What follows belongs to an exercise in optimizing a design on an open flow for a short achievable clock period and few clock cycles; a production flow would make more cautious choices. At most, simulation tests tie the RTL to the original design; equivalence was not proved. Some runs may be left out. An edit can pass the tests and still lose a function that they never use. Only the layout flow was run in run 7; the RTL was not checked for function there. Power is estimated from default activity; no workload was simulated.

<file path="run.sh">
#!/bin/bash
# synth_recipe.tcl (not shown) runs the flow's synth.tcl, then flattens the netlist and writes it again
# the make line also repeats each setting of config.mk as NAME=value (left out here)
make -C /OpenROAD-flow-scripts/flow DESIGN_CONFIG=/design/flow/config.mk WORK_HOME=/design/flow/orfs CLKGATE_MAP_FILE= SYNTH_SCRIPT=/design/flow/synth_recipe.tcl finish
</file>
<file path="design.v">
module IF (   
    input clk,
    input rst,
    input [32-1:0] inst_i,   
    input pcsrc,   
    input pcwrite,   
    input [32-1:0] pctarget,   
    output [32-1:0] pcplus4,   
    output reg [32-1:0] pc,   
    output [32-1:0] inst_addr_o,   
    output inst_ce_o,   
    output [32-1:0] instruction   
);
    assign inst_ce_o = ~rst;   
    assign instruction = inst_i;
    assign pcplus4 = pc + 4;
    always @(posedge clk or posedge rst) begin
        if (rst) begin
            pc <= 0;   
        end else if (pcwrite || pcsrc) begin   
            if (pcsrc) begin
                pc <= pctarget;
            end else begin
                pc <= pcplus4;
            end
        end else begin
            pc <= pc;
        end
    end
    assign inst_addr_o = pc;
endmodule
module IFID (
    input clk,
    input rst,
    input ifidwrite,   
    input ifflush,   
    input [32-1:0] pcplus4_if,
    input [32-1:0] pc_if,
    input [32-1:0] instruction_if,
    output reg [32-1:0] pcplus4_id,
    output reg [32-1:0] pc_id,
    output reg [32-1:0] instruction_id
);
    always @(posedge clk or posedge rst) begin
        if (rst) begin
            pcplus4_id <= 0;
            pc_id <= 0;
            instruction_id <= 0;
        end else if (ifflush) begin
            pcplus4_id <= 0;
            pc_id <= 0;
            instruction_id <= 0;
        end else if (ifidwrite) begin
            pcplus4_id <= pcplus4_if;
            pc_id <= pc_if;
            instruction_id <= instruction_if;
        end else begin
            pcplus4_id <= pcplus4_id;
            pc_id <= pc_id;
            instruction_id <= instruction_id;
        end
    end
endmodule
module Control (
    input clk,
    input rst,
    input [7-1:0] opcode,
    input clearcontrol,   
    output branch,
    output memread,
    output memtoreg,
    output [1:0] aluop,
    output memwrite,
    output alusrc,
    output regwrite,
    output reg aluinputpc,   
    output reg branchjalx,   
    output reg alu2pc   
);
    reg [7:0] ctrlcode;
    assign {alusrc, memtoreg, regwrite, memread, memwrite, branch, aluop} = ctrlcode;
    always @(*) begin
        if (clearcontrol || opcode[1:0] == 2'b00) begin
            ctrlcode = 8'b00000000;
        end else begin
        case (opcode[6:2])
            5'b01100: ctrlcode = 8'b00100010;   
            5'b11001: ctrlcode = 8'b10100001;   
            5'b00000: ctrlcode = 8'b11110000;   
            5'b00100: ctrlcode = 8'b10100011;   
            5'b01000: ctrlcode = 8'b10001000;   
            5'b11000: ctrlcode = 8'b00000101;   
            5'b01101: ctrlcode = 8'b10100000;   
            5'b00101: ctrlcode = 8'b10100000;   
            5'b11011: ctrlcode = 8'b00100100;   
            default: ctrlcode = 8'b00000000;
        endcase
        end
    end
    always @(*) begin
        if (clearcontrol) begin
            aluinputpc = 1'b0;
        end else if (opcode[6:2] == 5'b00101) begin
            aluinputpc = 1'b1;
        end else begin
            aluinputpc = 1'b0;
        end
    end
    always @(*) begin
        if (clearcontrol) begin
            branchjalx = 1'b0;
        end else if (opcode[6:2] == 5'b11011 || opcode[6:2] == 5'b11001) begin
            branchjalx = 1'b1;
        end else begin
            branchjalx = 1'b0;
        end
    end
    always @(*) begin
        if (clearcontrol) begin
            alu2pc = 1'b0;
        end else if (opcode[6:2] == 5'b11001) begin
            alu2pc = 1'b1;
        end else begin
            alu2pc = 1'b0;
        end
    end
endmodule
module HazardDetection (
    input clk,
    input rst,
    input [5-1:0] rs1_id,
    input [5-1:0] rs2_id,
    input [5-1:0] rd_ex,
    input memread_ex,
    output pcwrite,
    output ifidwrite,
    output clearcontrol   
);
    wire stall;
    assign stall = memread_ex && ((rd_ex == rs1_id) || (rd_ex == rs2_id));
    assign pcwrite = ~stall;
    assign ifidwrite = ~stall;
    assign clearcontrol = stall;
endmodule
module ImmGen (
    input clk,
    input rst,
    input [32-1:0] instruction,
    output reg [32-1:0] imm   
);
    wire [7-1:0] opcode;   
    assign opcode = instruction[6:0];
    always @(*) begin
        case (opcode[6:2])
            5'b01000:   
            imm = {
                {20{instruction[31]}},
                instruction[31:25],
                instruction[11:8],
                instruction[7]
            };
            5'b11000:   
            imm = {
                {19{instruction[31]}},
                instruction[31],
                instruction[7],
                instruction[30:25],
                instruction[11:8],
                1'b0
            };
            5'b01101, 5'b00101:
            imm = {instruction[31:12], {12{1'b0}}};   
            5'b11011:   
            imm = {
                {11{instruction[31]}},
                instruction[31],
                instruction[19:12],
                instruction[20],
                instruction[30:25],
                instruction[24:21],
                1'b0
            };
            default:   
            imm = {{20{instruction[31]}}, instruction[31:20]};
        endcase
    end
endmodule
module Registers (
    input clk,
    input rst,
    input regwrite,   
    input [5-1:0] rs1,   
    input [5-1:0] rs2,   
    input [5-1:0] rd,   
    input [32-1:0] write_data,
    output reg [32-1:0] read_data1,
    output reg [32-1:0] read_data2
);
    reg [32-1:0] registers[0:32-1];
    always @(posedge clk) begin
        if (rst) begin
            registers[0] <= 0;   
        end else if (regwrite && rd != 0) begin
            registers[rd] <= write_data;
        end else begin
            registers[0] <= 0;
        end
    end
    always @(*) begin
        if (rst) begin
            read_data1 = 0;
            read_data2 = 0;
        end else begin
            read_data1 = (regwrite && rd != 0 && rs1 == rd) ? write_data : registers[rs1];
            read_data2 = (regwrite && rd != 0 && rs2 == rd) ? write_data : registers[rs2];
        end
    end
endmodule
module ID (   
    input clk,
    input rst,
    input [32-1:0] instruction,   
    input [5-1:0] rd_wb,   
    input [32-1:0] write_data_wb,   
    input [5-1:0] rd_ex,   
    input memread_ex,   
    input regwrite_wb,   
    output inst30,   
    output [3-1:0] funct3,   
    output [5-1:0] rd,   
    output [5-1:0] rs2,   
    output [5-1:0] rs1,   
    output branch,   
    output memread,   
    output memtoreg,   
    output [1:0] aluop,   
    output memwrite,   
    output alusrc,   
    output regwrite,   
    output aluinputpc,   
    output branchjalx,   
    output alu2pc,   
    output pcwrite,   
    output ifidwrite,   
    output [32-1:0] read_data1,   
    output [32-1:0] read_data2,   
    output [32-1:0] immediate   
);
    assign inst30 = instruction[30];
    wire [7-1:0] opcode;   
    assign opcode = instruction[6:0];
    assign rs2 = instruction[24:20];
    assign rs1 = (opcode[6:2] == 5'b01101) ? 0 : instruction[19:15];   
    assign funct3 = instruction[14:12];
    assign rd = instruction[11:7];
    wire clearcontrol;   
    Control u_control (
        .clk(clk),
        .rst(rst),
        .opcode(opcode),
        .clearcontrol(clearcontrol),
        .branch(branch),
        .memread(memread),
        .memtoreg(memtoreg),
        .aluop(aluop),
        .memwrite(memwrite),
        .alusrc(alusrc),
        .regwrite(regwrite),
        .aluinputpc(aluinputpc),
        .branchjalx(branchjalx),
        .alu2pc(alu2pc)
    );
    Registers u_registers (
        .clk(clk),
        .rst(rst),
        .regwrite(regwrite_wb),
        .rs1(rs1),
        .rs2(rs2),
        .rd(rd_wb),
        .write_data(write_data_wb),
        .read_data1(read_data1),
        .read_data2(read_data2)
    );
    ImmGen u_immgen (
        .clk(clk),
        .rst(rst),
        .instruction(instruction),
        .imm(immediate)
    );
    HazardDetection u_hazard_detection (
        .clk(clk),
        .rst(rst),
        .rs1_id(rs1),
        .rs2_id(rs2),
        .rd_ex(rd_ex),
        .memread_ex(memread_ex),
        .pcwrite(pcwrite),
        .ifidwrite(ifidwrite),
        .clearcontrol(clearcontrol)
    );
endmodule
module IDEX (
    input clk,
    input rst,
    input idflush,   
    input inst30_id,
    input [3-1:0] funct3_id,
    input [5-1:0] rd_id,
    input [5-1:0] rs2_id,
    input [5-1:0] rs1_id,
    input branch_id,
    input memread_id,
    input memtoreg_id,
    input [1:0] aluop_id,
    input memwrite_id,
    input alusrc_id,
    input regwrite_id,
    input aluinputpc_id,
    input branchjalx_id,
    input alu2pc_id,
    input [32-1:0] read_data1_id,
    input [32-1:0] read_data2_id,
    input [32-1:0] immediate_id,
    input [32-1:0] pcplus4_id,
    input [32-1:0] pc_id,
    output reg inst30_ex,
    output reg [3-1:0] funct3_ex,
    output reg [5-1:0] rd_ex,
    output reg [5-1:0] rs2_ex,
    output reg [5-1:0] rs1_ex,
    output reg branch_ex,
    output reg memread_ex,
    output reg memtoreg_ex,
    output reg [1:0] aluop_ex,
    output reg memwrite_ex,
    output reg alusrc_ex,
    output reg regwrite_ex,
    output reg aluinputpc_ex,
    output reg branchjalx_ex,
    output reg alu2pc_ex,
    output reg [32-1:0] read_data1_ex,
    output reg [32-1:0] read_data2_ex,
    output reg [32-1:0] immediate_ex,
    output reg [32-1:0] pcplus4_ex,
    output reg [32-1:0] pc_ex
);
    always @(posedge clk or posedge rst) begin
        if (rst) begin
            inst30_ex <= 0;
            funct3_ex <= 0;
            rd_ex <= 0;
            rs2_ex <= 0;
            rs1_ex <= 0;
            branch_ex <= 0;
            memread_ex <= 0;
            memtoreg_ex <= 0;
            aluop_ex <= 0;
            memwrite_ex <= 0;
            alusrc_ex <= 0;
            regwrite_ex <= 0;
            aluinputpc_ex <= 0;
            branchjalx_ex <= 0;
            alu2pc_ex <= 0;
            read_data1_ex <= 0;
            read_data2_ex <= 0;
            immediate_ex <= 0;
            pcplus4_ex <= 0;
            pc_ex <= 0;
        end else if (idflush) begin
            inst30_ex <= 0;
            funct3_ex <= 0;
            rd_ex <= 0;
            rs2_ex <= 0;
            rs1_ex <= 0;
            branch_ex <= 0;
            memread_ex <= 0;
            memtoreg_ex <= 0;
            aluop_ex <= 0;
            memwrite_ex <= 0;
            alusrc_ex <= 0;
            regwrite_ex <= 0;
            aluinputpc_ex <= 0;
            branchjalx_ex <= 0;
            alu2pc_ex <= 0;
            read_data1_ex <= 0;
            read_data2_ex <= 0;
            immediate_ex <= 0;
            pcplus4_ex <= 0;
            pc_ex <= 0;
        end else begin
            inst30_ex <= inst30_id;
            funct3_ex <= funct3_id;
            rd_ex <= rd_id;
            rs2_ex <= rs2_id;
            rs1_ex <= rs1_id;
            branch_ex <= branch_id;
            memread_ex <= memread_id;
            memtoreg_ex <= memtoreg_id;
            aluop_ex <= aluop_id;
            memwrite_ex <= memwrite_id;
            alusrc_ex <= alusrc_id;
            regwrite_ex <= regwrite_id;
            aluinputpc_ex <= aluinputpc_id;
            branchjalx_ex <= branchjalx_id;
            alu2pc_ex <= alu2pc_id;
            read_data1_ex <= read_data1_id;
            read_data2_ex <= read_data2_id;
            immediate_ex <= immediate_id;
            pcplus4_ex <= pcplus4_id;
            pc_ex <= pc_id;
        end
    end
endmodule
module Add (
    input clk,
    input rst,
    input signed [32-1:0] pc,
    input signed [32-1:0] immediate,
    output signed [32-1:0] sum   
);
    assign sum = pc + immediate;
endmodule
module ALUMux (
    input clk,
    input rst,
    input [32-1:0] read_data1_ex,
    input [32-1:0] read_data2_ex,
    input [32-1:0] pc_ex,
    input [32-1:0] immediate_ex,
    input [32-1:0] wb_data_mem,   
    input [32-1:0] write_data_wb,   
    input aluinputpc_ex,
    input alusrc_ex,
    input [1:0] forwarda,
    input [1:0] forwardb,
    output reg [32-1:0] read_data2_forwarded,
    output signed [32-1:0] alu_op1,
    output signed [32-1:0] alu_op2
);
    reg [32-1:0] read_data1_forwarded;
    always @(*) begin
        case (forwarda)
            2'b00:   read_data1_forwarded = read_data1_ex;
            2'b10:   read_data1_forwarded = wb_data_mem;
            2'b01:   read_data1_forwarded = write_data_wb;
            2'b11:   read_data1_forwarded = read_data1_ex;
            default: read_data1_forwarded = 0;   
        endcase
    end
    always @(*) begin
        case (forwardb)
            2'b00:   read_data2_forwarded = read_data2_ex;
            2'b10:   read_data2_forwarded = wb_data_mem;
            2'b01:   read_data2_forwarded = write_data_wb;
            2'b11:   read_data2_forwarded = read_data2_ex;
            default: read_data2_forwarded = 0;   
        endcase
    end
    assign alu_op1 = (aluinputpc_ex) ? pc_ex : read_data1_forwarded;   
    assign alu_op2 = (alusrc_ex) ? immediate_ex : read_data2_forwarded;   
endmodule
module ALU (
    input clk,
    input rst,
    input signed [32-1:0] alu_op1,
    input signed [32-1:0] alu_op2,
    input inst30,
    input [3-1:0] funct3,
    input [1:0] aluop,   
    output reg alu_branch,   
    output reg [32-1:0] alu_result
);
    wire [32-1:0] alu_op1_unsigned, alu_op2_unsigned;
    assign alu_op1_unsigned = alu_op1;   
    assign alu_op2_unsigned = alu_op2;   
    always @(*) begin
        case (aluop)   
            2'b00: begin   
                alu_result = alu_op1 + alu_op2;
                alu_branch = 0;
            end
            2'b01: begin   
                alu_result = (alu_op1 + alu_op2) & 32'hFFFFFFFE;   
                case (funct3)
                    3'b000: begin   
                        alu_branch = (alu_op1 == alu_op2);
                    end
                    3'b001: begin   
                        alu_branch = (alu_op1 != alu_op2);
                    end
                    3'b100: begin   
                        alu_branch = (alu_op1 < alu_op2);
                    end
                    3'b101: begin   
                        alu_branch = (alu_op1 >= alu_op2);
                    end
                    3'b110: begin   
                        alu_branch = (alu_op1_unsigned < alu_op2_unsigned);
                    end
                    3'b111: begin   
                        alu_branch = (alu_op1_unsigned >= alu_op2_unsigned);
                    end
                    default: begin   
                        alu_branch = 0;
                    end
                endcase
            end
            2'b10: begin   
                alu_branch = 0;
                case (funct3)
                    3'b000: begin   
                        alu_result = inst30 ? alu_op1 - alu_op2 : alu_op1 + alu_op2;
                    end
                    3'b001: begin   
                        alu_result = alu_op1 << alu_op2[4:0];
                    end
                    3'b010: begin   
                        alu_result = (alu_op1 < alu_op2);
                    end
                    3'b011: begin   
                        alu_result = (alu_op1_unsigned < alu_op2_unsigned);
                    end
                    3'b100: begin   
                        alu_result = alu_op1 ^ alu_op2;
                    end
                    3'b101: begin   
                        alu_result = inst30 ? alu_op1 >>> alu_op2[4:0] : alu_op1 >> alu_op2[4:0];
                    end
                    3'b110: begin   
                        alu_result = alu_op1 | alu_op2;
                    end
                    3'b111: begin   
                        alu_result = alu_op1 & alu_op2;
                    end
                    default: begin   
                        alu_result = 0;
                    end
                endcase
            end
            2'b11: begin   
                alu_branch = 0;
                case (funct3)
                    3'b000: begin   
                        alu_result = alu_op1 + alu_op2;
                    end
                    3'b001: begin   
                        alu_result = alu_op1 << alu_op2[4:0];
                    end
                    3'b010: begin   
                        alu_result = (alu_op1 < alu_op2);
                    end
                    3'b011: begin   
                        alu_result = (alu_op1_unsigned < alu_op2_unsigned);
                    end
                    3'b100: begin   
                        alu_result = alu_op1 ^ alu_op2;
                    end
                    3'b101: begin   
                        alu_result = inst30 ? alu_op1 >>> alu_op2[4:0] : alu_op1 >> alu_op2[4:0];
                    end
                    3'b110: begin   
                        alu_result = alu_op1 | alu_op2;
                    end
                    3'b111: begin   
                        alu_result = alu_op1 & alu_op2;
                    end
                    default: begin   
                        alu_result = 0;
                    end
                endcase
            end
            default: begin   
                alu_result = 0;
                alu_branch = 0;
            end
        endcase
    end
endmodule
module Forwarding (
    input clk,
    input rst,
    input [5-1:0] rs1_ex,
    input [5-1:0] rs2_ex,
    input [5-1:0] rd_mem,
    input [5-1:0] rd_wb,
    input regwrite_mem,
    input regwrite_wb,
    output reg [1:0] forwarda,
    output reg [1:0] forwardb
);
    always @(*) begin
        if (regwrite_mem && rd_mem != 0 && rd_mem == rs1_ex) begin
            forwarda = 2'b10;
        end else if (regwrite_wb && rd_wb != 0 && rd_wb == rs1_ex) begin
            forwarda = 2'b01;
        end else begin
            forwarda = 2'b00;
        end
    end
    always @(*) begin
        if (regwrite_mem && rd_mem != 0 && rd_mem == rs2_ex) begin
            forwardb = 2'b10;
        end else if (regwrite_wb && rd_wb != 0 && rd_wb == rs2_ex) begin
            forwardb = 2'b01;
        end else begin
            forwardb = 2'b00;
        end
    end
endmodule
module EX (   
    input clk,
    input rst,
    input [5-1:0] rs1,
    input [5-1:0] rs2,
    input [32-1:0] pc,   
    input [32-1:0] read_data1,   
    input [32-1:0] read_data2,   
    input [32-1:0] immediate,   
    input [32-1:0] wb_data_mem,   
    input [32-1:0] write_data_wb,   
    input aluinputpc,   
    input alusrc,   
    input inst30,   
    input [3-1:0] funct3,   
    input [1:0] aluop,   
    input [5-1:0] rd_mem,   
    input [5-1:0] rd_wb,   
    input regwrite_mem,   
    input regwrite_wb,   
    output [32-1:0] read_data2_forwarded,   
    output [32-1:0] sum,   
    output alu_branch,   
    output [32-1:0] alu_result   
);
    Add u_add (
        .clk(clk),
        .rst(rst),
        .pc(pc),
        .immediate(immediate),
        .sum(sum)
    );
    wire [32-1:0] alu_op1;
    wire [32-1:0] alu_op2;
    wire [1:0] forwarda;   
    wire [1:0] forwardb;   
    ALUMux u_alumux (
        .clk(clk),
        .rst(rst),
        .read_data1_ex(read_data1),
        .read_data2_ex(read_data2),
        .pc_ex(pc),
        .immediate_ex(immediate),
        .wb_data_mem(wb_data_mem),
        .write_data_wb(write_data_wb),
        .aluinputpc_ex(aluinputpc),
        .alusrc_ex(alusrc),
        .forwarda(forwarda),
        .forwardb(forwardb),
        .read_data2_forwarded(read_data2_forwarded),
        .alu_op1(alu_op1),
        .alu_op2(alu_op2)
    );
    ALU u_alu (
        .clk(clk),
        .rst(rst),
        .alu_op1(alu_op1),
        .alu_op2(alu_op2),
        .inst30(inst30),
        .funct3(funct3),
        .aluop(aluop),
        .alu_branch(alu_branch),
        .alu_result(alu_result)
    );
    Forwarding u_forwarding (
        .clk(clk),
        .rst(rst),
        .rs1_ex(rs1),
        .rs2_ex(rs2),
        .rd_mem(rd_mem),
        .rd_wb(rd_wb),
        .regwrite_mem(regwrite_mem),
        .regwrite_wb(regwrite_wb),
        .forwarda(forwarda),
        .forwardb(forwardb)
    );
endmodule
module EXMEM (
    input clk,
    input rst,
    input exflush,   
    input [32-1:0] read_data2_forwarded_ex,
    input [32-1:0] sum_ex,
    input alu_branch_ex,
    input [32-1:0] alu_result_ex,
    input [5-1:0] rd_ex,
    input branch_ex,
    input memread_ex,
    input memtoreg_ex,
    input memwrite_ex,
    input regwrite_ex,
    input aluinputpc_ex,
    input branchjalx_ex,
    input alu2pc_ex,
    input [32-1:0] pcplus4_ex,
    output reg [32-1:0] read_data2_forwarded_mem,
    output reg [32-1:0] sum_mem,
    output reg alu_branch_mem,
    output reg [32-1:0] alu_result_mem,
    output reg [5-1:0] rd_mem,
    output reg branch_mem,
    output reg memread_mem,
    output reg memtoreg_mem,
    output reg memwrite_mem,
    output reg regwrite_mem,
    output reg aluinputpc_mem,
    output reg branchjalx_mem,
    output reg alu2pc_mem,
    output reg [32-1:0] pcplus4_mem
);
    always @(posedge clk or posedge rst) begin
        if (rst) begin
            read_data2_forwarded_mem <= 0;
            sum_mem <= 0;
            alu_branch_mem <= 0;
            alu_result_mem <= 0;
            rd_mem <= 0;
            branch_mem <= 0;
            memread_mem <= 0;
            memtoreg_mem <= 0;
            memwrite_mem <= 0;
            regwrite_mem <= 0;
            aluinputpc_mem <= 0;
            branchjalx_mem <= 0;
            alu2pc_mem <= 0;
            pcplus4_mem <= 0;
        end else if (exflush) begin
            read_data2_forwarded_mem <= 0;
            sum_mem <= 0;
            alu_branch_mem <= 0;
            alu_result_mem <= 0;
            rd_mem <= 0;
            branch_mem <= 0;
            memread_mem <= 0;
            memtoreg_mem <= 0;
            memwrite_mem <= 0;
            regwrite_mem <= 0;
            aluinputpc_mem <= 0;
            branchjalx_mem <= 0;
            alu2pc_mem <= 0;
            pcplus4_mem <= 0;
        end else begin
            read_data2_forwarded_mem <= read_data2_forwarded_ex;
            sum_mem <= sum_ex;
            alu_branch_mem <= alu_branch_ex;
            alu_result_mem <= alu_result_ex;
            rd_mem <= rd_ex;
            branch_mem <= branch_ex;
            memread_mem <= memread_ex;
            memtoreg_mem <= memtoreg_ex;
            memwrite_mem <= memwrite_ex;
            regwrite_mem <= regwrite_ex;
            aluinputpc_mem <= aluinputpc_ex;
            branchjalx_mem <= branchjalx_ex;
            alu2pc_mem <= alu2pc_ex;
            pcplus4_mem <= pcplus4_ex;
        end
    end
endmodule
module Branch (
    input  clk,
    input  rst,
    input  branch,
    input  alu_branch,
    input  branchjalx,
    output pcsrc,
    output ifflush,
    output idflush,
    output exflush
);
    assign pcsrc = branchjalx || (branch & alu_branch);
    wire flush;
    assign flush = branchjalx || (branch & alu_branch);
    assign ifflush = flush;
    assign idflush = flush;
    assign exflush = flush;
endmodule
module MEM (   
    input clk,
    input rst,
    input memread,   
    input memwrite,   
    input [32-1:0] alu_result,   
    input [32-1:0] read_data2_forwarded,   
    input [32-1:0] pcplus4,   
    input branchjalx,   
    input branch,   
    input alu_branch,   
    input [32-1:0] sum,   
    input alu2pc,   
    output data_we_o,   
    output data_ce_o,   
    output pcsrc,   
    output ifflush,   
    output idflush,   
    output exflush,   
    output [32-1:0] data_addr_o,   
    output [32-1:0] data_o,   
    output [32-1:0] wb_data,   
    output [32-1:0] pctarget   
);
    assign data_ce_o = memread || memwrite;
    assign data_we_o = memwrite;
    assign data_addr_o = alu_result;
    assign data_o = read_data2_forwarded;
    assign wb_data = branchjalx? pcplus4 : alu_result;   
    assign pctarget = alu2pc? alu_result : sum;   
    Branch u_branch (
        .clk(clk),
        .rst(rst),
        .branch(branch),
        .alu_branch(alu_branch),
        .branchjalx(branchjalx),
        .pcsrc(pcsrc),
        .ifflush(ifflush),
        .idflush(idflush),
        .exflush(exflush)
    );
endmodule
module MEMWB (
    input clk,
    input rst,
    input [32-1:0] data_i_mem,
    input [32-1:0] wb_data_mem,
    input [5-1:0] rd_mem,
    input memtoreg_mem,
    input regwrite_mem,
    output reg [32-1:0] data_i_wb,
    output reg [32-1:0] wb_data_wb,
    output reg [5-1:0] rd_wb,
    output reg memtoreg_wb,
    output reg regwrite_wb
);
    always @(posedge clk or posedge rst) begin
        if (rst) begin
            data_i_wb <= 0;
            wb_data_wb <= 0;
            rd_wb <= 0;
            memtoreg_wb <= 0;
            regwrite_wb <= 0;
        end else begin
            data_i_wb <= data_i_mem;
            wb_data_wb <= wb_data_mem;
            rd_wb <= rd_mem;
            memtoreg_wb <= memtoreg_mem;
            regwrite_wb <= regwrite_mem;
        end
    end
endmodule
module WB (
    input clk,
    input rst,
    input [32-1:0] data_i,   
    input [32-1:0] wb_data,   
    input memtoreg,   
    output [32-1:0] write_data   
);
    assign write_data = (memtoreg) ? data_i : wb_data;
endmodule
module riscv (
    input wire clk,
    input wire rst,   
    input  wire [31:0] inst_i,        
    output wire [31:0] inst_addr_o,   
    output wire        inst_ce_o,     
    input wire [31:0] data_i,   
    output wire data_we_o,   
    output wire data_ce_o,   
    output wire [31:0] data_addr_o,   
    output wire [31:0] data_o   
);
    wire pcsrc;
    wire pcwrite;
    wire [32-1:0] pctarget;
    wire [32-1:0] pcplus4_if;
    wire [32-1:0] pc_if;
    wire [32-1:0] instruction_if;
    IF u_IF (
        .clk(clk),
        .rst(rst),
        .inst_i(inst_i),
        .pcsrc(pcsrc),
        .pcwrite(pcwrite),
        .pctarget(pctarget),
        .pcplus4(pcplus4_if),
        .pc(pc_if),
        .inst_addr_o(inst_addr_o),
        .inst_ce_o(inst_ce_o),
        .instruction(instruction_if)
    );
    wire ifidwrite;
    wire ifflush;
    wire [32-1:0] pcplus4_id;
    wire [32-1:0] pc_id;
    wire [32-1:0] instruction_id;
    IFID u_IFID (
        .clk(clk),
        .rst(rst),
        .ifidwrite(ifidwrite),
        .ifflush(ifflush),
        .pcplus4_if(pcplus4_if),
        .pc_if(pc_if),
        .instruction_if(instruction_if),
        .pcplus4_id(pcplus4_id),
        .pc_id(pc_id),
        .instruction_id(instruction_id)
    );
    wire [5-1:0] rd_wb;
    wire [32-1:0] write_data_wb;
    wire [5-1:0] rd_ex;
    wire memread_ex;
    wire regwrite_wb;
    wire inst30_id;
    wire [3-1:0] funct3_id;
    wire [5-1:0] rd_id;
    wire [5-1:0] rs2_id;
    wire [5-1:0] rs1_id;
    wire branch_id;
    wire memread_id;
    wire memtoreg_id;
    wire [1:0] aluop_id;
    wire memwrite_id;
    wire alusrc_id;
    wire regwrite_id;
    wire aluinputpc_id;
    wire branchjalx_id;
    wire alu2pc_id;
    wire [32-1:0] read_data1_id;
    wire [32-1:0] read_data2_id;
    wire [32-1:0] immediate_id;
    ID u_ID (
        .clk(clk),
        .rst(rst),
        .instruction(instruction_id),
        .rd_wb(rd_wb),
        .write_data_wb(write_data_wb),
        .rd_ex(rd_ex),
        .memread_ex(memread_ex),
        .regwrite_wb(regwrite_wb),
        .inst30(inst30_id),
        .funct3(funct3_id),
        .rd(rd_id),
        .rs2(rs2_id),
        .rs1(rs1_id),
        .branch(branch_id),
        .memread(memread_id),
        .memtoreg(memtoreg_id),
        .aluop(aluop_id),
        .memwrite(memwrite_id),
        .alusrc(alusrc_id),
        .regwrite(regwrite_id),
        .aluinputpc(aluinputpc_id),
        .branchjalx(branchjalx_id),
        .alu2pc(alu2pc_id),
        .pcwrite(pcwrite),
        .ifidwrite(ifidwrite),
        .read_data1(read_data1_id),
        .read_data2(read_data2_id),
        .immediate(immediate_id)
    );
    wire idflush;
    wire inst30_ex;
    wire [3-1:0] funct3_ex;
    wire [5-1:0] rs2_ex;
    wire [5-1:0] rs1_ex;
    wire branch_ex;
    wire memtoreg_ex;
    wire [1:0] aluop_ex;
    wire memwrite_ex;
    wire alusrc_ex;
    wire regwrite_ex;
    wire aluinputpc_ex;
    wire branchjalx_ex;
    wire alu2pc_ex;
    wire [32-1:0] read_data1_ex;
    wire [32-1:0] read_data2_ex;
    wire [32-1:0] immediate_ex;
    wire [32-1:0] pcplus4_ex;
    wire [32-1:0] pc_ex;
    IDEX u_IDEX (
        .clk(clk),
        .rst(rst),
        .idflush(idflush),
        .inst30_id(inst30_id),
        .funct3_id(funct3_id),
        .rd_id(rd_id),
        .rs2_id(rs2_id),
        .rs1_id(rs1_id),
        .branch_id(branch_id),
        .memread_id(memread_id),
        .memtoreg_id(memtoreg_id),
        .aluop_id(aluop_id),
        .memwrite_id(memwrite_id),
        .alusrc_id(alusrc_id),
        .regwrite_id(regwrite_id),
        .aluinputpc_id(aluinputpc_id),
        .branchjalx_id(branchjalx_id),
        .alu2pc_id(alu2pc_id),
        .read_data1_id(read_data1_id),
        .read_data2_id(read_data2_id),
        .immediate_id(immediate_id),
        .pcplus4_id(pcplus4_id),
        .pc_id(pc_id),
        .inst30_ex(inst30_ex),
        .funct3_ex(funct3_ex),
        .rd_ex(rd_ex),
        .rs2_ex(rs2_ex),
        .rs1_ex(rs1_ex),
        .branch_ex(branch_ex),
        .memread_ex(memread_ex),
        .memtoreg_ex(memtoreg_ex),
        .aluop_ex(aluop_ex),
        .memwrite_ex(memwrite_ex),
        .alusrc_ex(alusrc_ex),
        .regwrite_ex(regwrite_ex),
        .aluinputpc_ex(aluinputpc_ex),
        .branchjalx_ex(branchjalx_ex),
        .alu2pc_ex(alu2pc_ex),
        .read_data1_ex(read_data1_ex),
        .read_data2_ex(read_data2_ex),
        .immediate_ex(immediate_ex),
        .pcplus4_ex(pcplus4_ex),
        .pc_ex(pc_ex)
    );
    wire [32-1:0] wb_data_mem;
    wire [5-1:0] rd_mem;
    wire regwrite_mem;
    wire [32-1:0] read_data2_forwarded_ex;
    wire [32-1:0] sum_ex;
    wire alu_branch_ex;
    wire [32-1:0] alu_result_ex;
    EX u_EX (
        .clk(clk),
        .rst(rst),
        .rs1(rs1_ex),
        .rs2(rs2_ex),
        .pc(pc_ex),
        .read_data1(read_data1_ex),
        .read_data2(read_data2_ex),
        .immediate(immediate_ex),
        .wb_data_mem(wb_data_mem),
        .write_data_wb(write_data_wb),
        .aluinputpc(aluinputpc_ex),
        .alusrc(alusrc_ex),
        .inst30(inst30_ex),
        .funct3(funct3_ex),
        .aluop(aluop_ex),
        .rd_mem(rd_mem),
        .rd_wb(rd_wb),
        .regwrite_mem(regwrite_mem),
        .regwrite_wb(regwrite_wb),
        .read_data2_forwarded(read_data2_forwarded_ex),
        .sum(sum_ex),
        .alu_branch(alu_branch_ex),
        .alu_result(alu_result_ex)
    );
    wire exflush;
    wire [32-1:0] read_data2_forwarded_mem;
    wire [32-1:0] sum_mem;
    wire alu_branch_mem;
    wire [32-1:0] alu_result_mem;
    wire branch_mem;
    wire memread_mem;
    wire memtoreg_mem;
    wire memwrite_mem;
    wire aluinputpc_mem;
    wire branchjalx_mem;
    wire alu2pc_mem;
    wire [32-1:0] pcplus4_mem;
    EXMEM u_EXMEM (
        .clk(clk),
        .rst(rst),
        .exflush(exflush),
        .read_data2_forwarded_ex(read_data2_forwarded_ex),
        .sum_ex(sum_ex),
        .alu_branch_ex(alu_branch_ex),
        .alu_result_ex(alu_result_ex),
        .rd_ex(rd_ex),
        .branch_ex(branch_ex),
        .memread_ex(memread_ex),
        .memtoreg_ex(memtoreg_ex),
        .memwrite_ex(memwrite_ex),
        .regwrite_ex(regwrite_ex),
        .aluinputpc_ex(aluinputpc_ex),
        .branchjalx_ex(branchjalx_ex),
        .alu2pc_ex(alu2pc_ex),
        .pcplus4_ex(pcplus4_ex),
        .read_data2_forwarded_mem(read_data2_forwarded_mem),
        .sum_mem(sum_mem),
        .alu_branch_mem(alu_branch_mem),
        .alu_result_mem(alu_result_mem),
        .rd_mem(rd_mem),
        .branch_mem(branch_mem),
        .memread_mem(memread_mem),
        .memtoreg_mem(memtoreg_mem),
        .memwrite_mem(memwrite_mem),
        .regwrite_mem(regwrite_mem),
        .aluinputpc_mem(aluinputpc_mem),
        .branchjalx_mem(branchjalx_mem),
        .alu2pc_mem(alu2pc_mem),
        .pcplus4_mem(pcplus4_mem)
    );
    MEM u_MEM (
        .clk(clk),
        .rst(rst),
        .memread(memread_mem),
        .memwrite(memwrite_mem),
        .alu_result(alu_result_mem),
        .read_data2_forwarded(read_data2_forwarded_mem),
        .pcplus4(pcplus4_mem),
        .branchjalx(branchjalx_mem),
        .branch(branch_mem),
        .alu_branch(alu_branch_mem),
        .sum(sum_mem),
        .alu2pc(alu2pc_mem),
        .data_we_o(data_we_o),
        .data_ce_o(data_ce_o),
        .pcsrc(pcsrc),
        .ifflush(ifflush),
        .idflush(idflush),
        .exflush(exflush),
        .data_addr_o(data_addr_o),
        .data_o(data_o),
        .wb_data(wb_data_mem),
        .pctarget(pctarget)
    );
    wire [32-1:0] wb_data_wb;
    wire memtoreg_wb;
    wire [32-1:0] data_i_wb;
    MEMWB u_MEMWB (
        .clk(clk),
        .rst(rst),
        .data_i_mem(data_i),
        .wb_data_mem(wb_data_mem),
        .rd_mem(rd_mem),
        .memtoreg_mem(memtoreg_mem),
        .regwrite_mem(regwrite_mem),
        .data_i_wb(data_i_wb),
        .wb_data_wb(wb_data_wb),
        .rd_wb(rd_wb),
        .memtoreg_wb(memtoreg_wb),
        .regwrite_wb(regwrite_wb)
    );
    WB u_WB (
        .clk(clk),
        .rst(rst),
        .data_i(data_i_wb),
        .wb_data(wb_data_wb),
        .memtoreg(memtoreg_wb),
        .write_data(write_data_wb)
    );
endmodule
</file>
<file path="config.mk">
export PLATFORM = sky130hd
export DESIGN_NAME = riscv
export DESIGN_NICKNAME = riscv
export VERILOG_FILES = /design/flow/design.v
export SDC_FILE = /design/flow/constraint.sdc
export NUM_CORES = 4
export LEC_CHECK = 0
export CAP_MARGIN = 20
export CORE_MARGIN = 2
export CORE_UTILIZATION = 40
export SLEW_MARGIN = 20
</file>
<file path="constraint.sdc">
create_clock -name core_clock -period 8.0 [get_ports {clk}]
set_input_delay 1.6000 -clock core_clock [delete_from_list [all_inputs] [get_ports {clk}]]
set_output_delay 1.6000 -clock core_clock [all_outputs]
set_load 0.01 [all_outputs]
</file>
### Wires at chosen ports, followed through buffers, run 1

(1.5 px per um)
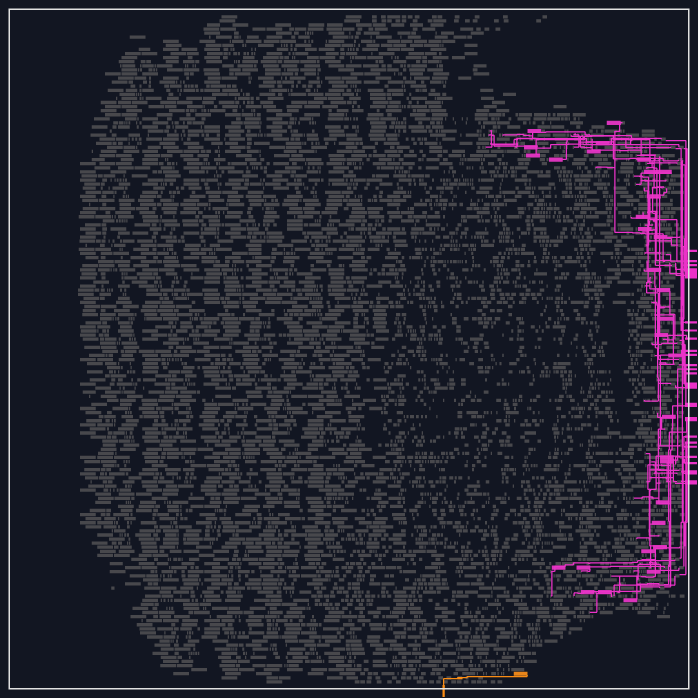
[orange] data_we_o | bits: 1 | direction: output | end cells: 1 | buffers: 1 | wire: 66.5 um
[magenta] inst_addr_o | bits: 32 | direction: output | end cells: 32 | buffers: 32 | wire: 4840 um
Port-buffer cells: 164
I/O pin count: 165

### Top view of the die, run 1

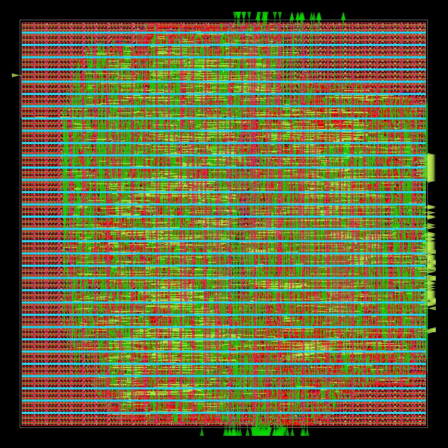
Final Cell Area: 90980 um^2
number of cells in the finished layout apart from fillers: 9482

### Ports around the boundary, run 1

(1 px per um) Pins as bars across the die edge, other pins in gray.
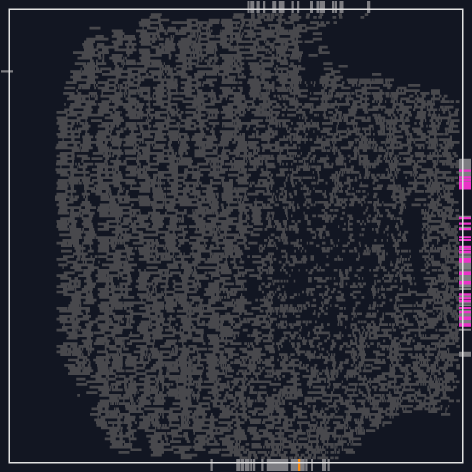
[magenta] inst_addr_o | pins: 32 | direction: output | edge: right
[orange] data_we_o | pins: 1 | direction: output | edge: bottom
all pins by edge: 81 right, 51 bottom, 32 top, 1 left
horizontal extent of the die: 452.0 um
vertical die dimension: 452.0 um

==> flow_summary.toml, run 1 <==
[status]
outcome = "timing/DRC/antenna clean"

[logic_synthesis]
synth_simple_gate_area_share_pct = 11.32
synthesis.nets = 6884
synth.cell_area_um2 = 80280
synth-xor-area-share_pct = 1.647
yosys.area.top_type_share_pct = 38.30
synth_top_family_by_area = "multiplexers"
dominantRegCellSynth = "sky130_fd_sc_hd__edfxtp_1"

[cells_and_area]
num-multi-input-gates = 4475
multiInputGateArea_um2 = 34200
seq_share_pct = 48.24
clock_buffer_count = 216
nNonClkInverters = 119

[critical_path]
crit_start = "u_MEMWB.rd_wb[4]"
critical_path.slowest_cell = "sky130_fd_sc_hd__o311ai_1"
cp_num_cells = 19
timing.critical_path.to = "u_EXMEM.alu_result_mem[31]"

[power]
power.share.combinational_pct = 24.6
ir_drop_uv = 174.8
ratio_of_total_power_to_cell_area_nw_per_um2 = 265.0
internal_power_mw = 16.23
p_seq_share_pct = 42.5

[clocking]
hold_buffer_count_at_cts = 0
worstSkewPairLatency_ns = 0.85
inserted_clock_buffers = 165

[global_routing]
globalRouteOverflowTotal = 0
grtUsageMet2_pct = 46.82
grtUsageTotal_pct = 29.32
grt.busiest_layer = "met2"

[timing]
setup_total_negative_slack_ns = 0
final.hold.worst_slack_ns = 0.4389
minimum_clock_period_ns = 7.215

[worst_hold_path]
hold_start = "u_EXMEM.regwrite_mem"
worst_hold_path.endpoint = "u_MEMWB.regwrite_wb"
hold_depth = 0

[detailed_routing]
wirelength_um = 305400
drt_pre_antenna_iters = 6

[flow_run]
drv_cap = 0

[floorplanning]
floorplan.tapcells = 2656
die_area_um2 = 204300

[placed_design]
gpl.final_weighted_congestion = 1.022
Testbench counts for the RTL of run 1, summed over its fixed seeds: cycles 60,270.
## run 1: power groups by stage
stage	Combinational [mW]	Clock, mW	Sequential, mW
5_1_grt	6.30	8.37	10.3
3_3_place_gp	5.78	0	10.4
3_5_place_dp	5.81	0	10.4
2_1_floorplan	3.65	0	9.92
4_1_cts	5.84	8.05	10.2
6_report	5.93	7.93	10.2
## run 1: state kept, by name (all words and copies together), names as in the netlist, 30 cells and up
signal                            flops
u_ID.u_registers.registers         1024
u_EXMEM.alu_result_mem               32
u_EXMEM.pcplus4_mem                  32
u_EXMEM.read_data2_forwarded_mem     32
u_EXMEM.sum_mem                      32
u_IDEX.immediate_ex                  32
u_IDEX.pc_ex                         32
u_IDEX.read_data1_ex                 32
u_IDEX.read_data2_ex                 32
u_IF.pc                              32
u_IFID.instruction_id                32
u_IFID.pcplus4_id                    32
u_MEMWB.data_i_wb                    32
u_MEMWB.wb_data_wb                   32
u_IDEX.pcplus4_ex                    30
u_IFID.pc_id                         30
### Clock wires, drivers and flops, run 1

(1 px per um)
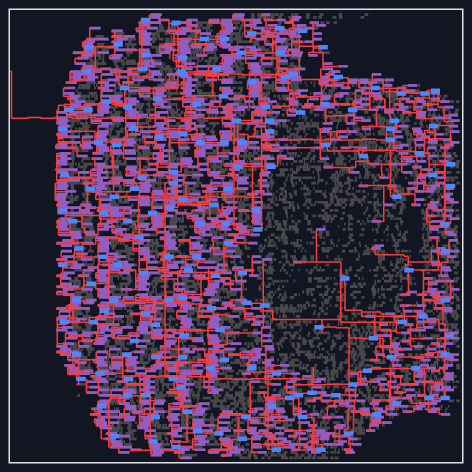

--- run 2 (changed files replaced; the others as in run 1) ---
==> design.v <==
module riscv (
    input wire clk,
    input wire rst,   
    input  wire [31:0] inst_i,
    output wire [31:0] inst_addr_o,
    output wire        inst_ce_o,
    input  wire [31:0] data_i,
    output wire        data_we_o,
    output wire        data_ce_o,
    output wire [31:0] data_addr_o,
    output wire [31:0] data_o
);
    reg  [31:0] f_pc;
    reg         f_run;
    reg         d_valid;
    reg  [31:0] d_inst;
    reg  [31:0] d_pc;
    reg  [31:0] d_pc4;
    reg         x_valid;
    reg         x_wen;
    reg         x_load;
    reg         x_store;
    reg         x_br;
    reg         x_jalr;
    reg         x_pred;
    reg  [4:0]  x_rd;
    reg  [31:0] x_a, x_b, x_s, x_pre, x_alt;
    reg         x_fwda, x_fwdb, x_fwds;
    reg         x_add, x_sub, x_sll, x_slt, x_sltu, x_xor, x_srl, x_sra, x_or, x_and, x_selpre;
    reg         x_beq, x_bne, x_blt, x_bge, x_bltu, x_bgeu;
    reg         m_wen;
    reg         m_load;
    reg         m_store;
    reg  [4:0]  m_rd;
    reg  [31:0] m_res;
    reg  [31:0] m_sdata;
    reg  [31:0] rf [1:31];
    wire [31:0] wb_data = m_load ? data_i : m_res;
    assign data_addr_o = m_res;
    assign data_o      = m_sdata;
    assign data_we_o   = m_store;
    assign data_ce_o   = m_store | m_load;
    always @(posedge clk) begin
        if (m_wen) rf[m_rd] <= wb_data;
    end
    wire [4:0] op  = d_inst[6:2];
    wire       ok  = d_inst[1:0] == 2'b11;
    wire [2:0] f3  = d_inst[14:12];
    wire       i30 = d_inst[30];
    wire [4:0] rs1 = d_inst[19:15];
    wire [4:0] rs2 = d_inst[24:20];
    wire [4:0] rd  = d_inst[11:7];
    wire is_op    = ok && op == 5'b01100;
    wire is_opimm = ok && op == 5'b00100;
    wire is_load  = ok && op == 5'b00000;
    wire is_store = ok && op == 5'b01000;
    wire is_br    = ok && op == 5'b11000;
    wire is_lui   = ok && op == 5'b01101;
    wire is_auipc = ok && op == 5'b00101;
    wire is_jal   = ok && op == 5'b11011;
    wire is_jalr  = ok && op == 5'b11001;
    wire use_rs1 = is_op | is_opimm | is_load | is_store | is_br | is_jalr;
    wire use_rs2 = is_op | is_store | is_br;
    wire use_imm = is_opimm | is_load | is_store | is_jalr;
    wire writes  = (is_op | is_opimm | is_load | is_lui | is_auipc | is_jal | is_jalr) && rd != 5'd0;
    wire [31:0] imm_i = {{20{d_inst[31]}}, d_inst[31:20]};
    wire [31:0] imm_s = {{20{d_inst[31]}}, d_inst[31:25], d_inst[11:7]};
    wire [31:0] imm_b = {{20{d_inst[31]}}, d_inst[7], d_inst[30:25], d_inst[11:8], 1'b0};
    wire [31:0] imm_u = {d_inst[31:12], 12'b0};
    wire [31:0] imm_j = {{12{d_inst[31]}}, d_inst[19:12], d_inst[20], d_inst[30:21], 1'b0};
    wire [31:0] imm_alu = is_store ? imm_s : imm_i;
    wire [31:0] imm_pc  = is_jal ? imm_j : (is_br ? imm_b : imm_u);
    wire [31:0] d_target = d_pc + imm_pc;
    wire [31:0] rf1 = (rs1 == 5'd0) ? 32'd0 : rf[rs1];
    wire [31:0] rf2 = (rs2 == 5'd0) ? 32'd0 : rf[rs2];
    wire [31:0] rs1_val = (m_wen && m_rd == rs1) ? wb_data : rf1;
    wire [31:0] rs2_val = (m_wen && m_rd == rs2) ? wb_data : rf2;
    wire load_use = d_valid && x_valid && x_load &&
                    ((use_rs1 && x_rd == rs1) || (use_rs2 && x_rd == rs2));
    wire d_pred   = is_jal | (is_br & d_inst[31]);
    wire d_redir  = d_valid && d_pred && !load_use;
    wire [31:0] a = x_fwda ? m_res : x_a;
    wire [31:0] b = x_fwdb ? m_res : x_b;
    wire [31:0] s = x_fwds ? m_res : x_s;
    wire [31:0] sum  = a + b;
    wire [31:0] diff = a - b;
    wire        eq   = a == b;
    wire        ltu  = a < b;
    wire        lt   = (a[31] ^ b[31]) ? a[31] : ltu;
    wire signed [31:0] a_s = a;
    wire [31:0] shl  = a << b[4:0];
    wire [31:0] shr  = a >> b[4:0];
    wire [31:0] sha  = a_s >>> b[4:0];
    wire [31:0] result =
        ({32{x_add}}    & sum) |
        ({32{x_sub}}    & diff) |
        ({32{x_sll}}    & shl) |
        ({32{x_slt}}    & {31'd0, lt}) |
        ({32{x_sltu}}   & {31'd0, ltu}) |
        ({32{x_xor}}    & (a ^ b)) |
        ({32{x_srl}}    & shr) |
        ({32{x_sra}}    & sha) |
        ({32{x_or}}     & (a | b)) |
        ({32{x_and}}    & (a & b)) |
        ({32{x_selpre}} & x_pre);
    wire taken = (x_beq & eq) | (x_bne & ~eq) | (x_blt & lt) | (x_bge & ~lt) |
                 (x_bltu & ltu) | (x_bgeu & ~ltu);
    wire x_mispred = x_valid & x_br & (taken ^ x_pred);
    wire x_jr      = x_valid & x_jalr;
    wire x_redir   = x_mispred | x_jr;
    wire [31:0] x_target = x_jr ? {sum[31:1], 1'b0} : x_alt;
    assign inst_addr_o = f_pc;
    assign inst_ce_o   = f_run;
    wire [31:0] f_pc4 = f_pc + 32'd4;
    always @(posedge clk or posedge rst) begin
        if (rst) begin
            f_pc  <= 32'd0;
            f_run <= 1'b0;
        end else begin
            f_run <= 1'b1;
            if (x_redir)
                f_pc <= x_target;
            else if (load_use || !f_run)
                f_pc <= f_pc;
            else if (d_redir)
                f_pc <= d_target;
            else
                f_pc <= f_pc4;
        end
    end
    always @(posedge clk or posedge rst) begin
        if (rst) begin
            d_valid <= 1'b0;
        end else if (x_redir) begin
            d_valid <= 1'b0;
        end else if (!load_use) begin
            d_valid <= f_run && !d_redir;
        end
    end
    always @(posedge clk) begin
        if (!load_use) begin
            d_inst <= inst_i;
            d_pc   <= f_pc;
            d_pc4  <= f_pc4;
        end
    end
    always @(posedge clk or posedge rst) begin
        if (rst) begin
            x_valid <= 1'b0;
        end else begin
            x_valid <= d_valid && !load_use && !x_redir;
        end
    end
    wire fwd_ok = x_valid && x_wen && !x_load;
    always @(posedge clk) begin
        x_wen   <= writes;
        x_load  <= is_load;
        x_store <= is_store;
        x_br    <= is_br;
        x_jalr  <= is_jalr;
        x_pred  <= d_pred;
        x_rd    <= rd;
        x_a     <= rs1_val;
        x_b     <= use_imm ? imm_alu : rs2_val;
        x_s     <= rs2_val;
        x_pre   <= is_lui ? imm_u : (is_auipc ? d_target : d_pc4);
        x_alt   <= d_pred ? d_pc4 : d_target;
        x_fwda  <= fwd_ok && x_rd == rs1;
        x_fwdb  <= fwd_ok && x_rd == rs2 && !use_imm;
        x_fwds  <= fwd_ok && x_rd == rs2;
        x_add   <= ((is_op & ~i30) | is_opimm) & f3 == 3'b000 | is_load | is_store;
        x_sub   <= is_op & i30 & f3 == 3'b000;
        x_sll   <= (is_op | is_opimm) & f3 == 3'b001;
        x_slt   <= (is_op | is_opimm) & f3 == 3'b010;
        x_sltu  <= (is_op | is_opimm) & f3 == 3'b011;
        x_xor   <= (is_op | is_opimm) & f3 == 3'b100;
        x_srl   <= (is_op | is_opimm) & f3 == 3'b101 & ~i30;
        x_sra   <= (is_op | is_opimm) & f3 == 3'b101 & i30;
        x_or    <= (is_op | is_opimm) & f3 == 3'b110;
        x_and   <= (is_op | is_opimm) & f3 == 3'b111;
        x_selpre <= is_lui | is_auipc | is_jal | is_jalr;
        x_beq   <= f3 == 3'b000;
        x_bne   <= f3 == 3'b001;
        x_blt   <= f3 == 3'b100;
        x_bge   <= f3 == 3'b101;
        x_bltu  <= f3 == 3'b110;
        x_bgeu  <= f3 == 3'b111;
    end
    always @(posedge clk or posedge rst) begin
        if (rst) begin
            m_wen   <= 1'b0;
            m_load  <= 1'b0;
            m_store <= 1'b0;
        end else begin
            m_wen   <= x_valid & x_wen;
            m_load  <= x_valid & x_load;
            m_store <= x_valid & x_store;
        end
    end
    always @(posedge clk) begin
        m_rd    <= x_rd;
        m_res   <= result;
        m_sdata <= s;
    end
endmodule
==> config.mk <==
export PLATFORM = sky130hd
export DESIGN_NAME = riscv
export DESIGN_NICKNAME = riscv
export VERILOG_FILES = /design/flow/design.v
export SDC_FILE = /design/flow/constraint.sdc
export NUM_CORES = 4
export LEC_CHECK = 0
export ABC_CLOCK_PERIOD_IN_PS = 2500
export CAP_MARGIN = 20
export CORE_MARGIN = 2
export CORE_UTILIZATION = 40
export SETUP_SLACK_MARGIN = 5
export SLEW_MARGIN = 20
### Clock wires, drivers and flops, run 2

(1 px per um)
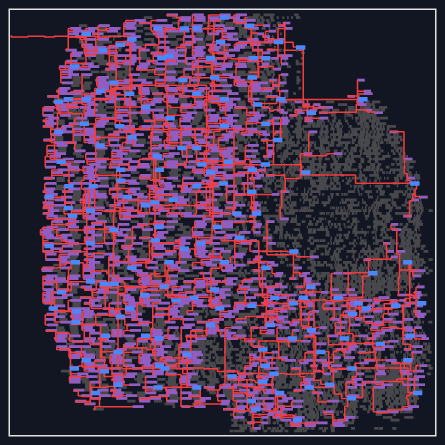
[purple] flip-flops | count: 1394
[blue] cells driving clock nets | count: 152
[red] clock wires | length: 18300 um
flops lie: all over the die
routed clock nets: 153
clock latency on the worst-skew pair: 0.84 ns
Clock power frac: 33.9%

### Top view of the die, run 2

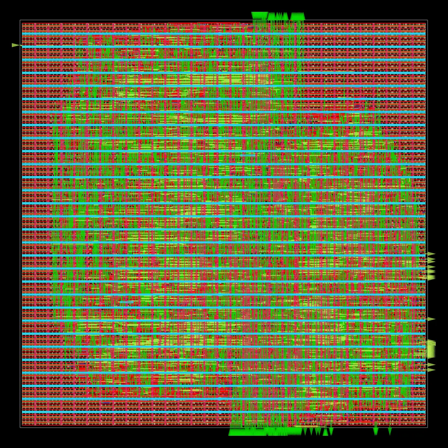
post-detailed-routing wire length: 273600 um
vertical die dimension: 425.1 um
Cell Rows: 154
horizontal extent of the die: 425.1 um

==> run 2 against run 1 <==
  * Critical endpoint is now f_pc[22]
  * Final cell count fell by 15%
  * Setup slack improved by 2.9 ns
  * Core utilization rose by 5.1 points
  * Combinational power fell by 12%
  * Worst hold slack got worse by 0.047 ns
  * Fmax rose by 67%
  * Clock skew fell by 0.018 ns
  * Sequential power fell by 13%
  * Largest power group unchanged
==> flow_summary.toml, run 2 <==
[timing]
final.hold.worst_slack_ns = 0.3917
setup_total_negative_slack_ns = 0
minimum_clock_period_ns = 4.310

[critical_path]
critical_path.slowest_cell = "sky130_fd_sc_hd__a221o_2"
crit_path_end_kind = "register"
cp_num_cells = 17
timing.critical_path.to = "f_pc[22]"
crit_start = "x_fwdb"

[global_routing]
grtUsageMet2_pct = 47.98
grtUsageTotal_pct = 29.47
globalRouteOverflowTotal = 0
grt.busiest_layer = "met2"

[logic_synthesis]
synthesis.nets = 5297
yosys.area.top_type_share_pct = 45.98
dominantRegCellSynth = "sky130_fd_sc_hd__edfxtp_1"

[floorplanning]
die_area_um2 = 180700
ios = 165

[placed_design]
port-buffer-count = 164

[power]
ir_drop_uv = 216.9
pwr.group.clock_mw = 7.20
power_sequential_mw = 8.86
power.share.combinational_pct = 24.4
p_seq_share_pct = 41.7
internal_power_mw = 14.70
combinationalPower_mw = 5.20
ratio_of_total_power_to_cell_area_nw_per_um2 = 238.3

[clocking]
inserted_clock_buffers = 152
hold_buffer_count_at_cts = 0

[cells_and_area]
most_flops_register = "rf"
final-instance-count-excl-fill = 8042
largest_register_ff_count = 992

[worst_hold_path]
worst_hold_path.endpoint = "m_rd[1]"
hold_start = "x_rd[1]"

[status]
outcome = "timing/DRC/antenna clean"

[detailed_routing]
drt_pre_antenna_iters = 8

[flow_run]
drv_cap = 0
Testbench counts for the RTL of run 2, summed over its fixed seeds: cycles 54,883.
run 2: cell count changes after synthesis, sizes merged, moves of 112 or more:
| cell | delta |
|---|---|
| mux2i | -144 |
| and2 | -112 |
| dfrtp | -486 |
| nand3 | -248 |
| o221ai | -167 |
| nand2 | -586 |
| clkbuf | -122 |
| mux4 | +227 |
| dfxtp | +270 |
run 2: logic make-up (layout without fill, tap and decap cells):
kind of cell | count (synthesis) | count (layout) | share of synthesized area (%)
flops | 1394 | 1394 | 54.94
buf+inv | 529 | 1133 | 2.883
fa+ha+maj | 139 | 139 | 2.484
compound gates | 1052 | 1053 | 9.749
other cells | 1 | 4 | 0.005288
simple gates | 950 | 952 | 5.854
mux | 917 | 917 | 22.72
xor+xnor | 110 | 110 | 1.358
run 2: layout make-up:
type                            instances  area (um^2)  share of cell area, %
Timing Repair Buffer                  694         7456                  8.358
Clock buffer                          191         4076                  4.570
Timing Repair inverter                  6        45.04                0.05049
Clock inverter                         89        950.9                  1.066
Multi-Input combinational cell       3172        33930                  38.04
Inverter                              153        626.9                 0.7027
Tap cell                             2340         2928                  3.282
Antenna cell                            3        7.507               0.008416
Sequential cell                      1394        39180                  43.92
### Wires at chosen ports, followed through buffers, run 2

(2 px per um)
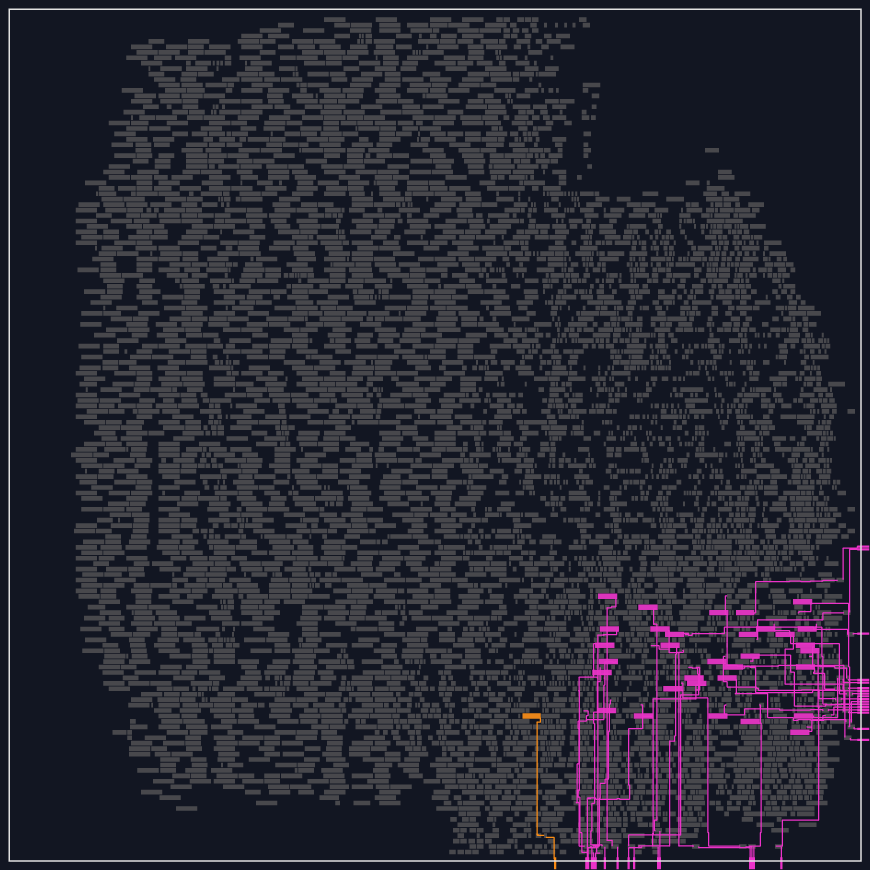

--- run 3 (diff from run 2) ---
--- a/config.mk
+++ b/config.mk
@@ -6,8 +6,6 @@
 export NUM_CORES = 4
 export LEC_CHECK = 0
-export ABC_CLOCK_PERIOD_IN_PS = 2500
 export CAP_MARGIN = 20
 export CORE_MARGIN = 2
 export CORE_UTILIZATION = 40
-export SETUP_SLACK_MARGIN = 5
 export SLEW_MARGIN = 20
### Wires at chosen ports, followed through buffers, run 3

(2 px per um)
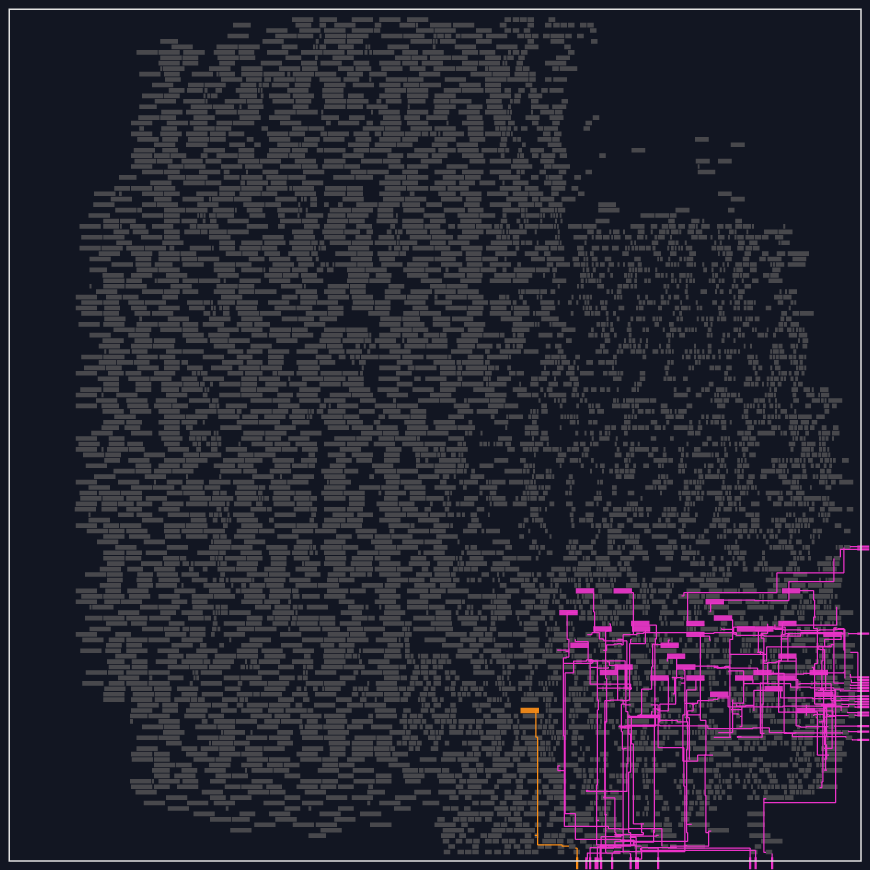

==> run 3 against run 2 <==
  * Highest routed layer unchanged
  * Fmax down 29%
  * Synthesized cell count unchanged
  * Largest cell class unchanged
  * Sequential share of layout area up 4.6 points
  * Final cell count down 5.3%
  * Routed wire length down 8.7%
  * Via count down 6.4%
  * First-iteration DRC count down 11%
  * Still clean on timing, DRC and antenna
  * Flip-flop and latch count unchanged
  * Critical endpoint is now f_pc[5]
  * Die area unchanged
  * Core utilization down 5.0 points
  * Clock-buffer cell count down 2
  * Non-clock buffer count down 410
==> flow_summary.toml, run 3 <==
[floorplanning]
floorplan.die.width_um = 425.1
ios = 165
placementRows = 154
chipHeight_um = 425.1
floorplan.core_area_um2 = 176100
die_area_um2 = 180700

[cells_and_area]
largest_register_ff_count = 992
synthToLayoutAreaGrowth_pct = 13.33
most_flops_register = "rf"
final-instance-count-excl-fill = 7618
finalNetCount = 5358

[power]
p_seq_share_pct = 45.4
combinationalPower_mw = 3.66
power.share.combinational_pct = 18.7
total_power_mw = 19.63
internal_power_mw = 13.75
power_sequential_mw = 8.92
ir_drop_uv = 219.6
ratio_of_total_power_to_cell_area_nw_per_um2 = 244.3

[flow_run]
drv_cap = 0

[timing]
post-route-period-util_pct = 76.30
setup_total_negative_slack_ns = 0
max_slew.worst_pin.slew_ns = 1.257
minimum_clock_period_ns = 6.104
final.hold.worst_slack_ns = 0.3968

[global_routing]
globalRouteOverflowTotal = 0
grtUsageTotal_pct = 27.27
grtUsageMet2_pct = 44.28
met3_usage_pct = 5.316
grt.busiest_layer = "met2"
antenna_violations_before_repair = 8
grt_first_pass_wirelength_um = 351800

[logic_synthesis]
synth_async_sr_flop_share_pct = 2.726
yosys.area.top_type_share_pct = 45.98
dominantRegCellSynth = "sky130_fd_sc_hd__edfxtp_1"
post_synth_most_frequent_cells = "sky130_fd_sc_hd__edfxtp_1, sky130_fd_sc_hd__mux4_2, sky130_fd_sc_hd__nor2_1"
yosys_warnings = 1
synthesis.nets = 5297
synth.cell_area_um2 = 70920

[critical_path]
crit_path_end_kind = "register"
critical_path.slowest_cell = "sky130_fd_sc_hd__dfxtp_2"
cp_top_family = "simple AND/OR/NAND/NOR gates"
crit_path_max_fanout = 23

[status]
outcome = "timing/DRC/antenna clean"

[clocking]
inserted_clock_buffers = 151
hold_buffer_count_at_cts = 0
post_cts_buffers = 0
worstSkewPairLatency_ns = 0.84

[detailed_routing]
route.detailed.vias_per_inst = 6.279
drt_pre_antenna_iters = 6
dr_wl_met3_um = 19860
wirelength_um = 249700

[placed_design]
port-buffer-count = 164
numPlacedInstances = 7340
pre_cts_ws_ns = 2.109
### Clock wires, drivers and flops, run 3

(1 px per um)
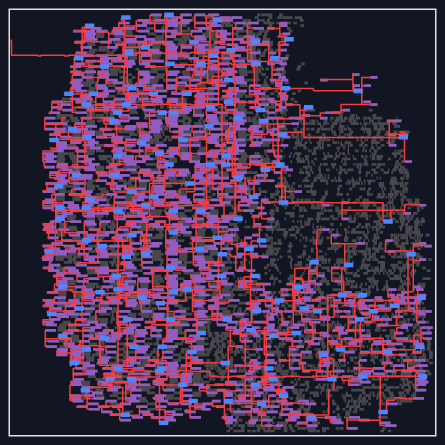
Clock power frac: 35.9%
final worst clock skew: 0.04942 ns
total clock network power: 7.05 mW

[run 3: final cells by class]
class	instances	area, um^2	area share (%)
antenna	2	5.005	0.006227
clock buffer	189	4089	5.087
clock inverter	87	864.6	1.076
inverter	153	574.3	0.7146
multi-input combinational	3169	30270	37.67
sequential	1394	39010	48.54
tap	2340	2928	3.643
timing repair buffer	284	2630	3.272
[run 3: path summary, 6_finish.rpt]
path,start,to,slack (ns),cells past startpoint
setup reg to reg,x_fwdb,f_pc[5],1.90,12
hold reg to reg,x_rd[3],m_rd[3],0.40,0
setup / recovery,x_fwdb,f_pc[5],1.90,12
min in group asynchronous,rst,f_pc[9],1.30,2
hold / removal,x_rd[3],m_rd[3],0.40,0
max in group asynchronous,rst,m_load,6.00,2
[run 3: logic make-up (layout without fill, tap and decap cells)]
family | after synthesis | count (layout) | synth area share, %
other | 1 | 3 | 0.005288
AOI/OAI and AO/OA | 1052 | 1052 | 9.749
adders and majority gates | 139 | 139 | 2.484
and+or+nand+nor | 950 | 950 | 5.854
buffers and inverters | 529 | 713 | 2.883
xor gates and xnor gates | 110 | 110 | 1.358
DFF | 1394 | 1394 | 54.94
muxes | 917 | 917 | 22.72
### Ports around the boundary, run 3

(1 px per um) Pins as bars across the die edge, other pins in gray.
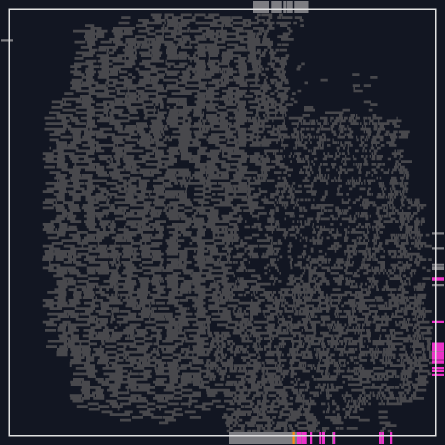

==> run 4: a larger rewrite; changed files in full <==
==> design.v <==
module riscv (
    input wire clk,
    input wire rst,   
    input  wire [31:0] inst_i,
    output wire [31:0] inst_addr_o,
    output wire        inst_ce_o,
    input  wire [31:0] data_i,
    output wire        data_we_o,
    output wire        data_ce_o,
    output wire [31:0] data_addr_o,
    output wire [31:0] data_o
);
    reg  [31:0] f_pc;
    reg         f_run;
    reg         btb_v;
    reg  [29:0] btb_tag;
    reg  [11:0] btb_off;
    reg         d_valid;
    reg  [4:0]  d_rs1, d_rs2, d_rd;
    reg  [31:0] d_pc, d_pc4;
    reg  [31:0] d_r1, d_r2;           
    reg  [31:0] d_immpc;              
    reg  [31:0] d_immalu;             
    reg         d_op, d_opimm, d_load, d_store, d_br, d_lui, d_auipc, d_jal, d_jalr;
    reg         d_use1, d_use2, d_useimm, d_wen, d_pred;
    reg  [10:0] d_alu;                
    reg  [5:0]  d_bf;                 
    reg         d_bpred;              
    reg  [11:0] d_boff;
    reg         d_bok;                
    reg         x_valid;
    reg         x_wen, x_load, x_store, x_br, x_jalr, x_pred;
    reg  [4:0]  x_rd;
    reg  [31:0] x_a, x_b, x_s, x_pre, x_alt;
    reg         x_fa, x_fb, x_fs;     
    reg  [10:0] x_alu;
    reg  [5:0]  x_bf;
    reg         m_wen, m_load, m_store;
    reg  [4:0]  m_rd;
    reg  [31:0] m_res, m_sdata;
    reg         w_wen;
    reg  [4:0]  w_rd;
    reg  [31:0] w_data;
    reg  [31:0] rf [1:31];
    localparam A_ADD = 0, A_SUB = 1, A_SLL = 2, A_SLT = 3, A_SLTU = 4, A_XOR = 5,
               A_SRL = 6, A_SRA = 7, A_OR = 8, A_AND = 9, A_PRE = 10;
    localparam B_EQ = 0, B_NE = 1, B_LT = 2, B_GE = 3, B_LTU = 4, B_GEU = 5;
    wire [31:0] wb_data = m_load ? data_i : m_res;
    assign data_addr_o = m_res;
    assign data_o      = m_sdata;
    assign data_we_o   = m_store;
    assign data_ce_o   = m_store | m_load;
    always @(posedge clk) begin
        if (m_wen) rf[m_rd] <= wb_data;
        w_rd   <= m_rd;
        w_data <= wb_data;
    end
    always @(posedge clk or posedge rst) begin
        if (rst) w_wen <= 1'b0;
        else     w_wen <= m_wen;
    end
    wire [31:0] fi  = inst_i;
    wire [4:0]  fop = fi[6:2];
    wire        fok = fi[1:0] == 2'b11;
    wire [2:0]  ff3 = fi[14:12];
    wire        f30 = fi[30];
    wire [4:0]  frs1 = fi[19:15];
    wire [4:0]  frs2 = fi[24:20];
    wire [4:0]  frd  = fi[11:7];
    wire f_op    = fok && fop == 5'b01100;
    wire f_opimm = fok && fop == 5'b00100;
    wire f_load  = fok && fop == 5'b00000;
    wire f_store = fok && fop == 5'b01000;
    wire f_br    = fok && fop == 5'b11000;
    wire f_lui   = fok && fop == 5'b01101;
    wire f_auipc = fok && fop == 5'b00101;
    wire f_jal   = fok && fop == 5'b11011;
    wire f_jalr  = fok && fop == 5'b11001;
    wire f_arith = f_op | f_opimm;
    wire [31:0] fimm_i = {{20{fi[31]}}, fi[31:20]};
    wire [31:0] fimm_s = {{20{fi[31]}}, fi[31:25], fi[11:7]};
    wire [31:0] fimm_b = {{20{fi[31]}}, fi[7], fi[30:25], fi[11:8], 1'b0};
    wire [31:0] fimm_u = {fi[31:12], 12'b0};
    wire [31:0] fimm_j = {{12{fi[31]}}, fi[19:12], fi[20], fi[30:21], 1'b0};
    wire [10:0] f_alu;
    assign f_alu[A_ADD]  = (f_arith & ff3 == 3'b000 & ~(f_op & f30)) | f_load | f_store;
    assign f_alu[A_SUB]  = f_op & ff3 == 3'b000 & f30;
    assign f_alu[A_SLL]  = f_arith & ff3 == 3'b001;
    assign f_alu[A_SLT]  = f_arith & ff3 == 3'b010;
    assign f_alu[A_SLTU] = f_arith & ff3 == 3'b011;
    assign f_alu[A_XOR]  = f_arith & ff3 == 3'b100;
    assign f_alu[A_SRL]  = f_arith & ff3 == 3'b101 & ~f30;
    assign f_alu[A_SRA]  = f_arith & ff3 == 3'b101 & f30;
    assign f_alu[A_OR]   = f_arith & ff3 == 3'b110;
    assign f_alu[A_AND]  = f_arith & ff3 == 3'b111;
    assign f_alu[A_PRE]  = f_lui | f_auipc | f_jal | f_jalr;
    wire [5:0] f_bf;
    assign f_bf[B_EQ]  = ff3 == 3'b000;
    assign f_bf[B_NE]  = ff3 == 3'b001;
    assign f_bf[B_LT]  = ff3 == 3'b100;
    assign f_bf[B_GE]  = ff3 == 3'b101;
    assign f_bf[B_LTU] = ff3 == 3'b110;
    assign f_bf[B_GEU] = ff3 == 3'b111;
    wire [31:0] f_r1 = (frs1 == 5'd0) ? 32'd0 : rf[frs1];
    wire [31:0] f_r2 = (frs2 == 5'd0) ? 32'd0 : rf[frs2];
    wire [31:0] d_target = d_pc + d_immpc;
    wire [31:0] rs1_val = (m_wen && m_rd == d_rs1) ? wb_data :
                          (w_wen && w_rd == d_rs1) ? w_data : d_r1;
    wire [31:0] rs2_val = (m_wen && m_rd == d_rs2) ? wb_data :
                          (w_wen && w_rd == d_rs2) ? w_data : d_r2;
    wire load_use = d_valid && x_valid && x_load &&
                    ((d_use1 && x_rd == d_rs1) || (d_use2 && x_rd == d_rs2));
    wire btb_ok   = d_bok && d_immpc[12:1] == d_boff;
    wire d_redir  = d_valid && !load_use && (d_bpred ? !btb_ok : d_pred);
    wire [31:0] d_rtarget = d_pred ? d_target : d_pc4;
    wire btb_ins  = d_valid && !load_use && d_bok && !(d_bpred && btb_ok);
    wire c00 = ~x_fa & ~x_fb;
    wire c10 =  x_fa & ~x_fb;
    wire c01 = ~x_fa &  x_fb;
    wire c11 =  x_fa &  x_fb;
    wire [31:0] a = x_fa ? m_res : x_a;
    wire [31:0] b = x_fb ? m_res : x_b;
    wire [31:0] s = x_fs ? m_res : x_s;
    wire [31:0] sum00 = x_a + x_b;
    wire [31:0] sum10 = m_res + x_b;
    wire [31:0] sum01 = x_a + m_res;
    wire [31:0] sum11 = {m_res[30:0], 1'b0};
    wire [31:0] sum = ({32{c00}} & sum00) | ({32{c10}} & sum10) |
                      ({32{c01}} & sum01) | ({32{c11}} & sum11);
    wire [31:0] dif00 = x_a - x_b;
    wire [31:0] dif10 = m_res - x_b;
    wire [31:0] dif01 = x_a - m_res;
    wire [31:0] dif = ({32{c00}} & dif00) | ({32{c10}} & dif10) | ({32{c01}} & dif01);
    wire ltu00 = x_a < x_b;
    wire ltu10 = m_res < x_b;
    wire ltu01 = x_a < m_res;
    wire lt00  = (x_a[31] ^ x_b[31]) ? x_a[31] : ltu00;
    wire lt10  = (m_res[31] ^ x_b[31]) ? m_res[31] : ltu10;
    wire lt01  = (x_a[31] ^ m_res[31]) ? x_a[31] : ltu01;
    wire eq00  = x_a == x_b;
    wire eq10  = m_res == x_b;
    wire eq01  = x_a == m_res;
    wire ltu = (c00 & ltu00) | (c10 & ltu10) | (c01 & ltu01);
    wire lt  = (c00 & lt00) | (c10 & lt10) | (c01 & lt01);
    wire t00 = (x_bf[B_EQ] & eq00) | (x_bf[B_NE] & ~eq00) | (x_bf[B_LT] & lt00) |
               (x_bf[B_GE] & ~lt00) | (x_bf[B_LTU] & ltu00) | (x_bf[B_GEU] & ~ltu00);
    wire t10 = (x_bf[B_EQ] & eq10) | (x_bf[B_NE] & ~eq10) | (x_bf[B_LT] & lt10) |
               (x_bf[B_GE] & ~lt10) | (x_bf[B_LTU] & ltu10) | (x_bf[B_GEU] & ~ltu10);
    wire t01 = (x_bf[B_EQ] & eq01) | (x_bf[B_NE] & ~eq01) | (x_bf[B_LT] & lt01) |
               (x_bf[B_GE] & ~lt01) | (x_bf[B_LTU] & ltu01) | (x_bf[B_GEU] & ~ltu01);
    wire t11 = x_bf[B_EQ] | x_bf[B_GE] | x_bf[B_GEU];
    wire taken = (c00 & t00) | (c10 & t10) | (c01 & t01) | (c11 & t11);
    wire signed [31:0] a_s = a;
    wire [31:0] shl = a << b[4:0];
    wire [31:0] shr = a >> b[4:0];
    wire [31:0] sha = a_s >>> b[4:0];
    wire [31:0] result =
        ({32{x_alu[A_ADD]}}  & sum) |
        ({32{x_alu[A_SUB]}}  & dif) |
        ({32{x_alu[A_SLL]}}  & shl) |
        ({32{x_alu[A_SLT]}}  & {31'd0, lt}) |
        ({32{x_alu[A_SLTU]}} & {31'd0, ltu}) |
        ({32{x_alu[A_XOR]}}  & (a ^ b)) |
        ({32{x_alu[A_SRL]}}  & shr) |
        ({32{x_alu[A_SRA]}}  & sha) |
        ({32{x_alu[A_OR]}}   & (a | b)) |
        ({32{x_alu[A_AND]}}  & (a & b)) |
        ({32{x_alu[A_PRE]}}  & x_pre);
    wire x_mispred = x_valid & x_br & (taken ^ x_pred);
    wire x_jr      = x_valid & x_jalr;
    wire x_redir   = x_mispred | x_jr;
    wire [31:0] x_target = x_jalr ? {sum[31:1], 1'b0} : x_alt;
    assign inst_addr_o = f_pc;
    assign inst_ce_o   = f_run;
    wire [31:0] f_pc4  = f_pc + 32'd4;
    wire        f_hit  = btb_v && btb_tag == f_pc[31:2];
    wire [31:0] f_btgt = f_pc + {{19{btb_off[11]}}, btb_off, 1'b0};
    always @(posedge clk or posedge rst) begin
        if (rst) begin
            f_pc  <= 32'd0;
            f_run <= 1'b0;
        end else begin
            f_run <= 1'b1;
            if (x_redir)
                f_pc <= x_target;
            else if (load_use || !f_run)
                f_pc <= f_pc;
            else if (d_redir)
                f_pc <= d_rtarget;
            else if (f_hit)
                f_pc <= f_btgt;
            else
                f_pc <= f_pc4;
        end
    end
    always @(posedge clk or posedge rst) begin
        if (rst) begin
            btb_v <= 1'b0;
        end else if (btb_ins) begin
            btb_v <= 1'b1;
        end
    end
    always @(posedge clk) begin
        if (btb_ins) begin
            btb_tag <= d_pc[31:2];
            btb_off <= d_immpc[12:1];
        end
    end
    always @(posedge clk or posedge rst) begin
        if (rst) begin
            d_valid <= 1'b0;
        end else if (x_redir) begin
            d_valid <= 1'b0;
        end else if (!load_use) begin
            d_valid <= f_run && !d_redir;
        end
    end
    always @(posedge clk) begin
        if (load_use) begin
            d_r1 <= rs1_val;
            d_r2 <= rs2_val;
        end else begin
            d_rs1    <= frs1;
            d_rs2    <= frs2;
            d_rd     <= frd;
            d_pc     <= f_pc;
            d_pc4    <= f_pc4;
            d_r1     <= f_r1;
            d_r2     <= f_r2;
            d_immpc  <= f_jal ? fimm_j : (f_br ? fimm_b : fimm_u);
            d_immalu <= f_store ? fimm_s : fimm_i;
            d_op     <= f_op;
            d_opimm  <= f_opimm;
            d_load   <= f_load;
            d_store  <= f_store;
            d_br     <= f_br;
            d_lui    <= f_lui;
            d_auipc  <= f_auipc;
            d_jal    <= f_jal;
            d_jalr   <= f_jalr;
            d_use1   <= f_arith | f_load | f_store | f_br | f_jalr;
            d_use2   <= f_op | f_store | f_br;
            d_useimm <= f_opimm | f_load | f_store | f_jalr;
            d_wen    <= (f_arith | f_load | f_lui | f_auipc | f_jal | f_jalr) && frd != 5'd0;
            d_pred   <= f_jal | (f_br & fi[31]);
            d_alu    <= f_alu;
            d_bf     <= f_bf;
            d_bpred  <= f_hit;
            d_boff   <= btb_off;
            d_bok    <= f_br & fi[31];
        end
    end
    always @(posedge clk or posedge rst) begin
        if (rst) begin
            x_valid <= 1'b0;
        end else begin
            x_valid <= d_valid && !load_use && !x_redir;
        end
    end
    wire fwd_ok = x_valid && x_wen && !x_load;
    always @(posedge clk) begin
        x_wen   <= d_wen;
        x_load  <= d_load;
        x_store <= d_store;
        x_br    <= d_br;
        x_jalr  <= d_jalr;
        x_pred  <= d_pred;
        x_rd    <= d_rd;
        x_a     <= rs1_val;
        x_b     <= d_useimm ? d_immalu : rs2_val;
        x_s     <= rs2_val;
        x_pre   <= d_lui ? d_immpc : (d_auipc ? d_target : d_pc4);
        x_alt   <= d_pred ? d_pc4 : d_target;
        x_fa    <= fwd_ok && x_rd == d_rs1;
        x_fb    <= fwd_ok && x_rd == d_rs2 && !d_useimm;
        x_fs    <= fwd_ok && x_rd == d_rs2;
        x_alu   <= d_alu;
        x_bf    <= d_bf;
    end
    always @(posedge clk or posedge rst) begin
        if (rst) begin
            m_wen   <= 1'b0;
            m_load  <= 1'b0;
            m_store <= 1'b0;
        end else begin
            m_wen   <= x_valid & x_wen;
            m_load  <= x_valid & x_load;
            m_store <= x_valid & x_store;
        end
    end
    always @(posedge clk) begin
        m_rd    <= x_rd;
        m_res   <= result;
        m_sdata <= s;
    end
endmodule
==> config.mk <==
export PLATFORM = sky130hd
export DESIGN_NAME = riscv
export DESIGN_NICKNAME = riscv
export VERILOG_FILES = /design/flow/design.v
export SDC_FILE = /design/flow/constraint.sdc
export NUM_CORES = 4
export LEC_CHECK = 0
export ABC_CLOCK_PERIOD_IN_PS = 2500
export CAP_MARGIN = 20
export CORE_MARGIN = 2
export CORE_UTILIZATION = 40
export SETUP_SLACK_MARGIN = 5
export SLEW_MARGIN = 20
### Ports around the boundary, run 4

(1 px per um) Pins as bars across the die edge, other pins in gray.
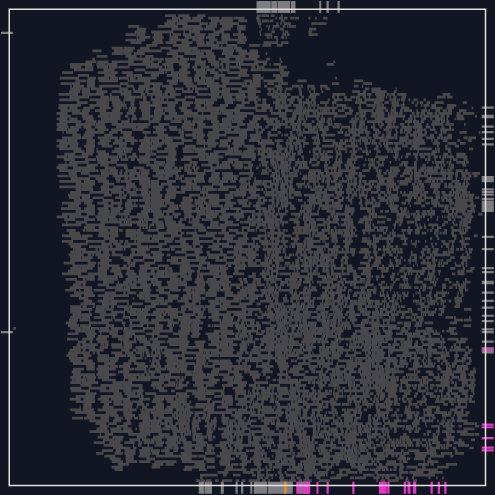
[magenta] inst_addr_o | pins: 32 | direction: output | edge: 26 bottom, 6 right
[orange] data_we_o | pins: 1 | direction: output | edge: bottom

### Wires at chosen ports, followed through buffers, run 4

(1.5 px per um)
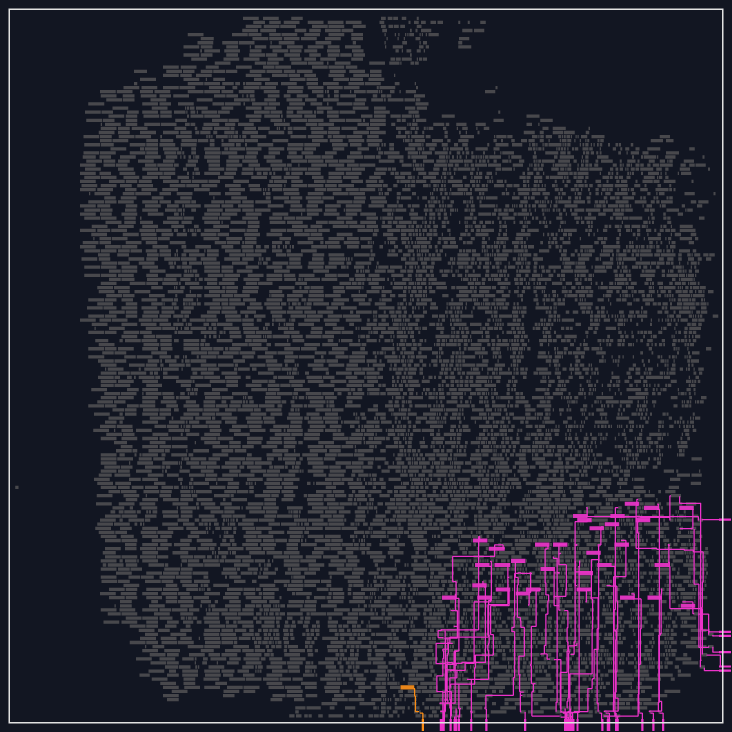
[magenta] inst_addr_o | bits: 32 | direction: output | end cells: 32 | buffers: 51 | wire: 4340 um
[orange] data_we_o | bits: 1 | direction: output | end cells: 1 | buffers: 1 | wire: 26.0 um

==> run 4 against run 3 <==
  * Global-route usage increased by 4.0 points
  * Area after synthesis up 25%
  * Non-clock buffer count increased by 553
  * Clock power grew 16%
  * Fmax grew 61%
  * Clock-buffer cell count increased by 38
  * Clock skew increased by 0.021 ns
==> flow_summary.toml, run 4 <==
[global_routing]
grt_first_pass_wirelength_um = 501500
grt.busiest_layer = "met2"
globalRouteOverflowTotal = 0
met3_usage_pct = 6.664

[flow_run]
drv_cap = 0

[timing]
post-route-period-util_pct = 47.43

[detailed_routing]
drt_pre_antenna_iters = 8

[clocking]
inserted_clock_buffers = 168
hold_buffer_count_at_cts = 0
worstSkewPairLatency_ns = 0.86

[power]
clock_power_share_pct = 32.9
power.share.combinational_pct = 27.8
internal_power_mw = 16.92
p_seq_share_pct = 39.2

[floorplanning]
ios = 165
floorplan.core_area_um2 = 219900
floorplan.die.width_um = 474.7

[cells_and_area]
clock_buffer_count = 227
nNonClkInverters = 286
synthToLayoutAreaGrowth_pct = 24.56
largest_class = "multi-input combinational cells"
bufAreaShareNonClock_pct = 7.795
flops_and_latches = 1596
finalNetCount = 8130

[logic_synthesis]
yosys_warnings = 1
synthesis.nets = 7604

[placed_design]
numPlacedInstances = 10006

[critical_path]
cp_top_family = "compound AO/OA/AOI/OAI gates"
rrSetupSlack_ns = 4.21

[worst_hold_path]
hold_depth = 0

[status]
outcome = "timing/DRC/antenna clean"
Testbench counts for the RTL of run 4, summed over its fixed seeds: cycles 52,866.
-- run 4: path summary, 6_finish.rpt --
kind                            startpoint         to
worst max-delay path               x_a[10]  m_res[27]
max in group asynchronous              rst   f_pc[31]
worst min-delay path                d_jalr     x_jalr
min in group asynchronous              rst    m_store
worst min register to register      d_jalr     x_jalr
worst max register to register     x_a[10]  m_res[27]
-- run 4: per-stage QoR --
step / hold WS [ns] / total power [mW] / cell area, um^2 / util [%] / worst slack, ns
after global routing: 0.3445 / 25.63 / 110400 / 50.19 / 4.161
after CTS: 0.3372 / 24.28 / 106700 / 48.51 / 4.290
after global placement: 0.3260 / 15.18 / 94320 / 42.89 / 3.091
after floorplan: 0.3233 / 13.24 / 90190 / - / 4.604
after detailed placement: 0.3277 / 15.19 / 94350 / 42.90 / 2.975
final: 0.3400 / 24.94 / 110400 / 50.19 / 4.206
-- run 4: kinds of logic after synthesis --
family                   share of synthesized area (%)
AO/OA/AOI/OAI                                    11.92
XOR/XNOR                                         2.901
adder cells (fa/ha/maj)                          4.628
buffers and inverters                            3.337
flip-flops                                       49.77
multiplexers                                     19.41
other                                         0.004231
AND/OR/NAND/NOR                                  8.031
### Clock wires, drivers and flops, run 4

(1 px per um)
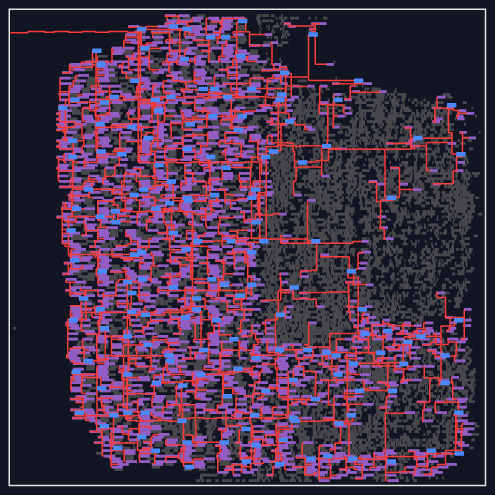

--- run 5 (diff from run 4) ---
--- a/design.v
+++ b/design.v
@@ -36,5 +36,5 @@
     reg  [10:0] x_alu;
     reg  [5:0]  x_bf;
-    reg         m_wen, m_load, m_store;
+    reg         m_wen, m_load, m_store, m_ce;
     reg  [4:0]  m_rd;
     reg  [31:0] m_res, m_sdata;
@@ -50,5 +50,5 @@
     assign data_o      = m_sdata;
     assign data_we_o   = m_store;
-    assign data_ce_o   = m_store | m_load;
+    assign data_ce_o   = m_ce;
     always @(posedge clk) begin
         if (m_wen) rf[m_rd] <= wb_data;
@@ -56,7 +56,6 @@
         w_data <= wb_data;
     end
-    always @(posedge clk or posedge rst) begin
-        if (rst) w_wen <= 1'b0;
-        else     w_wen <= m_wen;
+    always @(posedge clk) begin
+        w_wen <= m_wen;
     end
     wire [31:0] fi  = inst_i;
@@ -104,5 +103,6 @@
     wire [31:0] f_r1 = (frs1 == 5'd0) ? 32'd0 : rf[frs1];
     wire [31:0] f_r2 = (frs2 == 5'd0) ? 32'd0 : rf[frs2];
-    wire [31:0] d_target = d_pc + d_immpc;
+    wire [31:0] d_target = d_pc + d_immpc;       
+    wire [31:0] d_auipc_val = {d_pc[31:12] + d_immpc[31:12], d_pc[11:0]};
     wire [31:0] rs1_val = (m_wen && m_rd == d_rs1) ? wb_data :
                           (w_wen && w_rd == d_rs1) ? w_data : d_r1;
@@ -270,5 +270,5 @@
         x_b     <= d_useimm ? d_immalu : rs2_val;
         x_s     <= rs2_val;
-        x_pre   <= d_lui ? d_immpc : (d_auipc ? d_target : d_pc4);
+        x_pre   <= d_lui ? d_immpc : (d_auipc ? d_auipc_val : d_pc4);
         x_alt   <= d_pred ? d_pc4 : d_target;
         x_fa    <= fwd_ok && x_rd == d_rs1;
@@ -278,14 +278,9 @@
         x_bf    <= d_bf;
     end
-    always @(posedge clk or posedge rst) begin
-        if (rst) begin
-            m_wen   <= 1'b0;
-            m_load  <= 1'b0;
-            m_store <= 1'b0;
-        end else begin
-            m_wen   <= x_valid & x_wen;
-            m_load  <= x_valid & x_load;
-            m_store <= x_valid & x_store;
-        end
+    always @(posedge clk) begin
+        m_wen   <= x_valid & x_wen;
+        m_load  <= x_valid & x_load;
+        m_store <= x_valid & x_store;
+        m_ce    <= x_valid & (x_load | x_store);
     end
     always @(posedge clk) begin
### Clock wires, drivers and flops, run 5

(1 px per um)
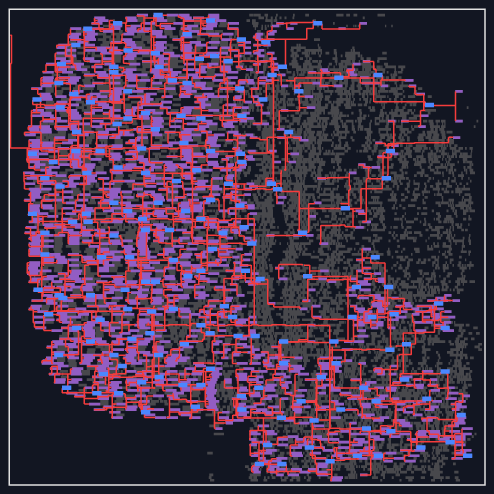
[blue] cells driving clock nets | count: 173
[purple] flip-flops | count: 1597
[red] clock wires | length: 21.0 mm
routed clock nets: 174

==> run 5 against run 4 <==
  * Worst hold slack worse by 0.034 ns
  * Sequential power hardly changed
  * Register-to-register slack worse by 0.19 ns
  * Clock power increased by 2.9%
  * First-iteration DRC count down 10%
  * Power increased by 1.7%
  * Non-clock buffer count decreased by 26
  * Critical path depth grew 4
  * Area after synthesis shrank 0.17%
  * Critical endpoint is now f_pc[25]
==> flow_summary.toml, run 5 <==
[cells_and_area]
nNonClkInverters = 282
bufAreaShareNonClock_pct = 7.585
finalNetCount = 8083
flops_and_latches = 1597
synthToLayoutAreaGrowth_pct = 24.63
fin_area_um2 = 110300
clock_buffer_count = 221
largest_class = "multi-input combinational cells"
most_flops_register = "rf"

[power]
clock_power_share_pct = 33.3
internal_power_mw = 17.12
p_seq_share_pct = 38.6
combinationalPower_mw = 7.12
total_power_mw = 25.36
power.share.combinational_pct = 28.1

[floorplanning]
floorplan.core_area_um2 = 219700
ios = 165
floorplan.die.width_um = 474.3

[placed_design]
dpl_cell_area_um2 = 94210
numPlacedInstances = 9997
pre_cts_ws_ns = 2.496

[timing]
final.hold.worst_slack_ns = 0.3062
post-route-period-util_pct = 49.84

[detailed_routing]
drt_pre_antenna_iters = 5

[flow_run]
drv_cap = 0

[global_routing]
grt_first_pass_wirelength_um = 491900
globalRouteOverflowTotal = 0

[logic_synthesis]
yosys_warnings = 1

[status]
outcome = "timing/DRC/antenna clean"

[critical_path]
cp_top_family = "compound AO/OA/AOI/OAI gates"

[clocking]
inserted_clock_buffers = 173
hold_buffer_count_at_cts = 0
Testbench counts for the RTL of run 5, summed over its fixed seeds: cycles 52,866.
### Cells colored by class, run 5

(1 px per um)
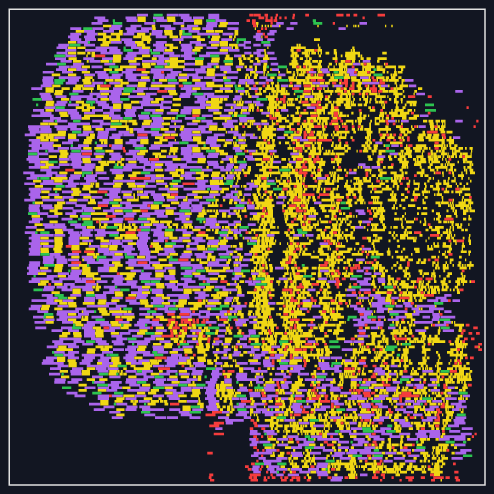
[yellow] all other logic | cells: 5110
[red] other buffers and delay cells | cells: 811
[purple] flip-flops | cells: 1597
[green] clock drivers and dummy loads | cells: 328
Util after Layout: 50.19%
Seq/total area: 40.24%

-- run 5: worst paths after layout --
path / start / endpoint / slack [ns] / depth (start not counted)
max: m_res[19] / f_pc[25] / 4.01 / 15
min: d_load / x_load / 0.31 / 0
max reg2reg: m_res[19] / f_pc[25] / 4.01 / 15
min reg2reg: d_load / x_load / 0.31 / 0
max in group asynchronous: rst / f_pc[12] / 6.37 / 3
min in group asynchronous: rst / f_run / 1.16 / 3
-- run 5: logic make-up after synthesis --
group | Yosys count | synth area share, %
AOI/OAI and AO/OA | 1664 | 11.94
DFF | 1597 | 49.86
and+or+nand+nor | 1568 | 8.019
muxes | 941 | 18.90
buffers and inverters | 773 | 3.381
xor gates and xnor gates | 327 | 3.237
adders and majority gates | 324 | 4.658
other | 1 | 0.004238
-- run 5: layer usage --
layer | vias to the layer above | share of wire, % | global-route usage [%] | routed length [um]
li1 | 28679 | - | - | -
met2 | 3763 | 46 | 48.46 | 164800
met5 | - | 0.0075 | 0 | 27
met3 | 819 | 9.1 | 5.581 | 32430
met1 | 34477 | 38 | 40.44 | 137600
met4 | 4 | 6.5 | 16.19 | 23200
### Wires at chosen ports, followed through buffers, run 5

(1.5 px per um)
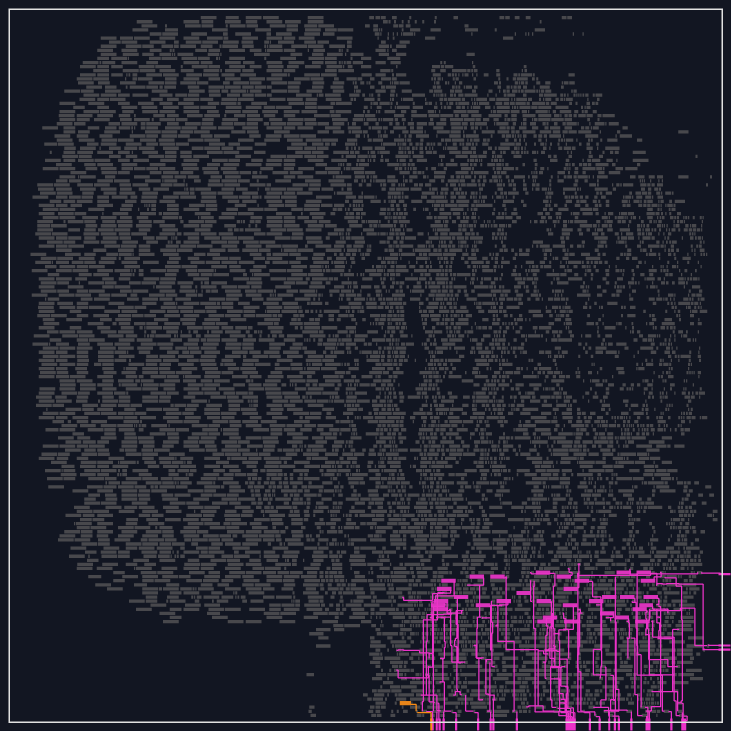

--- run 6 (diff from run 5) ---
--- a/design.v
+++ b/design.v
@@ -27,8 +27,9 @@
     reg  [5:0]  d_bf;                 
     reg         d_bpred;              
+    reg         d_bnop, d_bskip;      
     reg  [11:0] d_boff;
     reg         d_bok;                
     reg         x_valid;
-    reg         x_wen, x_load, x_store, x_br, x_jalr, x_pred;
+    reg         x_wen, x_load, x_store, x_br, x_jalr, x_pred, x_skip;
     reg  [4:0]  x_rd;
     reg  [31:0] x_a, x_b, x_s, x_pre, x_alt;
@@ -168,4 +169,5 @@
         ({32{x_alu[A_PRE]}}  & x_pre);
     wire x_mispred = x_valid & x_br & (taken ^ x_pred);
+    wire x_kill    = x_valid & x_skip & taken;    
     wire x_jr      = x_valid & x_jalr;
     wire x_redir   = x_mispred | x_jr;
@@ -249,4 +251,6 @@
             d_boff   <= btb_off;
             d_bok    <= f_br & fi[31];
+            d_bnop   <= f_br & fimm_b == 32'd4;
+            d_bskip  <= f_br & fimm_b == 32'd8;
         end
     end
@@ -255,13 +259,15 @@
             x_valid <= 1'b0;
         end else begin
-            x_valid <= d_valid && !load_use && !x_redir;
+            x_valid <= d_valid && !load_use && !x_redir && !x_kill;
         end
     end
     wire fwd_ok = x_valid && x_wen && !x_load;
+    wire skip_ok = d_bskip && !d_bpred && !(f_jal || (f_br && fi[31]) || f_hit);
     always @(posedge clk) begin
         x_wen   <= d_wen;
         x_load  <= d_load;
         x_store <= d_store;
-        x_br    <= d_br;
+        x_br    <= d_br & !d_bnop & !skip_ok;
+        x_skip  <= skip_ok;
         x_jalr  <= d_jalr;
         x_pred  <= d_pred;
### Wires at chosen ports, followed through buffers, run 6

(1.5 px per um)
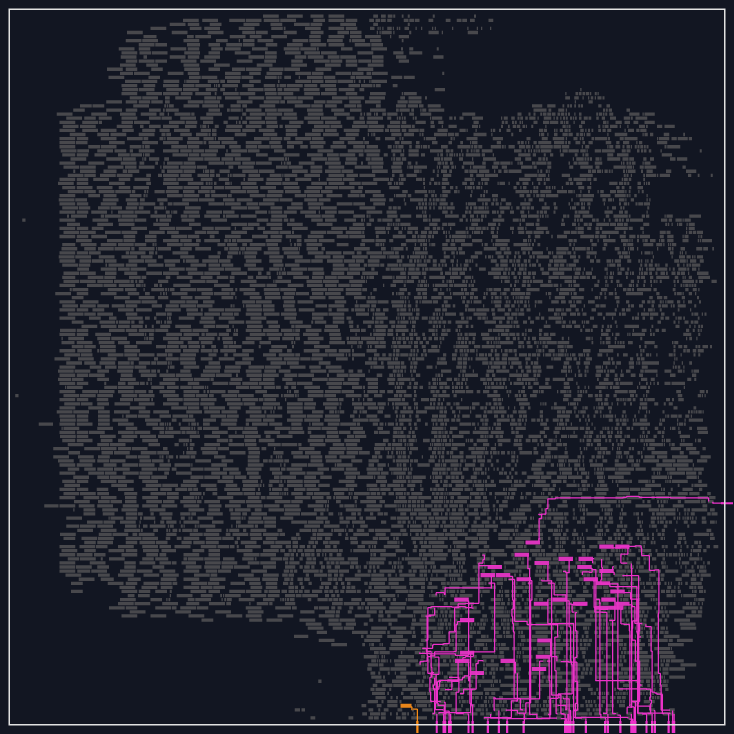

### Ports around the boundary, run 6

(1 px per um) Pins as bars across the die edge, other pins in gray.
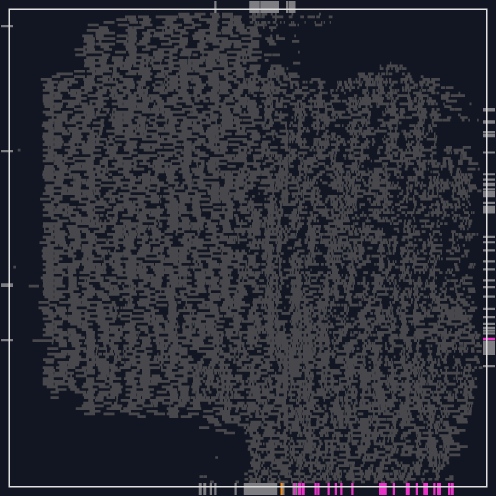
vertical die dimension: 476.1 um
horizontal extent of the die: 476.1 um

==> run 6 against run 5 <==
  * Still clean
  * Clock-buffer cell count up 4
  * Routed wire length up 2.5%
  * Core utilization down 0.66 points
  * Via count up 1.7%
  * Flip-flop and latch count up 3
  * Global-route usage up 0.45 points
  * Setup slack worse by 0.090 ns
  * Register-to-register slack worse by 0.09 ns
  * Combinational power up 1%
==> flow_summary.toml, run 6 <==
[status]
outcome = "timing/DRC/antenna clean"

[power]
combinationalPower_mw = 7.20
power-top-group = "registers"
total_power_mw = 25.29
internal_power_mw = 16.99
p_seq_share_pct = 38.9
power.share.combinational_pct = 28.5
clock_power_share_pct = 32.7

[logic_synthesis]
ys_seq_area_share_pct = 49.58
yosys_warnings = 1
synth_top_family_by_area = "multiplexers"
synth-xor-area-share_pct = 3.066
synth_compound_gate_area_share_pct = 12.00
synth-adder-area-share_pct = 4.624
synth_simple_gate_area_share_pct = 7.752
synthMuxAreaShare_pct = 19.61

[detailed_routing]
detail_route.wirelength.met1_um = 136400
dr_wl_met3_um = 37240
drt_pre_antenna_iters = 8
wire_length_on_met2_um = 165500
topRoutingLayerUsed = "met5"

[timing]
post-route-period-util_pct = 50.96
final.hold.worst_slack_ns = 0.3278
grt_setup_unrepaired = "true"
finalHoldViolations = 0
setup_total_negative_slack_ns = 0

[floorplanning]
ios = 165
floorplan.core_area_um2 = 221900

[critical_path]
critPathKind = "reg -> reg"

[cells_and_area]
finalNetCount = 8013
most_flops_register = "rf"
final_common_cell = "sky130_fd_sc_hd__edfxtp_1"
fin_area_um2 = 109900
final_core_util_pct = 49.53
synthToLayoutAreaGrowth_pct = 23.30
most-common-layout-cells = "sky130_fd_sc_hd__edfxtp_1, sky130_fd_sc_hd__mux4_2, sky130_fd_sc_hd__nor2_1, sky130_fd_sc_hd__nand2_1, sky130_fd_sc_hd__a21oi_1"

[placed_design]
pre_cts_ws_ns = 2.775
numPlacedInstances = 10004
dpl_cell_area_um2 = 94850

[global_routing]
globalRouteOverflowTotal = 0
grt.busiest_layer = "met2"
grtUsageMet1_pct = 40.60
first_global_vias = 65801
grt_first_pass_wirelength_um = 501100
met3_usage_pct = 5.942
grtUsageMet2_pct = 48.21

[flow_run]
drv_cap = 0

[clocking]
hold_buffer_count_at_cts = 0
cts.sink_count = 1600
worstSkewPairLatency_ns = 0.88
inserted_clock_buffers = 170
Testbench counts for the RTL of run 6, summed over its fixed seeds: cycles 52,414.
[run 6: critical path: cells and delay by family (launching register included)]
kind | cells | cell delay, ns
compound gates | 6 | 2.12
simple gates | 4 | 0.57
flops | 1 | 0.42
buf+inv | 2 | 0.32
fa+ha+maj | 1 | 0.28
mux | 1 | 0.27
[run 6: worst paths after layout]
| check | from | slack, ns | depth (start not counted) | end |
|---|---|---|---|---|
| max | x_b[11] | 3.92 | 14 | f_pc[26] |
| min | d_wen | 0.33 | 0 | x_wen |
| max reg2reg | x_b[11] | 3.92 | 14 | f_pc[26] |
| min reg2reg | d_wen | 0.33 | 0 | x_wen |
| max in group asynchronous | rst | 6.03 | 2 | f_pc[19] |
| min in group asynchronous | rst | 1.29 | 2 | x_valid |
[run 6: area by class of cell]
type / count / area, um^2
Fill cell: 19044 / 112000
Multi-Input combinational cell: 4829 / 46740
Sequential cell: 1600 / 44460
Timing Repair Buffer: 722 / 7899
Clock buffer: 225 / 4633
Tap cell: 2975 / 3722
Inverter: 299 / 1216
Clock inverter: 96 / 1194
Antenna cell: 9 / 22.52
Timing Repair inverter: 1 / 8.758
### Cells colored by class, run 6

(1 px per um)
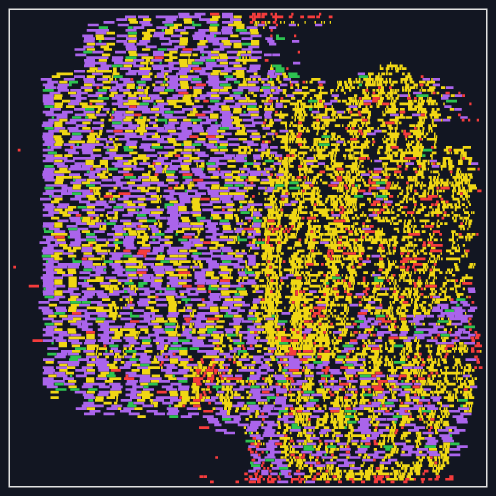

--- run 7 (diff from run 6) ---
--- a/design.v
+++ b/design.v
@@ -113,6 +113,8 @@
                     ((d_use1 && x_rd == d_rs1) || (d_use2 && x_rd == d_rs2));
     wire btb_ok   = d_bok && d_immpc[12:1] == d_boff;
-    wire d_redir  = d_valid && !load_use && (d_bpred ? !btb_ok : d_pred);
-    wire [31:0] d_rtarget = d_pred ? d_target : d_pc4;
+    wire jr_early = d_jalr && x_valid && x_wen && x_alu[A_PRE] && x_rd == d_rs1;
+    wire [31:0] jr_sum = x_pre + d_immalu;
+    wire d_redir  = d_valid && !load_use && (jr_early || (d_bpred ? !btb_ok : d_pred));
+    wire [31:0] d_rtarget = jr_early ? {jr_sum[31:1], 1'b0} : (d_pred ? d_target : d_pc4);
     wire btb_ins  = d_valid && !load_use && d_bok && !(d_bpred && btb_ok);
     wire c00 = ~x_fa & ~x_fb;
@@ -270,5 +272,5 @@
         x_br    <= d_br & !d_bnop & !skip_ok;
         x_skip  <= skip_ok;
-        x_jalr  <= d_jalr;
+        x_jalr  <= d_jalr & !jr_early;
         x_pred  <= d_pred;
         x_rd    <= d_rd;
--- a/config.mk
+++ b/config.mk
@@ -9,5 +9,6 @@
 export CAP_MARGIN = 20
 export CORE_MARGIN = 2
-export CORE_UTILIZATION = 40
+export CORE_UTILIZATION = 55
+export PLACE_DENSITY = 0.75
 export SETUP_SLACK_MARGIN = 5
 export SLEW_MARGIN = 20
### Cells colored by class, run 7

(1 px per um)
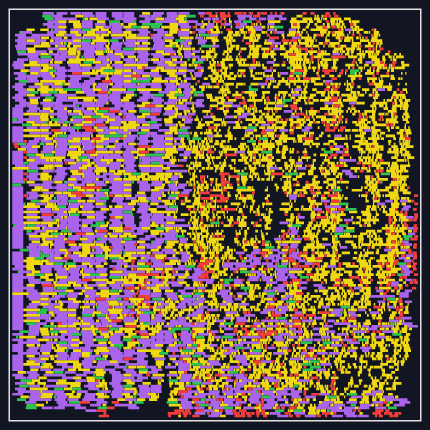
Util after Layout: 68.25%
Seq/total area: 39.65%
Core Region: 164400 um^2
Final Cell Area: 112200 um^2
Cell Rows: 149

==> run 7 against run 6 <==
  * First-iteration DRC count up 37%
  * Routed wire length up 8.2%
  * Design area up 2.1%
  * Clock-buffer cell count down 1
  * Die area down 26%
  * Clock skew up 0.014 ns
  * Synthesized cell count up 3.6%
  * Critical endpoint is now f_pc[30]
  * Area after synthesis up 1.8%
==> flow_summary.toml, run 7 <==
[critical_path]
rrSetupSlack_ns = 4.06
destination_of_the_worst_register_to_register_timing_path = "f_pc[30]"
critPathKind = "reg -> reg"
r2r_path_start = "x_b[10]"
ff2ff_path_depth = 15
cp_top_family = "compound AO/OA/AOI/OAI gates"
timing.critical_path.buf_inv = 3

[detailed_routing]
drt_pre_antenna_iters = 9

[logic_synthesis]
synth-adder-area-share_pct = 4.980
synthMuxAreaShare_pct = 18.81
synth_top_family_by_area = "multiplexers"
synth-xor-area-share_pct = 3.341
synth_simple_gate_area_share_pct = 8.141
synthesis.nets = 7881
yosys_warnings = 1
post-synth-top-area-cell = "sky130_fd_sc_hd__edfxtp_1"

[global_routing]
grtUsageMet2_pct = 65.58
first_global_vias = 72012
grt.busiest_layer = "met2"
globalRouteOverflowTotal = 0
grt_first_pass_wirelength_um = 540000
grtUsageMet1_pct = 58.92
met3_usage_pct = 15.04

[timing]
setup_total_negative_slack_ns = 0
final.hold.worst_slack_ns = 0.3191
grt_setup_unrepaired = "true"
post-route-period-util_pct = 49.26
finalHoldViolations = 0

[worst_hold_path]
worstHoldPathType = "reg -> reg"
worst_hold_path.endpoint = "x_alu[1]"
hold_start = "d_alu[1]"

[clocking]
hold_buffer_count_at_cts = 0
worstSkewPairLatency_ns = 0.87

[power]
power.share.combinational_pct = 30.9
combinationalPower_mw = 8.07
internal_power_mw = 17.14
power-top-group = "registers"
total_power_mw = 26.08
clock_power_share_pct = 31.2
p_seq_share_pct = 37.9
power_sequential_mw = 9.89

[floorplanning]
ios = 165
chipHeight_um = 410.1
floorplan.die.width_um = 410.1

[flow_run]
drv_cap = 0

[cells_and_area]
final_common_cell = "sky130_fd_sc_hd__edfxtp_1"
most_flops_register = "rf"
finalNetCount = 8404
fillCellCount = 11408
synthToLayoutAreaGrowth_pct = 23.74

[status]
outcome = "timing/DRC/antenna clean"
### Clock wires, drivers and flops, run 7

(1 px per um)
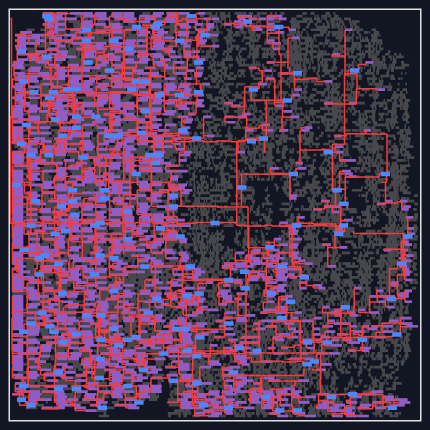
[purple] flip-flops | count: 1600
[red] clock wires | length: 20.7 mm
[blue] cells driving clock nets | count: 167
flops lie: all over the die
routed clock nets: 168

[run 7: area by class of cell]
type	count	area (um^2)	area share, %
diodes	20	50.05	0.04460
clock buffers	224	4616	4.113
clock inverters	87	1017	0.9064
inverters	299	1229	1.095
multi-input cells	5066	48950	43.61
flip-flops and latches	1600	44490	39.65
well taps	2189	2739	2.441
repair buffers	849	9136	8.141
[run 7: layer usage]
metal | wire length (um) | vias up
met2 | 166700 | 7155
met4 | 33800 | 16
met1 | 137300 | 37080
li1 | - | 29819
met5 | 119 | -
met3 | 59210 | 1823
[run 7: worst max-delay path by stage]
stage                     startpoint        to  slack [ns]  depth (start not counted)
after CTS                     x_b[1]  f_pc[29]        4.11                         14
final                        x_b[10]  f_pc[30]        4.06                         15
after global placement     m_res[31]  f_pc[30]        2.75                         14
after global routing         x_b[24]   f_pc[8]        4.05                         17
after floorplan           inst_i[20]  d_r2[22]        4.64                          7
after detailed placement   m_res[31]  f_pc[30]        2.73                         14
[run 7: per-stage QoR]
step | cell area, um^2 | utilization [%]
after detailed placement | 95760 | 58.24
final | 112200 | 68.25
after CTS | 109200 | 66.38
after floorplan | 92450 | -
after global placement | 95710 | 58.21
after global routing | 112200 | 68.22
### Top view of the die, run 7

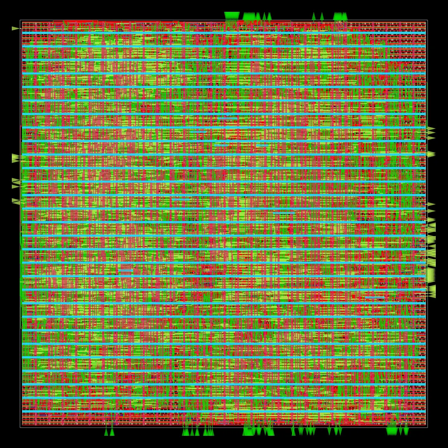

--- run 8 (diff from run 7) ---
--- a/design.v
+++ b/design.v
@@ -13,7 +13,4 @@
     reg  [31:0] f_pc;
     reg         f_run;
-    reg         btb_v;
-    reg  [29:0] btb_tag;
-    reg  [11:0] btb_off;
     reg         d_valid;
     reg  [4:0]  d_rs1, d_rs2, d_rd;
@@ -26,8 +23,6 @@
     reg  [10:0] d_alu;                
     reg  [5:0]  d_bf;                 
-    reg         d_bpred;              
+    reg         d_fpred;              
     reg         d_bnop, d_bskip;      
-    reg  [11:0] d_boff;
-    reg         d_bok;                
     reg         x_valid;
     reg         x_wen, x_load, x_store, x_br, x_jalr, x_pred, x_skip;
@@ -112,10 +107,8 @@
     wire load_use = d_valid && x_valid && x_load &&
                     ((d_use1 && x_rd == d_rs1) || (d_use2 && x_rd == d_rs2));
-    wire btb_ok   = d_bok && d_immpc[12:1] == d_boff;
     wire jr_early = d_jalr && x_valid && x_wen && x_alu[A_PRE] && x_rd == d_rs1;
     wire [31:0] jr_sum = x_pre + d_immalu;
-    wire d_redir  = d_valid && !load_use && (jr_early || (d_bpred ? !btb_ok : d_pred));
+    wire d_redir  = d_valid && !load_use && (jr_early || (d_pred && !d_fpred));
     wire [31:0] d_rtarget = jr_early ? {jr_sum[31:1], 1'b0} : (d_pred ? d_target : d_pc4);
-    wire btb_ins  = d_valid && !load_use && d_bok && !(d_bpred && btb_ok);
     wire c00 = ~x_fa & ~x_fb;
     wire c10 =  x_fa & ~x_fb;
@@ -178,6 +171,13 @@
     assign inst_ce_o   = f_run;
     wire [31:0] f_pc4  = f_pc + 32'd4;
-    wire        f_hit  = btb_v && btb_tag == f_pc[31:2];
-    wire [31:0] f_btgt = f_pc + {{19{btb_off[11]}}, btb_off, 1'b0};
+    wire        f_isgn  = fi[31];
+    wire [8:0]  f_jlo   = {1'b0, f_pc[7:0]} + {1'b0, fimm_j[7:0]};
+    wire [8:0]  f_blo   = {1'b0, f_pc[7:0]} + {1'b0, fimm_b[7:0]};
+    wire        f_jnear = fimm_j[20:8] == {13{f_isgn}} && f_jlo[8] == f_isgn;
+    wire        f_bnear = fimm_b[12:8] == {5{f_isgn}} && f_blo[8] == f_isgn;
+    wire        f_jp    = f_jal & f_jnear;
+    wire        f_bp    = f_br & f_isgn & f_bnear;
+    wire        f_fpred = f_jp | f_bp;
+    wire [31:0] f_btgt  = {f_pc[31:8], f_jal ? f_jlo[7:0] : f_blo[7:0]};
     always @(posedge clk or posedge rst) begin
         if (rst) begin
@@ -192,21 +192,8 @@
             else if (d_redir)
                 f_pc <= d_rtarget;
-            else if (f_hit)
+            else if (f_fpred)
                 f_pc <= f_btgt;
             else
                 f_pc <= f_pc4;
-        end
-    end
-    always @(posedge clk or posedge rst) begin
-        if (rst) begin
-            btb_v <= 1'b0;
-        end else if (btb_ins) begin
-            btb_v <= 1'b1;
-        end
-    end
-    always @(posedge clk) begin
-        if (btb_ins) begin
-            btb_tag <= d_pc[31:2];
-            btb_off <= d_immpc[12:1];
         end
     end
@@ -250,7 +237,5 @@
             d_alu    <= f_alu;
             d_bf     <= f_bf;
-            d_bpred  <= f_hit;
-            d_boff   <= btb_off;
-            d_bok    <= f_br & fi[31];
+            d_fpred  <= f_fpred;
             d_bnop   <= f_br & fimm_b == 32'd4;
             d_bskip  <= f_br & fimm_b == 32'd8;
@@ -265,5 +250,5 @@
     end
     wire fwd_ok = x_valid && x_wen && !x_load;
-    wire skip_ok = d_bskip && !d_bpred && !(f_jal || (f_br && fi[31]) || f_hit);
+    wire skip_ok = d_bskip && !(f_jal || (f_br && fi[31]));
     always @(posedge clk) begin
         x_wen   <= d_wen;
--- a/config.mk
+++ b/config.mk
@@ -9,6 +9,5 @@
 export CAP_MARGIN = 20
 export CORE_MARGIN = 2
-export CORE_UTILIZATION = 55
-export PLACE_DENSITY = 0.75
+export CORE_UTILIZATION = 40
 export SETUP_SLACK_MARGIN = 5
 export SLEW_MARGIN = 20
### Top view of the die, run 8

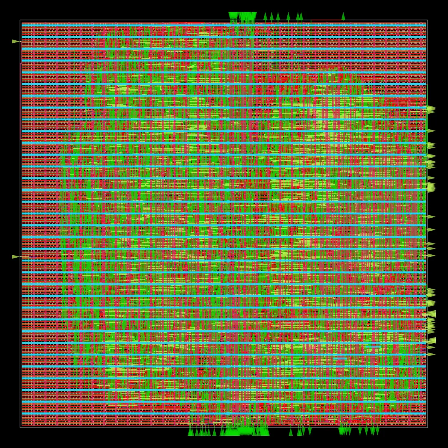
Util after Layout: 49.94%
number of cells in the finished layout apart from fillers: 10597
Cell Rows: 171
post-detailed-routing wire length: 361000 um

### Cells colored by class, run 8

(1 px per um)
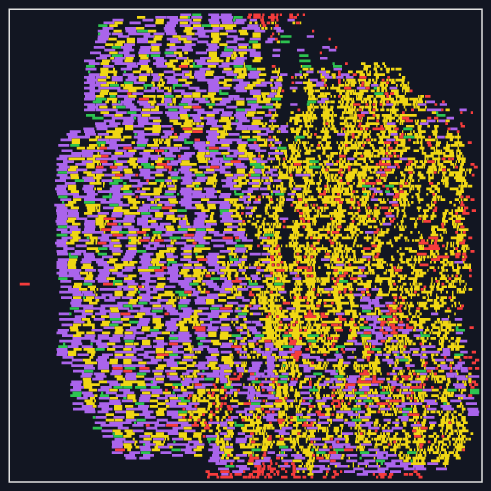
[yellow] all other logic | cells: 5092
[green] clock drivers and dummy loads | cells: 306
[purple] flip-flops | cells: 1544
[red] other buffers and delay cells | cells: 792

==> run 8 against run 7 <==
  * Still clean
  * Flip-flop and latch count fell by 56
  * Sequential power fell by 3.5%
  * Final cell count rose by 2.5%
  * Fmax fell by 2.4%
  * Setup slack got worse by 0.098 ns
  * First-iteration DRC count fell by 33%
  * Clock power fell by 2.5%
  * Clock-buffer cell count fell by 18
  * Core utilization fell by 18 points
  * Largest cell class unchanged
==> flow_summary.toml, run 8 <==
[floorplanning]
ios = 165
floorplan.die.width_um = 471.2
chipHeight_um = 471.2
floorplan.core_area_um2 = 217200

[power]
combinationalPower_mw = 7.37
power.share.combinational_pct = 29.7
power_sequential_mw = 9.54
clock_power_share_pct = 31.9
power-top-group = "registers"
internal_power_mw = 16.66
switching_power_total_mw = 8.182
total_power_mw = 24.84
p_seq_share_pct = 38.4

[detailed_routing]
drt_iter0_drc = 8935
topRoutingLayerUsed = "met5"
detail_route.wirelength.met1_um = 132600
drt_pre_antenna_iters = 6
dr_wl_met3_um = 33020

[timing]
setup_total_negative_slack_ns = 0
post-route-period-util_pct = 50.49
grt_setup_unrepaired = "true"
finalHoldViolations = 0
final.hold.worst_slack_ns = 0.3412

[logic_synthesis]
yosys_warnings = 1
synthesis.nets = 7511
ys_seq_area_share_pct = 48.69
post_synth_most_frequent_cells = "sky130_fd_sc_hd__edfxtp_1, sky130_fd_sc_hd__mux4_2, sky130_fd_sc_hd__nand2_1"
post-synth-top-area-cell = "sky130_fd_sc_hd__edfxtp_1"

[cells_and_area]
final_common_cell = "sky130_fd_sc_hd__edfxtp_1"
most_flops_register = "rf"
finalNetCount = 7999
synthToLayoutAreaGrowth_pct = 24.20

[critical_path]
r2r_path_start = "x_b[21]"
cp_top_family = "compound AO/OA/AOI/OAI gates"
rrSetupSlack_ns = 3.96
timing.critical_path.buf_inv = 2
critPathKind = "reg -> reg"

[global_routing]
grt_first_pass_wirelength_um = 496500
first_global_vias = 66204

[flow_run]
drv_cap = 0

[clocking]
postCtsResizedCells = 1407
post_cts_buffers = 296
hold_buffer_count_at_cts = 0
worstSkewPairLatency_ns = 0.87

[status]
outcome = "timing/DRC/antenna clean"

[placed_design]
dpl_cell_area_um2 = 92820

[worst_hold_path]
worstHoldPathType = "reg -> reg"
Testbench counts for the RTL of run 8, summed over its fixed seeds: cycles 50,859.
==> run 8: final timing paths <==
path                       endpoint  cells past startpoint
max                        f_pc[30]                     14
min                         x_rd[0]                      0
max reg2reg                f_pc[30]                     14
min reg2reg                 x_rd[0]                      0
max in group asynchronous  f_pc[29]                      3
min in group asynchronous   f_pc[9]                      3
==> run 8: area by class of cell <==
class                      count  area (um^2)
fill                       18525       108700
multi-input combinational   4786        46580
sequential                  1544        42820
timing repair buffer         792         8668
clock buffer                 206         4429
tap                         2854         3571
inverter                     304         1221
clock inverter               100         1122
antenna                        9        22.52
timing repair inverter         2        15.01
==> run 8: routing by layer <==
layer  up-vias  track usage (%)
met4         4            20.21
met2      4245            49.82
li1      28375                -
met3      1021            5.207
met5         -                0
met1     34598            39.18
==> run 8: logic make-up after synthesis <==
| logic type | Yosys count | share of synthesized area [%] |
|---|---|---|
| AO/OA/AOI/OAI | 1634 | 12.10 |
| flip-flops | 1544 | 48.69 |
| AND/OR/NAND/NOR | 1523 | 7.915 |
| multiplexers | 996 | 19.91 |
| buffers and inverters | 777 | 3.492 |
| adder cells (fa/ha/maj) | 338 | 4.938 |
| XOR/XNOR | 294 | 2.949 |
| other | 1 | 0.004295 |
### Wires at chosen ports, followed through buffers, run 8

(1.5 px per um)
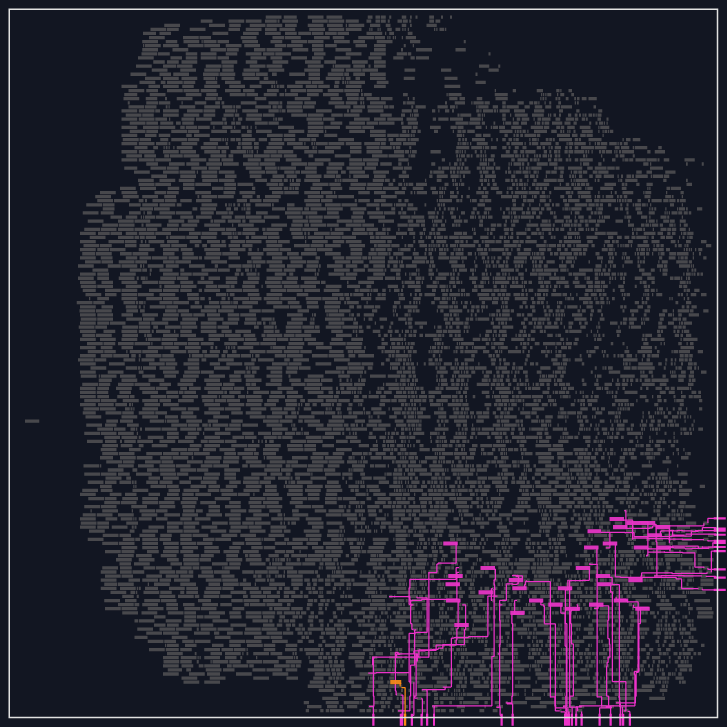

--- run 9 (diff from run 8) ---
--- a/design.v
+++ b/design.v
@@ -38,4 +38,7 @@
     reg  [4:0]  w_rd;
     reg  [31:0] w_data;
+    reg         v_wen;
+    reg  [4:0]  v_rd;
+    reg  [31:0] v_data;
     reg  [31:0] rf [1:31];
     localparam A_ADD = 0, A_SUB = 1, A_SLL = 2, A_SLT = 3, A_SLTU = 4, A_XOR = 5,
@@ -48,7 +51,10 @@
     assign data_ce_o   = m_ce;
     always @(posedge clk) begin
-        if (m_wen) rf[m_rd] <= wb_data;
+        if (w_wen) rf[w_rd] <= w_data;
         w_rd   <= m_rd;
         w_data <= wb_data;
+        v_wen  <= w_wen;
+        v_rd   <= w_rd;
+        v_data <= w_data;
     end
     always @(posedge clk) begin
@@ -102,7 +108,9 @@
     wire [31:0] d_auipc_val = {d_pc[31:12] + d_immpc[31:12], d_pc[11:0]};
     wire [31:0] rs1_val = (m_wen && m_rd == d_rs1) ? wb_data :
-                          (w_wen && w_rd == d_rs1) ? w_data : d_r1;
+                          (w_wen && w_rd == d_rs1) ? w_data :
+                          (v_wen && v_rd == d_rs1) ? v_data : d_r1;
     wire [31:0] rs2_val = (m_wen && m_rd == d_rs2) ? wb_data :
-                          (w_wen && w_rd == d_rs2) ? w_data : d_r2;
+                          (w_wen && w_rd == d_rs2) ? w_data :
+                          (v_wen && v_rd == d_rs2) ? v_data : d_r2;
     wire load_use = d_valid && x_valid && x_load &&
                     ((d_use1 && x_rd == d_rs1) || (d_use2 && x_rd == d_rs2));
### Wires at chosen ports, followed through buffers, run 9

(1.5 px per um)
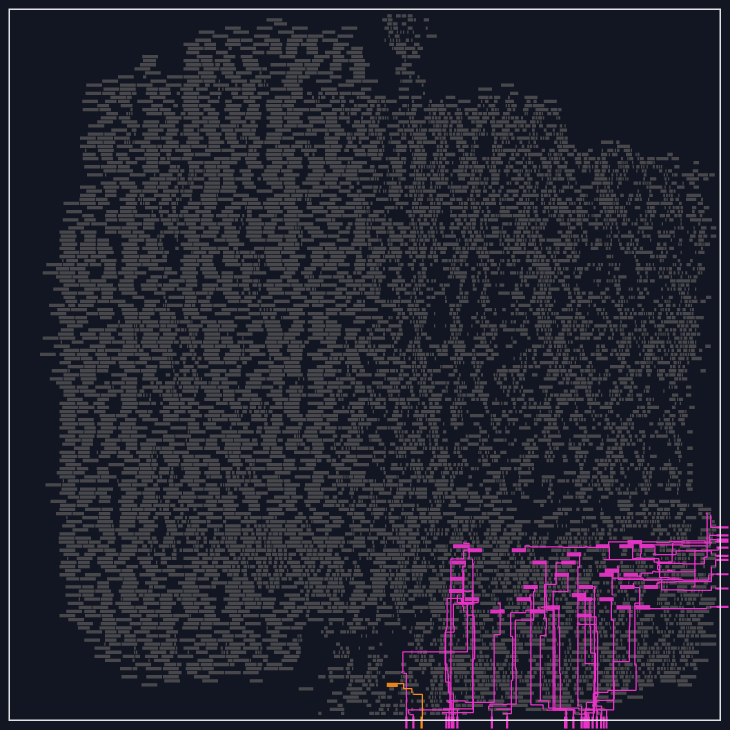
[orange] data_we_o | bits: 1 | direction: output | end cells: 1 | buffers: 1 | wire: 38.7 um
[magenta] inst_addr_o | bits: 32 | direction: output | end cells: 32 | buffers: 37 | wire: 3490 um

### Cells colored by class, run 9

(1 px per um)
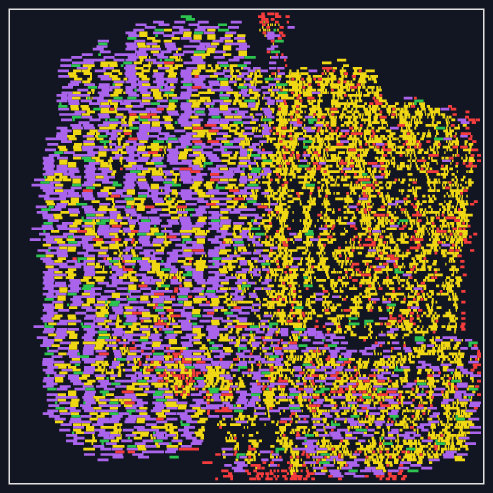
Seq/total area: 39.67%
Core Region: 219300 um^2
Final Cell Area: 110100 um^2

==> run 9 against run 8 <==
  * Still clean
  * First-iteration DRC count down 2.9%
  * Global-route usage up 0.56 points
  * Fmax down 0.31%
  * Die area up 0.78%
  * Via count up 1.9%
  * Setup slack worse by 0.012 ns
  * Non-clock buffer count up 36
  * Area after synthesis up 0.78%
  * Critical path depth unchanged
  * Worst hold slack better by 0.0054 ns
  * Critical endpoint is now m_res[28]
  * Highest routed layer unchanged
==> flow_summary.toml, run 9 <==
[status]
outcome = "timing/DRC/antenna clean"

[power]
total_power_mw = 25.40
switching_power_total_mw = 8.388
power-top-group = "registers"
clock_power_share_pct = 32.7
combinationalPower_mw = 7.22
power.share.combinational_pct = 28.4

[detailed_routing]
topRoutingLayerUsed = "met5"
dr_wl_met3_um = 35260
drt_pre_antenna_iters = 5
detail_route.wirelength.met1_um = 138000

[critical_path]
timing.critical_path.to = "m_res[28]"
destination_of_the_worst_register_to_register_timing_path = "m_res[28]"
ff2ff_path_depth = 14
cp_top_family = "compound AO/OA/AOI/OAI gates"

[floorplanning]
floorplan.die.width_um = 473.1
placementRows = 172
ios = 165

[cells_and_area]
fillCellCount = 18735
final_common_cell = "sky130_fd_sc_hd__edfxtp_1"
final-instance-count-excl-fill = 10830
synthToLayoutAreaGrowth_pct = 25.06
final_core_util_pct = 50.19
seqCellArea_um2 = 43660

[flow_run]
drv_cap = 0

[logic_synthesis]
synth_simple_gate_area_share_pct = 7.764
post_synth_most_frequent_cells = "sky130_fd_sc_hd__edfxtp_1, sky130_fd_sc_hd__mux4_2, sky130_fd_sc_hd__nor2_1"
post-synth-top-area-cell = "sky130_fd_sc_hd__edfxtp_1"
ys_seq_area_share_pct = 49.18
synthesis.nets = 7684
synth_compound_gate_area_share_pct = 12.72
synth-adder-area-share_pct = 4.899

[global_routing]
grtUsageMet2_pct = 49.70
grtUsageMet1_pct = 40.60
grt_first_pass_wirelength_um = 506100

[timing]
grt_setup_unrepaired = "true"
setup_total_negative_slack_ns = 0
post-route-period-util_pct = 50.64
final.hold.worst_slack_ns = 0.3466

[worst_hold_path]
hold_depth = 0
worst_hold_path.endpoint = "x_bf[3]"

[placed_design]
dpl_cell_area_um2 = 93420
Testbench counts for the RTL of run 9, summed over its fixed seeds: cycles 50,859.
==> run 9: changes by cell type in the layout (fill, tap and decap cells not counted), moves of 19 or more <==
cell,previous run,this run
sky130_fd_sc_hd__a211oi_1,34,112
sky130_fd_sc_hd__nor2_1,436,491
sky130_fd_sc_hd__a21oi_1,390,444
sky130_fd_sc_hd__o2bb2ai_1,36,0
sky130_fd_sc_hd__o22ai_1,47,77
sky130_fd_sc_hd__o21ai_0,249,275
sky130_fd_sc_hd__dfxtp_2,46,69
sky130_fd_sc_hd__buf_6,141,163
sky130_fd_sc_hd__buf_4,426,447
sky130_fd_sc_hd__nand2_1,484,463
sky130_fd_sc_hd__inv_1,264,284
sky130_fd_sc_hd__mux2_2,71,52
==> run 9: final cells by class <==
class,instances,area share (%)
antenna,6,0.01364
clock buffer,221,4.293
clock inverter,102,1.047
inverter,335,1.208
multi-input combinational,4884,42.36
sequential,1582,39.67
tap,2871,3.264
timing repair buffer,828,8.136
timing repair inverter,1,0.006821
==> run 9: repair_timing <==
item | CTS | global route
setup endpoints to repair | 737 | 342
hold buffers | 0 | 0
endpoints found under the hold margin | 0 | 0
pin swaps | 192 | 169
resized for setup | 1423 | 359
cloned | 42 | 15
setup buffers | 356 | 136

==> screenshots <==
Top view of the die.
picture 1
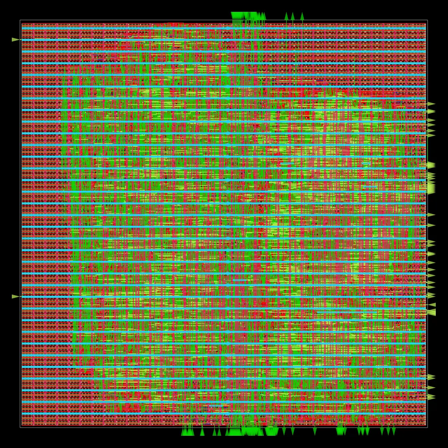
picture 2
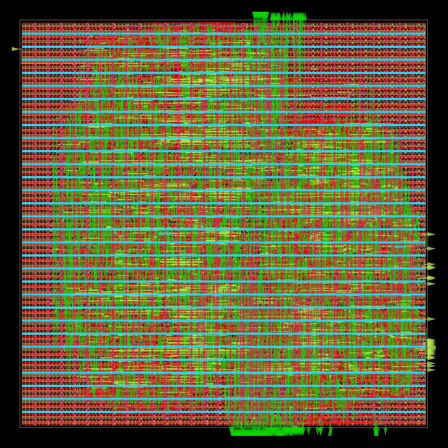
picture 3
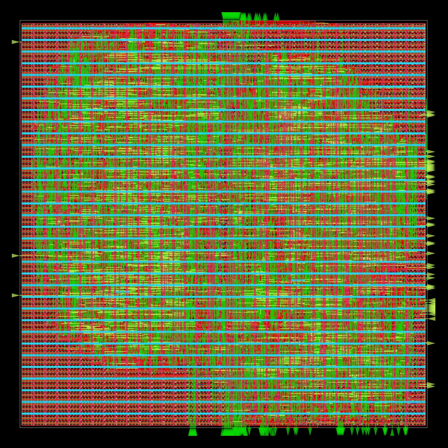
Picture 2 is run 3.
Picture 1 is run 4.
Picture 3 is run 5.

-- static timing again, ports no longer ideal --
How much do the figures lean on ideal ports? The routed layouts below were timed once more, with nothing changed but the port constraints. Step 1, drivers: a clkbuf_16 drives clk and a buf_2 each remaining input, both assumed. Step 2, shift: input delay + t, output delay - t, t = (earliest + latest rising clock arrival at the registers) / 2. This alone moves slack from input paths to output paths. a / b / c = ideal / step 1 / step 2; a / b = the first two.
run | t (ns) | setup slack, ns | latest minus earliest clock arrival (ns)
run 1 | 0.917 | 0.785 / 0.785 / 0.785 | 0.060 / 0.060
run 2 | 0.909 | 3.690 / 3.690 / 3.690 | 0.047 / 0.046
run 3 | 0.909 | 1.896 / 1.896 / 1.896 | 0.052 / 0.052
run 4 | 0.924 | 4.206 / 4.206 / 3.909 | 0.074 / 0.074
run 5 | 0.943 | 4.013 / 4.013 / 3.778 | 0.077 / 0.077
run 6 | 0.950 | 3.923 / 3.923 / 3.923 | 0.079 / 0.079
run 7 | 0.921 | 4.059 / 4.059 / 3.858 | 0.088 / 0.089
run 8 | 0.932 | 3.961 / 3.953 / 3.021 | 0.051 / 0.051
run 9 | 0.925 | 3.949 / 3.949 / 3.108 | 0.044 / 0.044
After both steps every run listed still meets setup and hold. For run 8, which loses most, drivers alone change the setup slack by -0.008 ns; drivers and shift together by -0.940 ns.
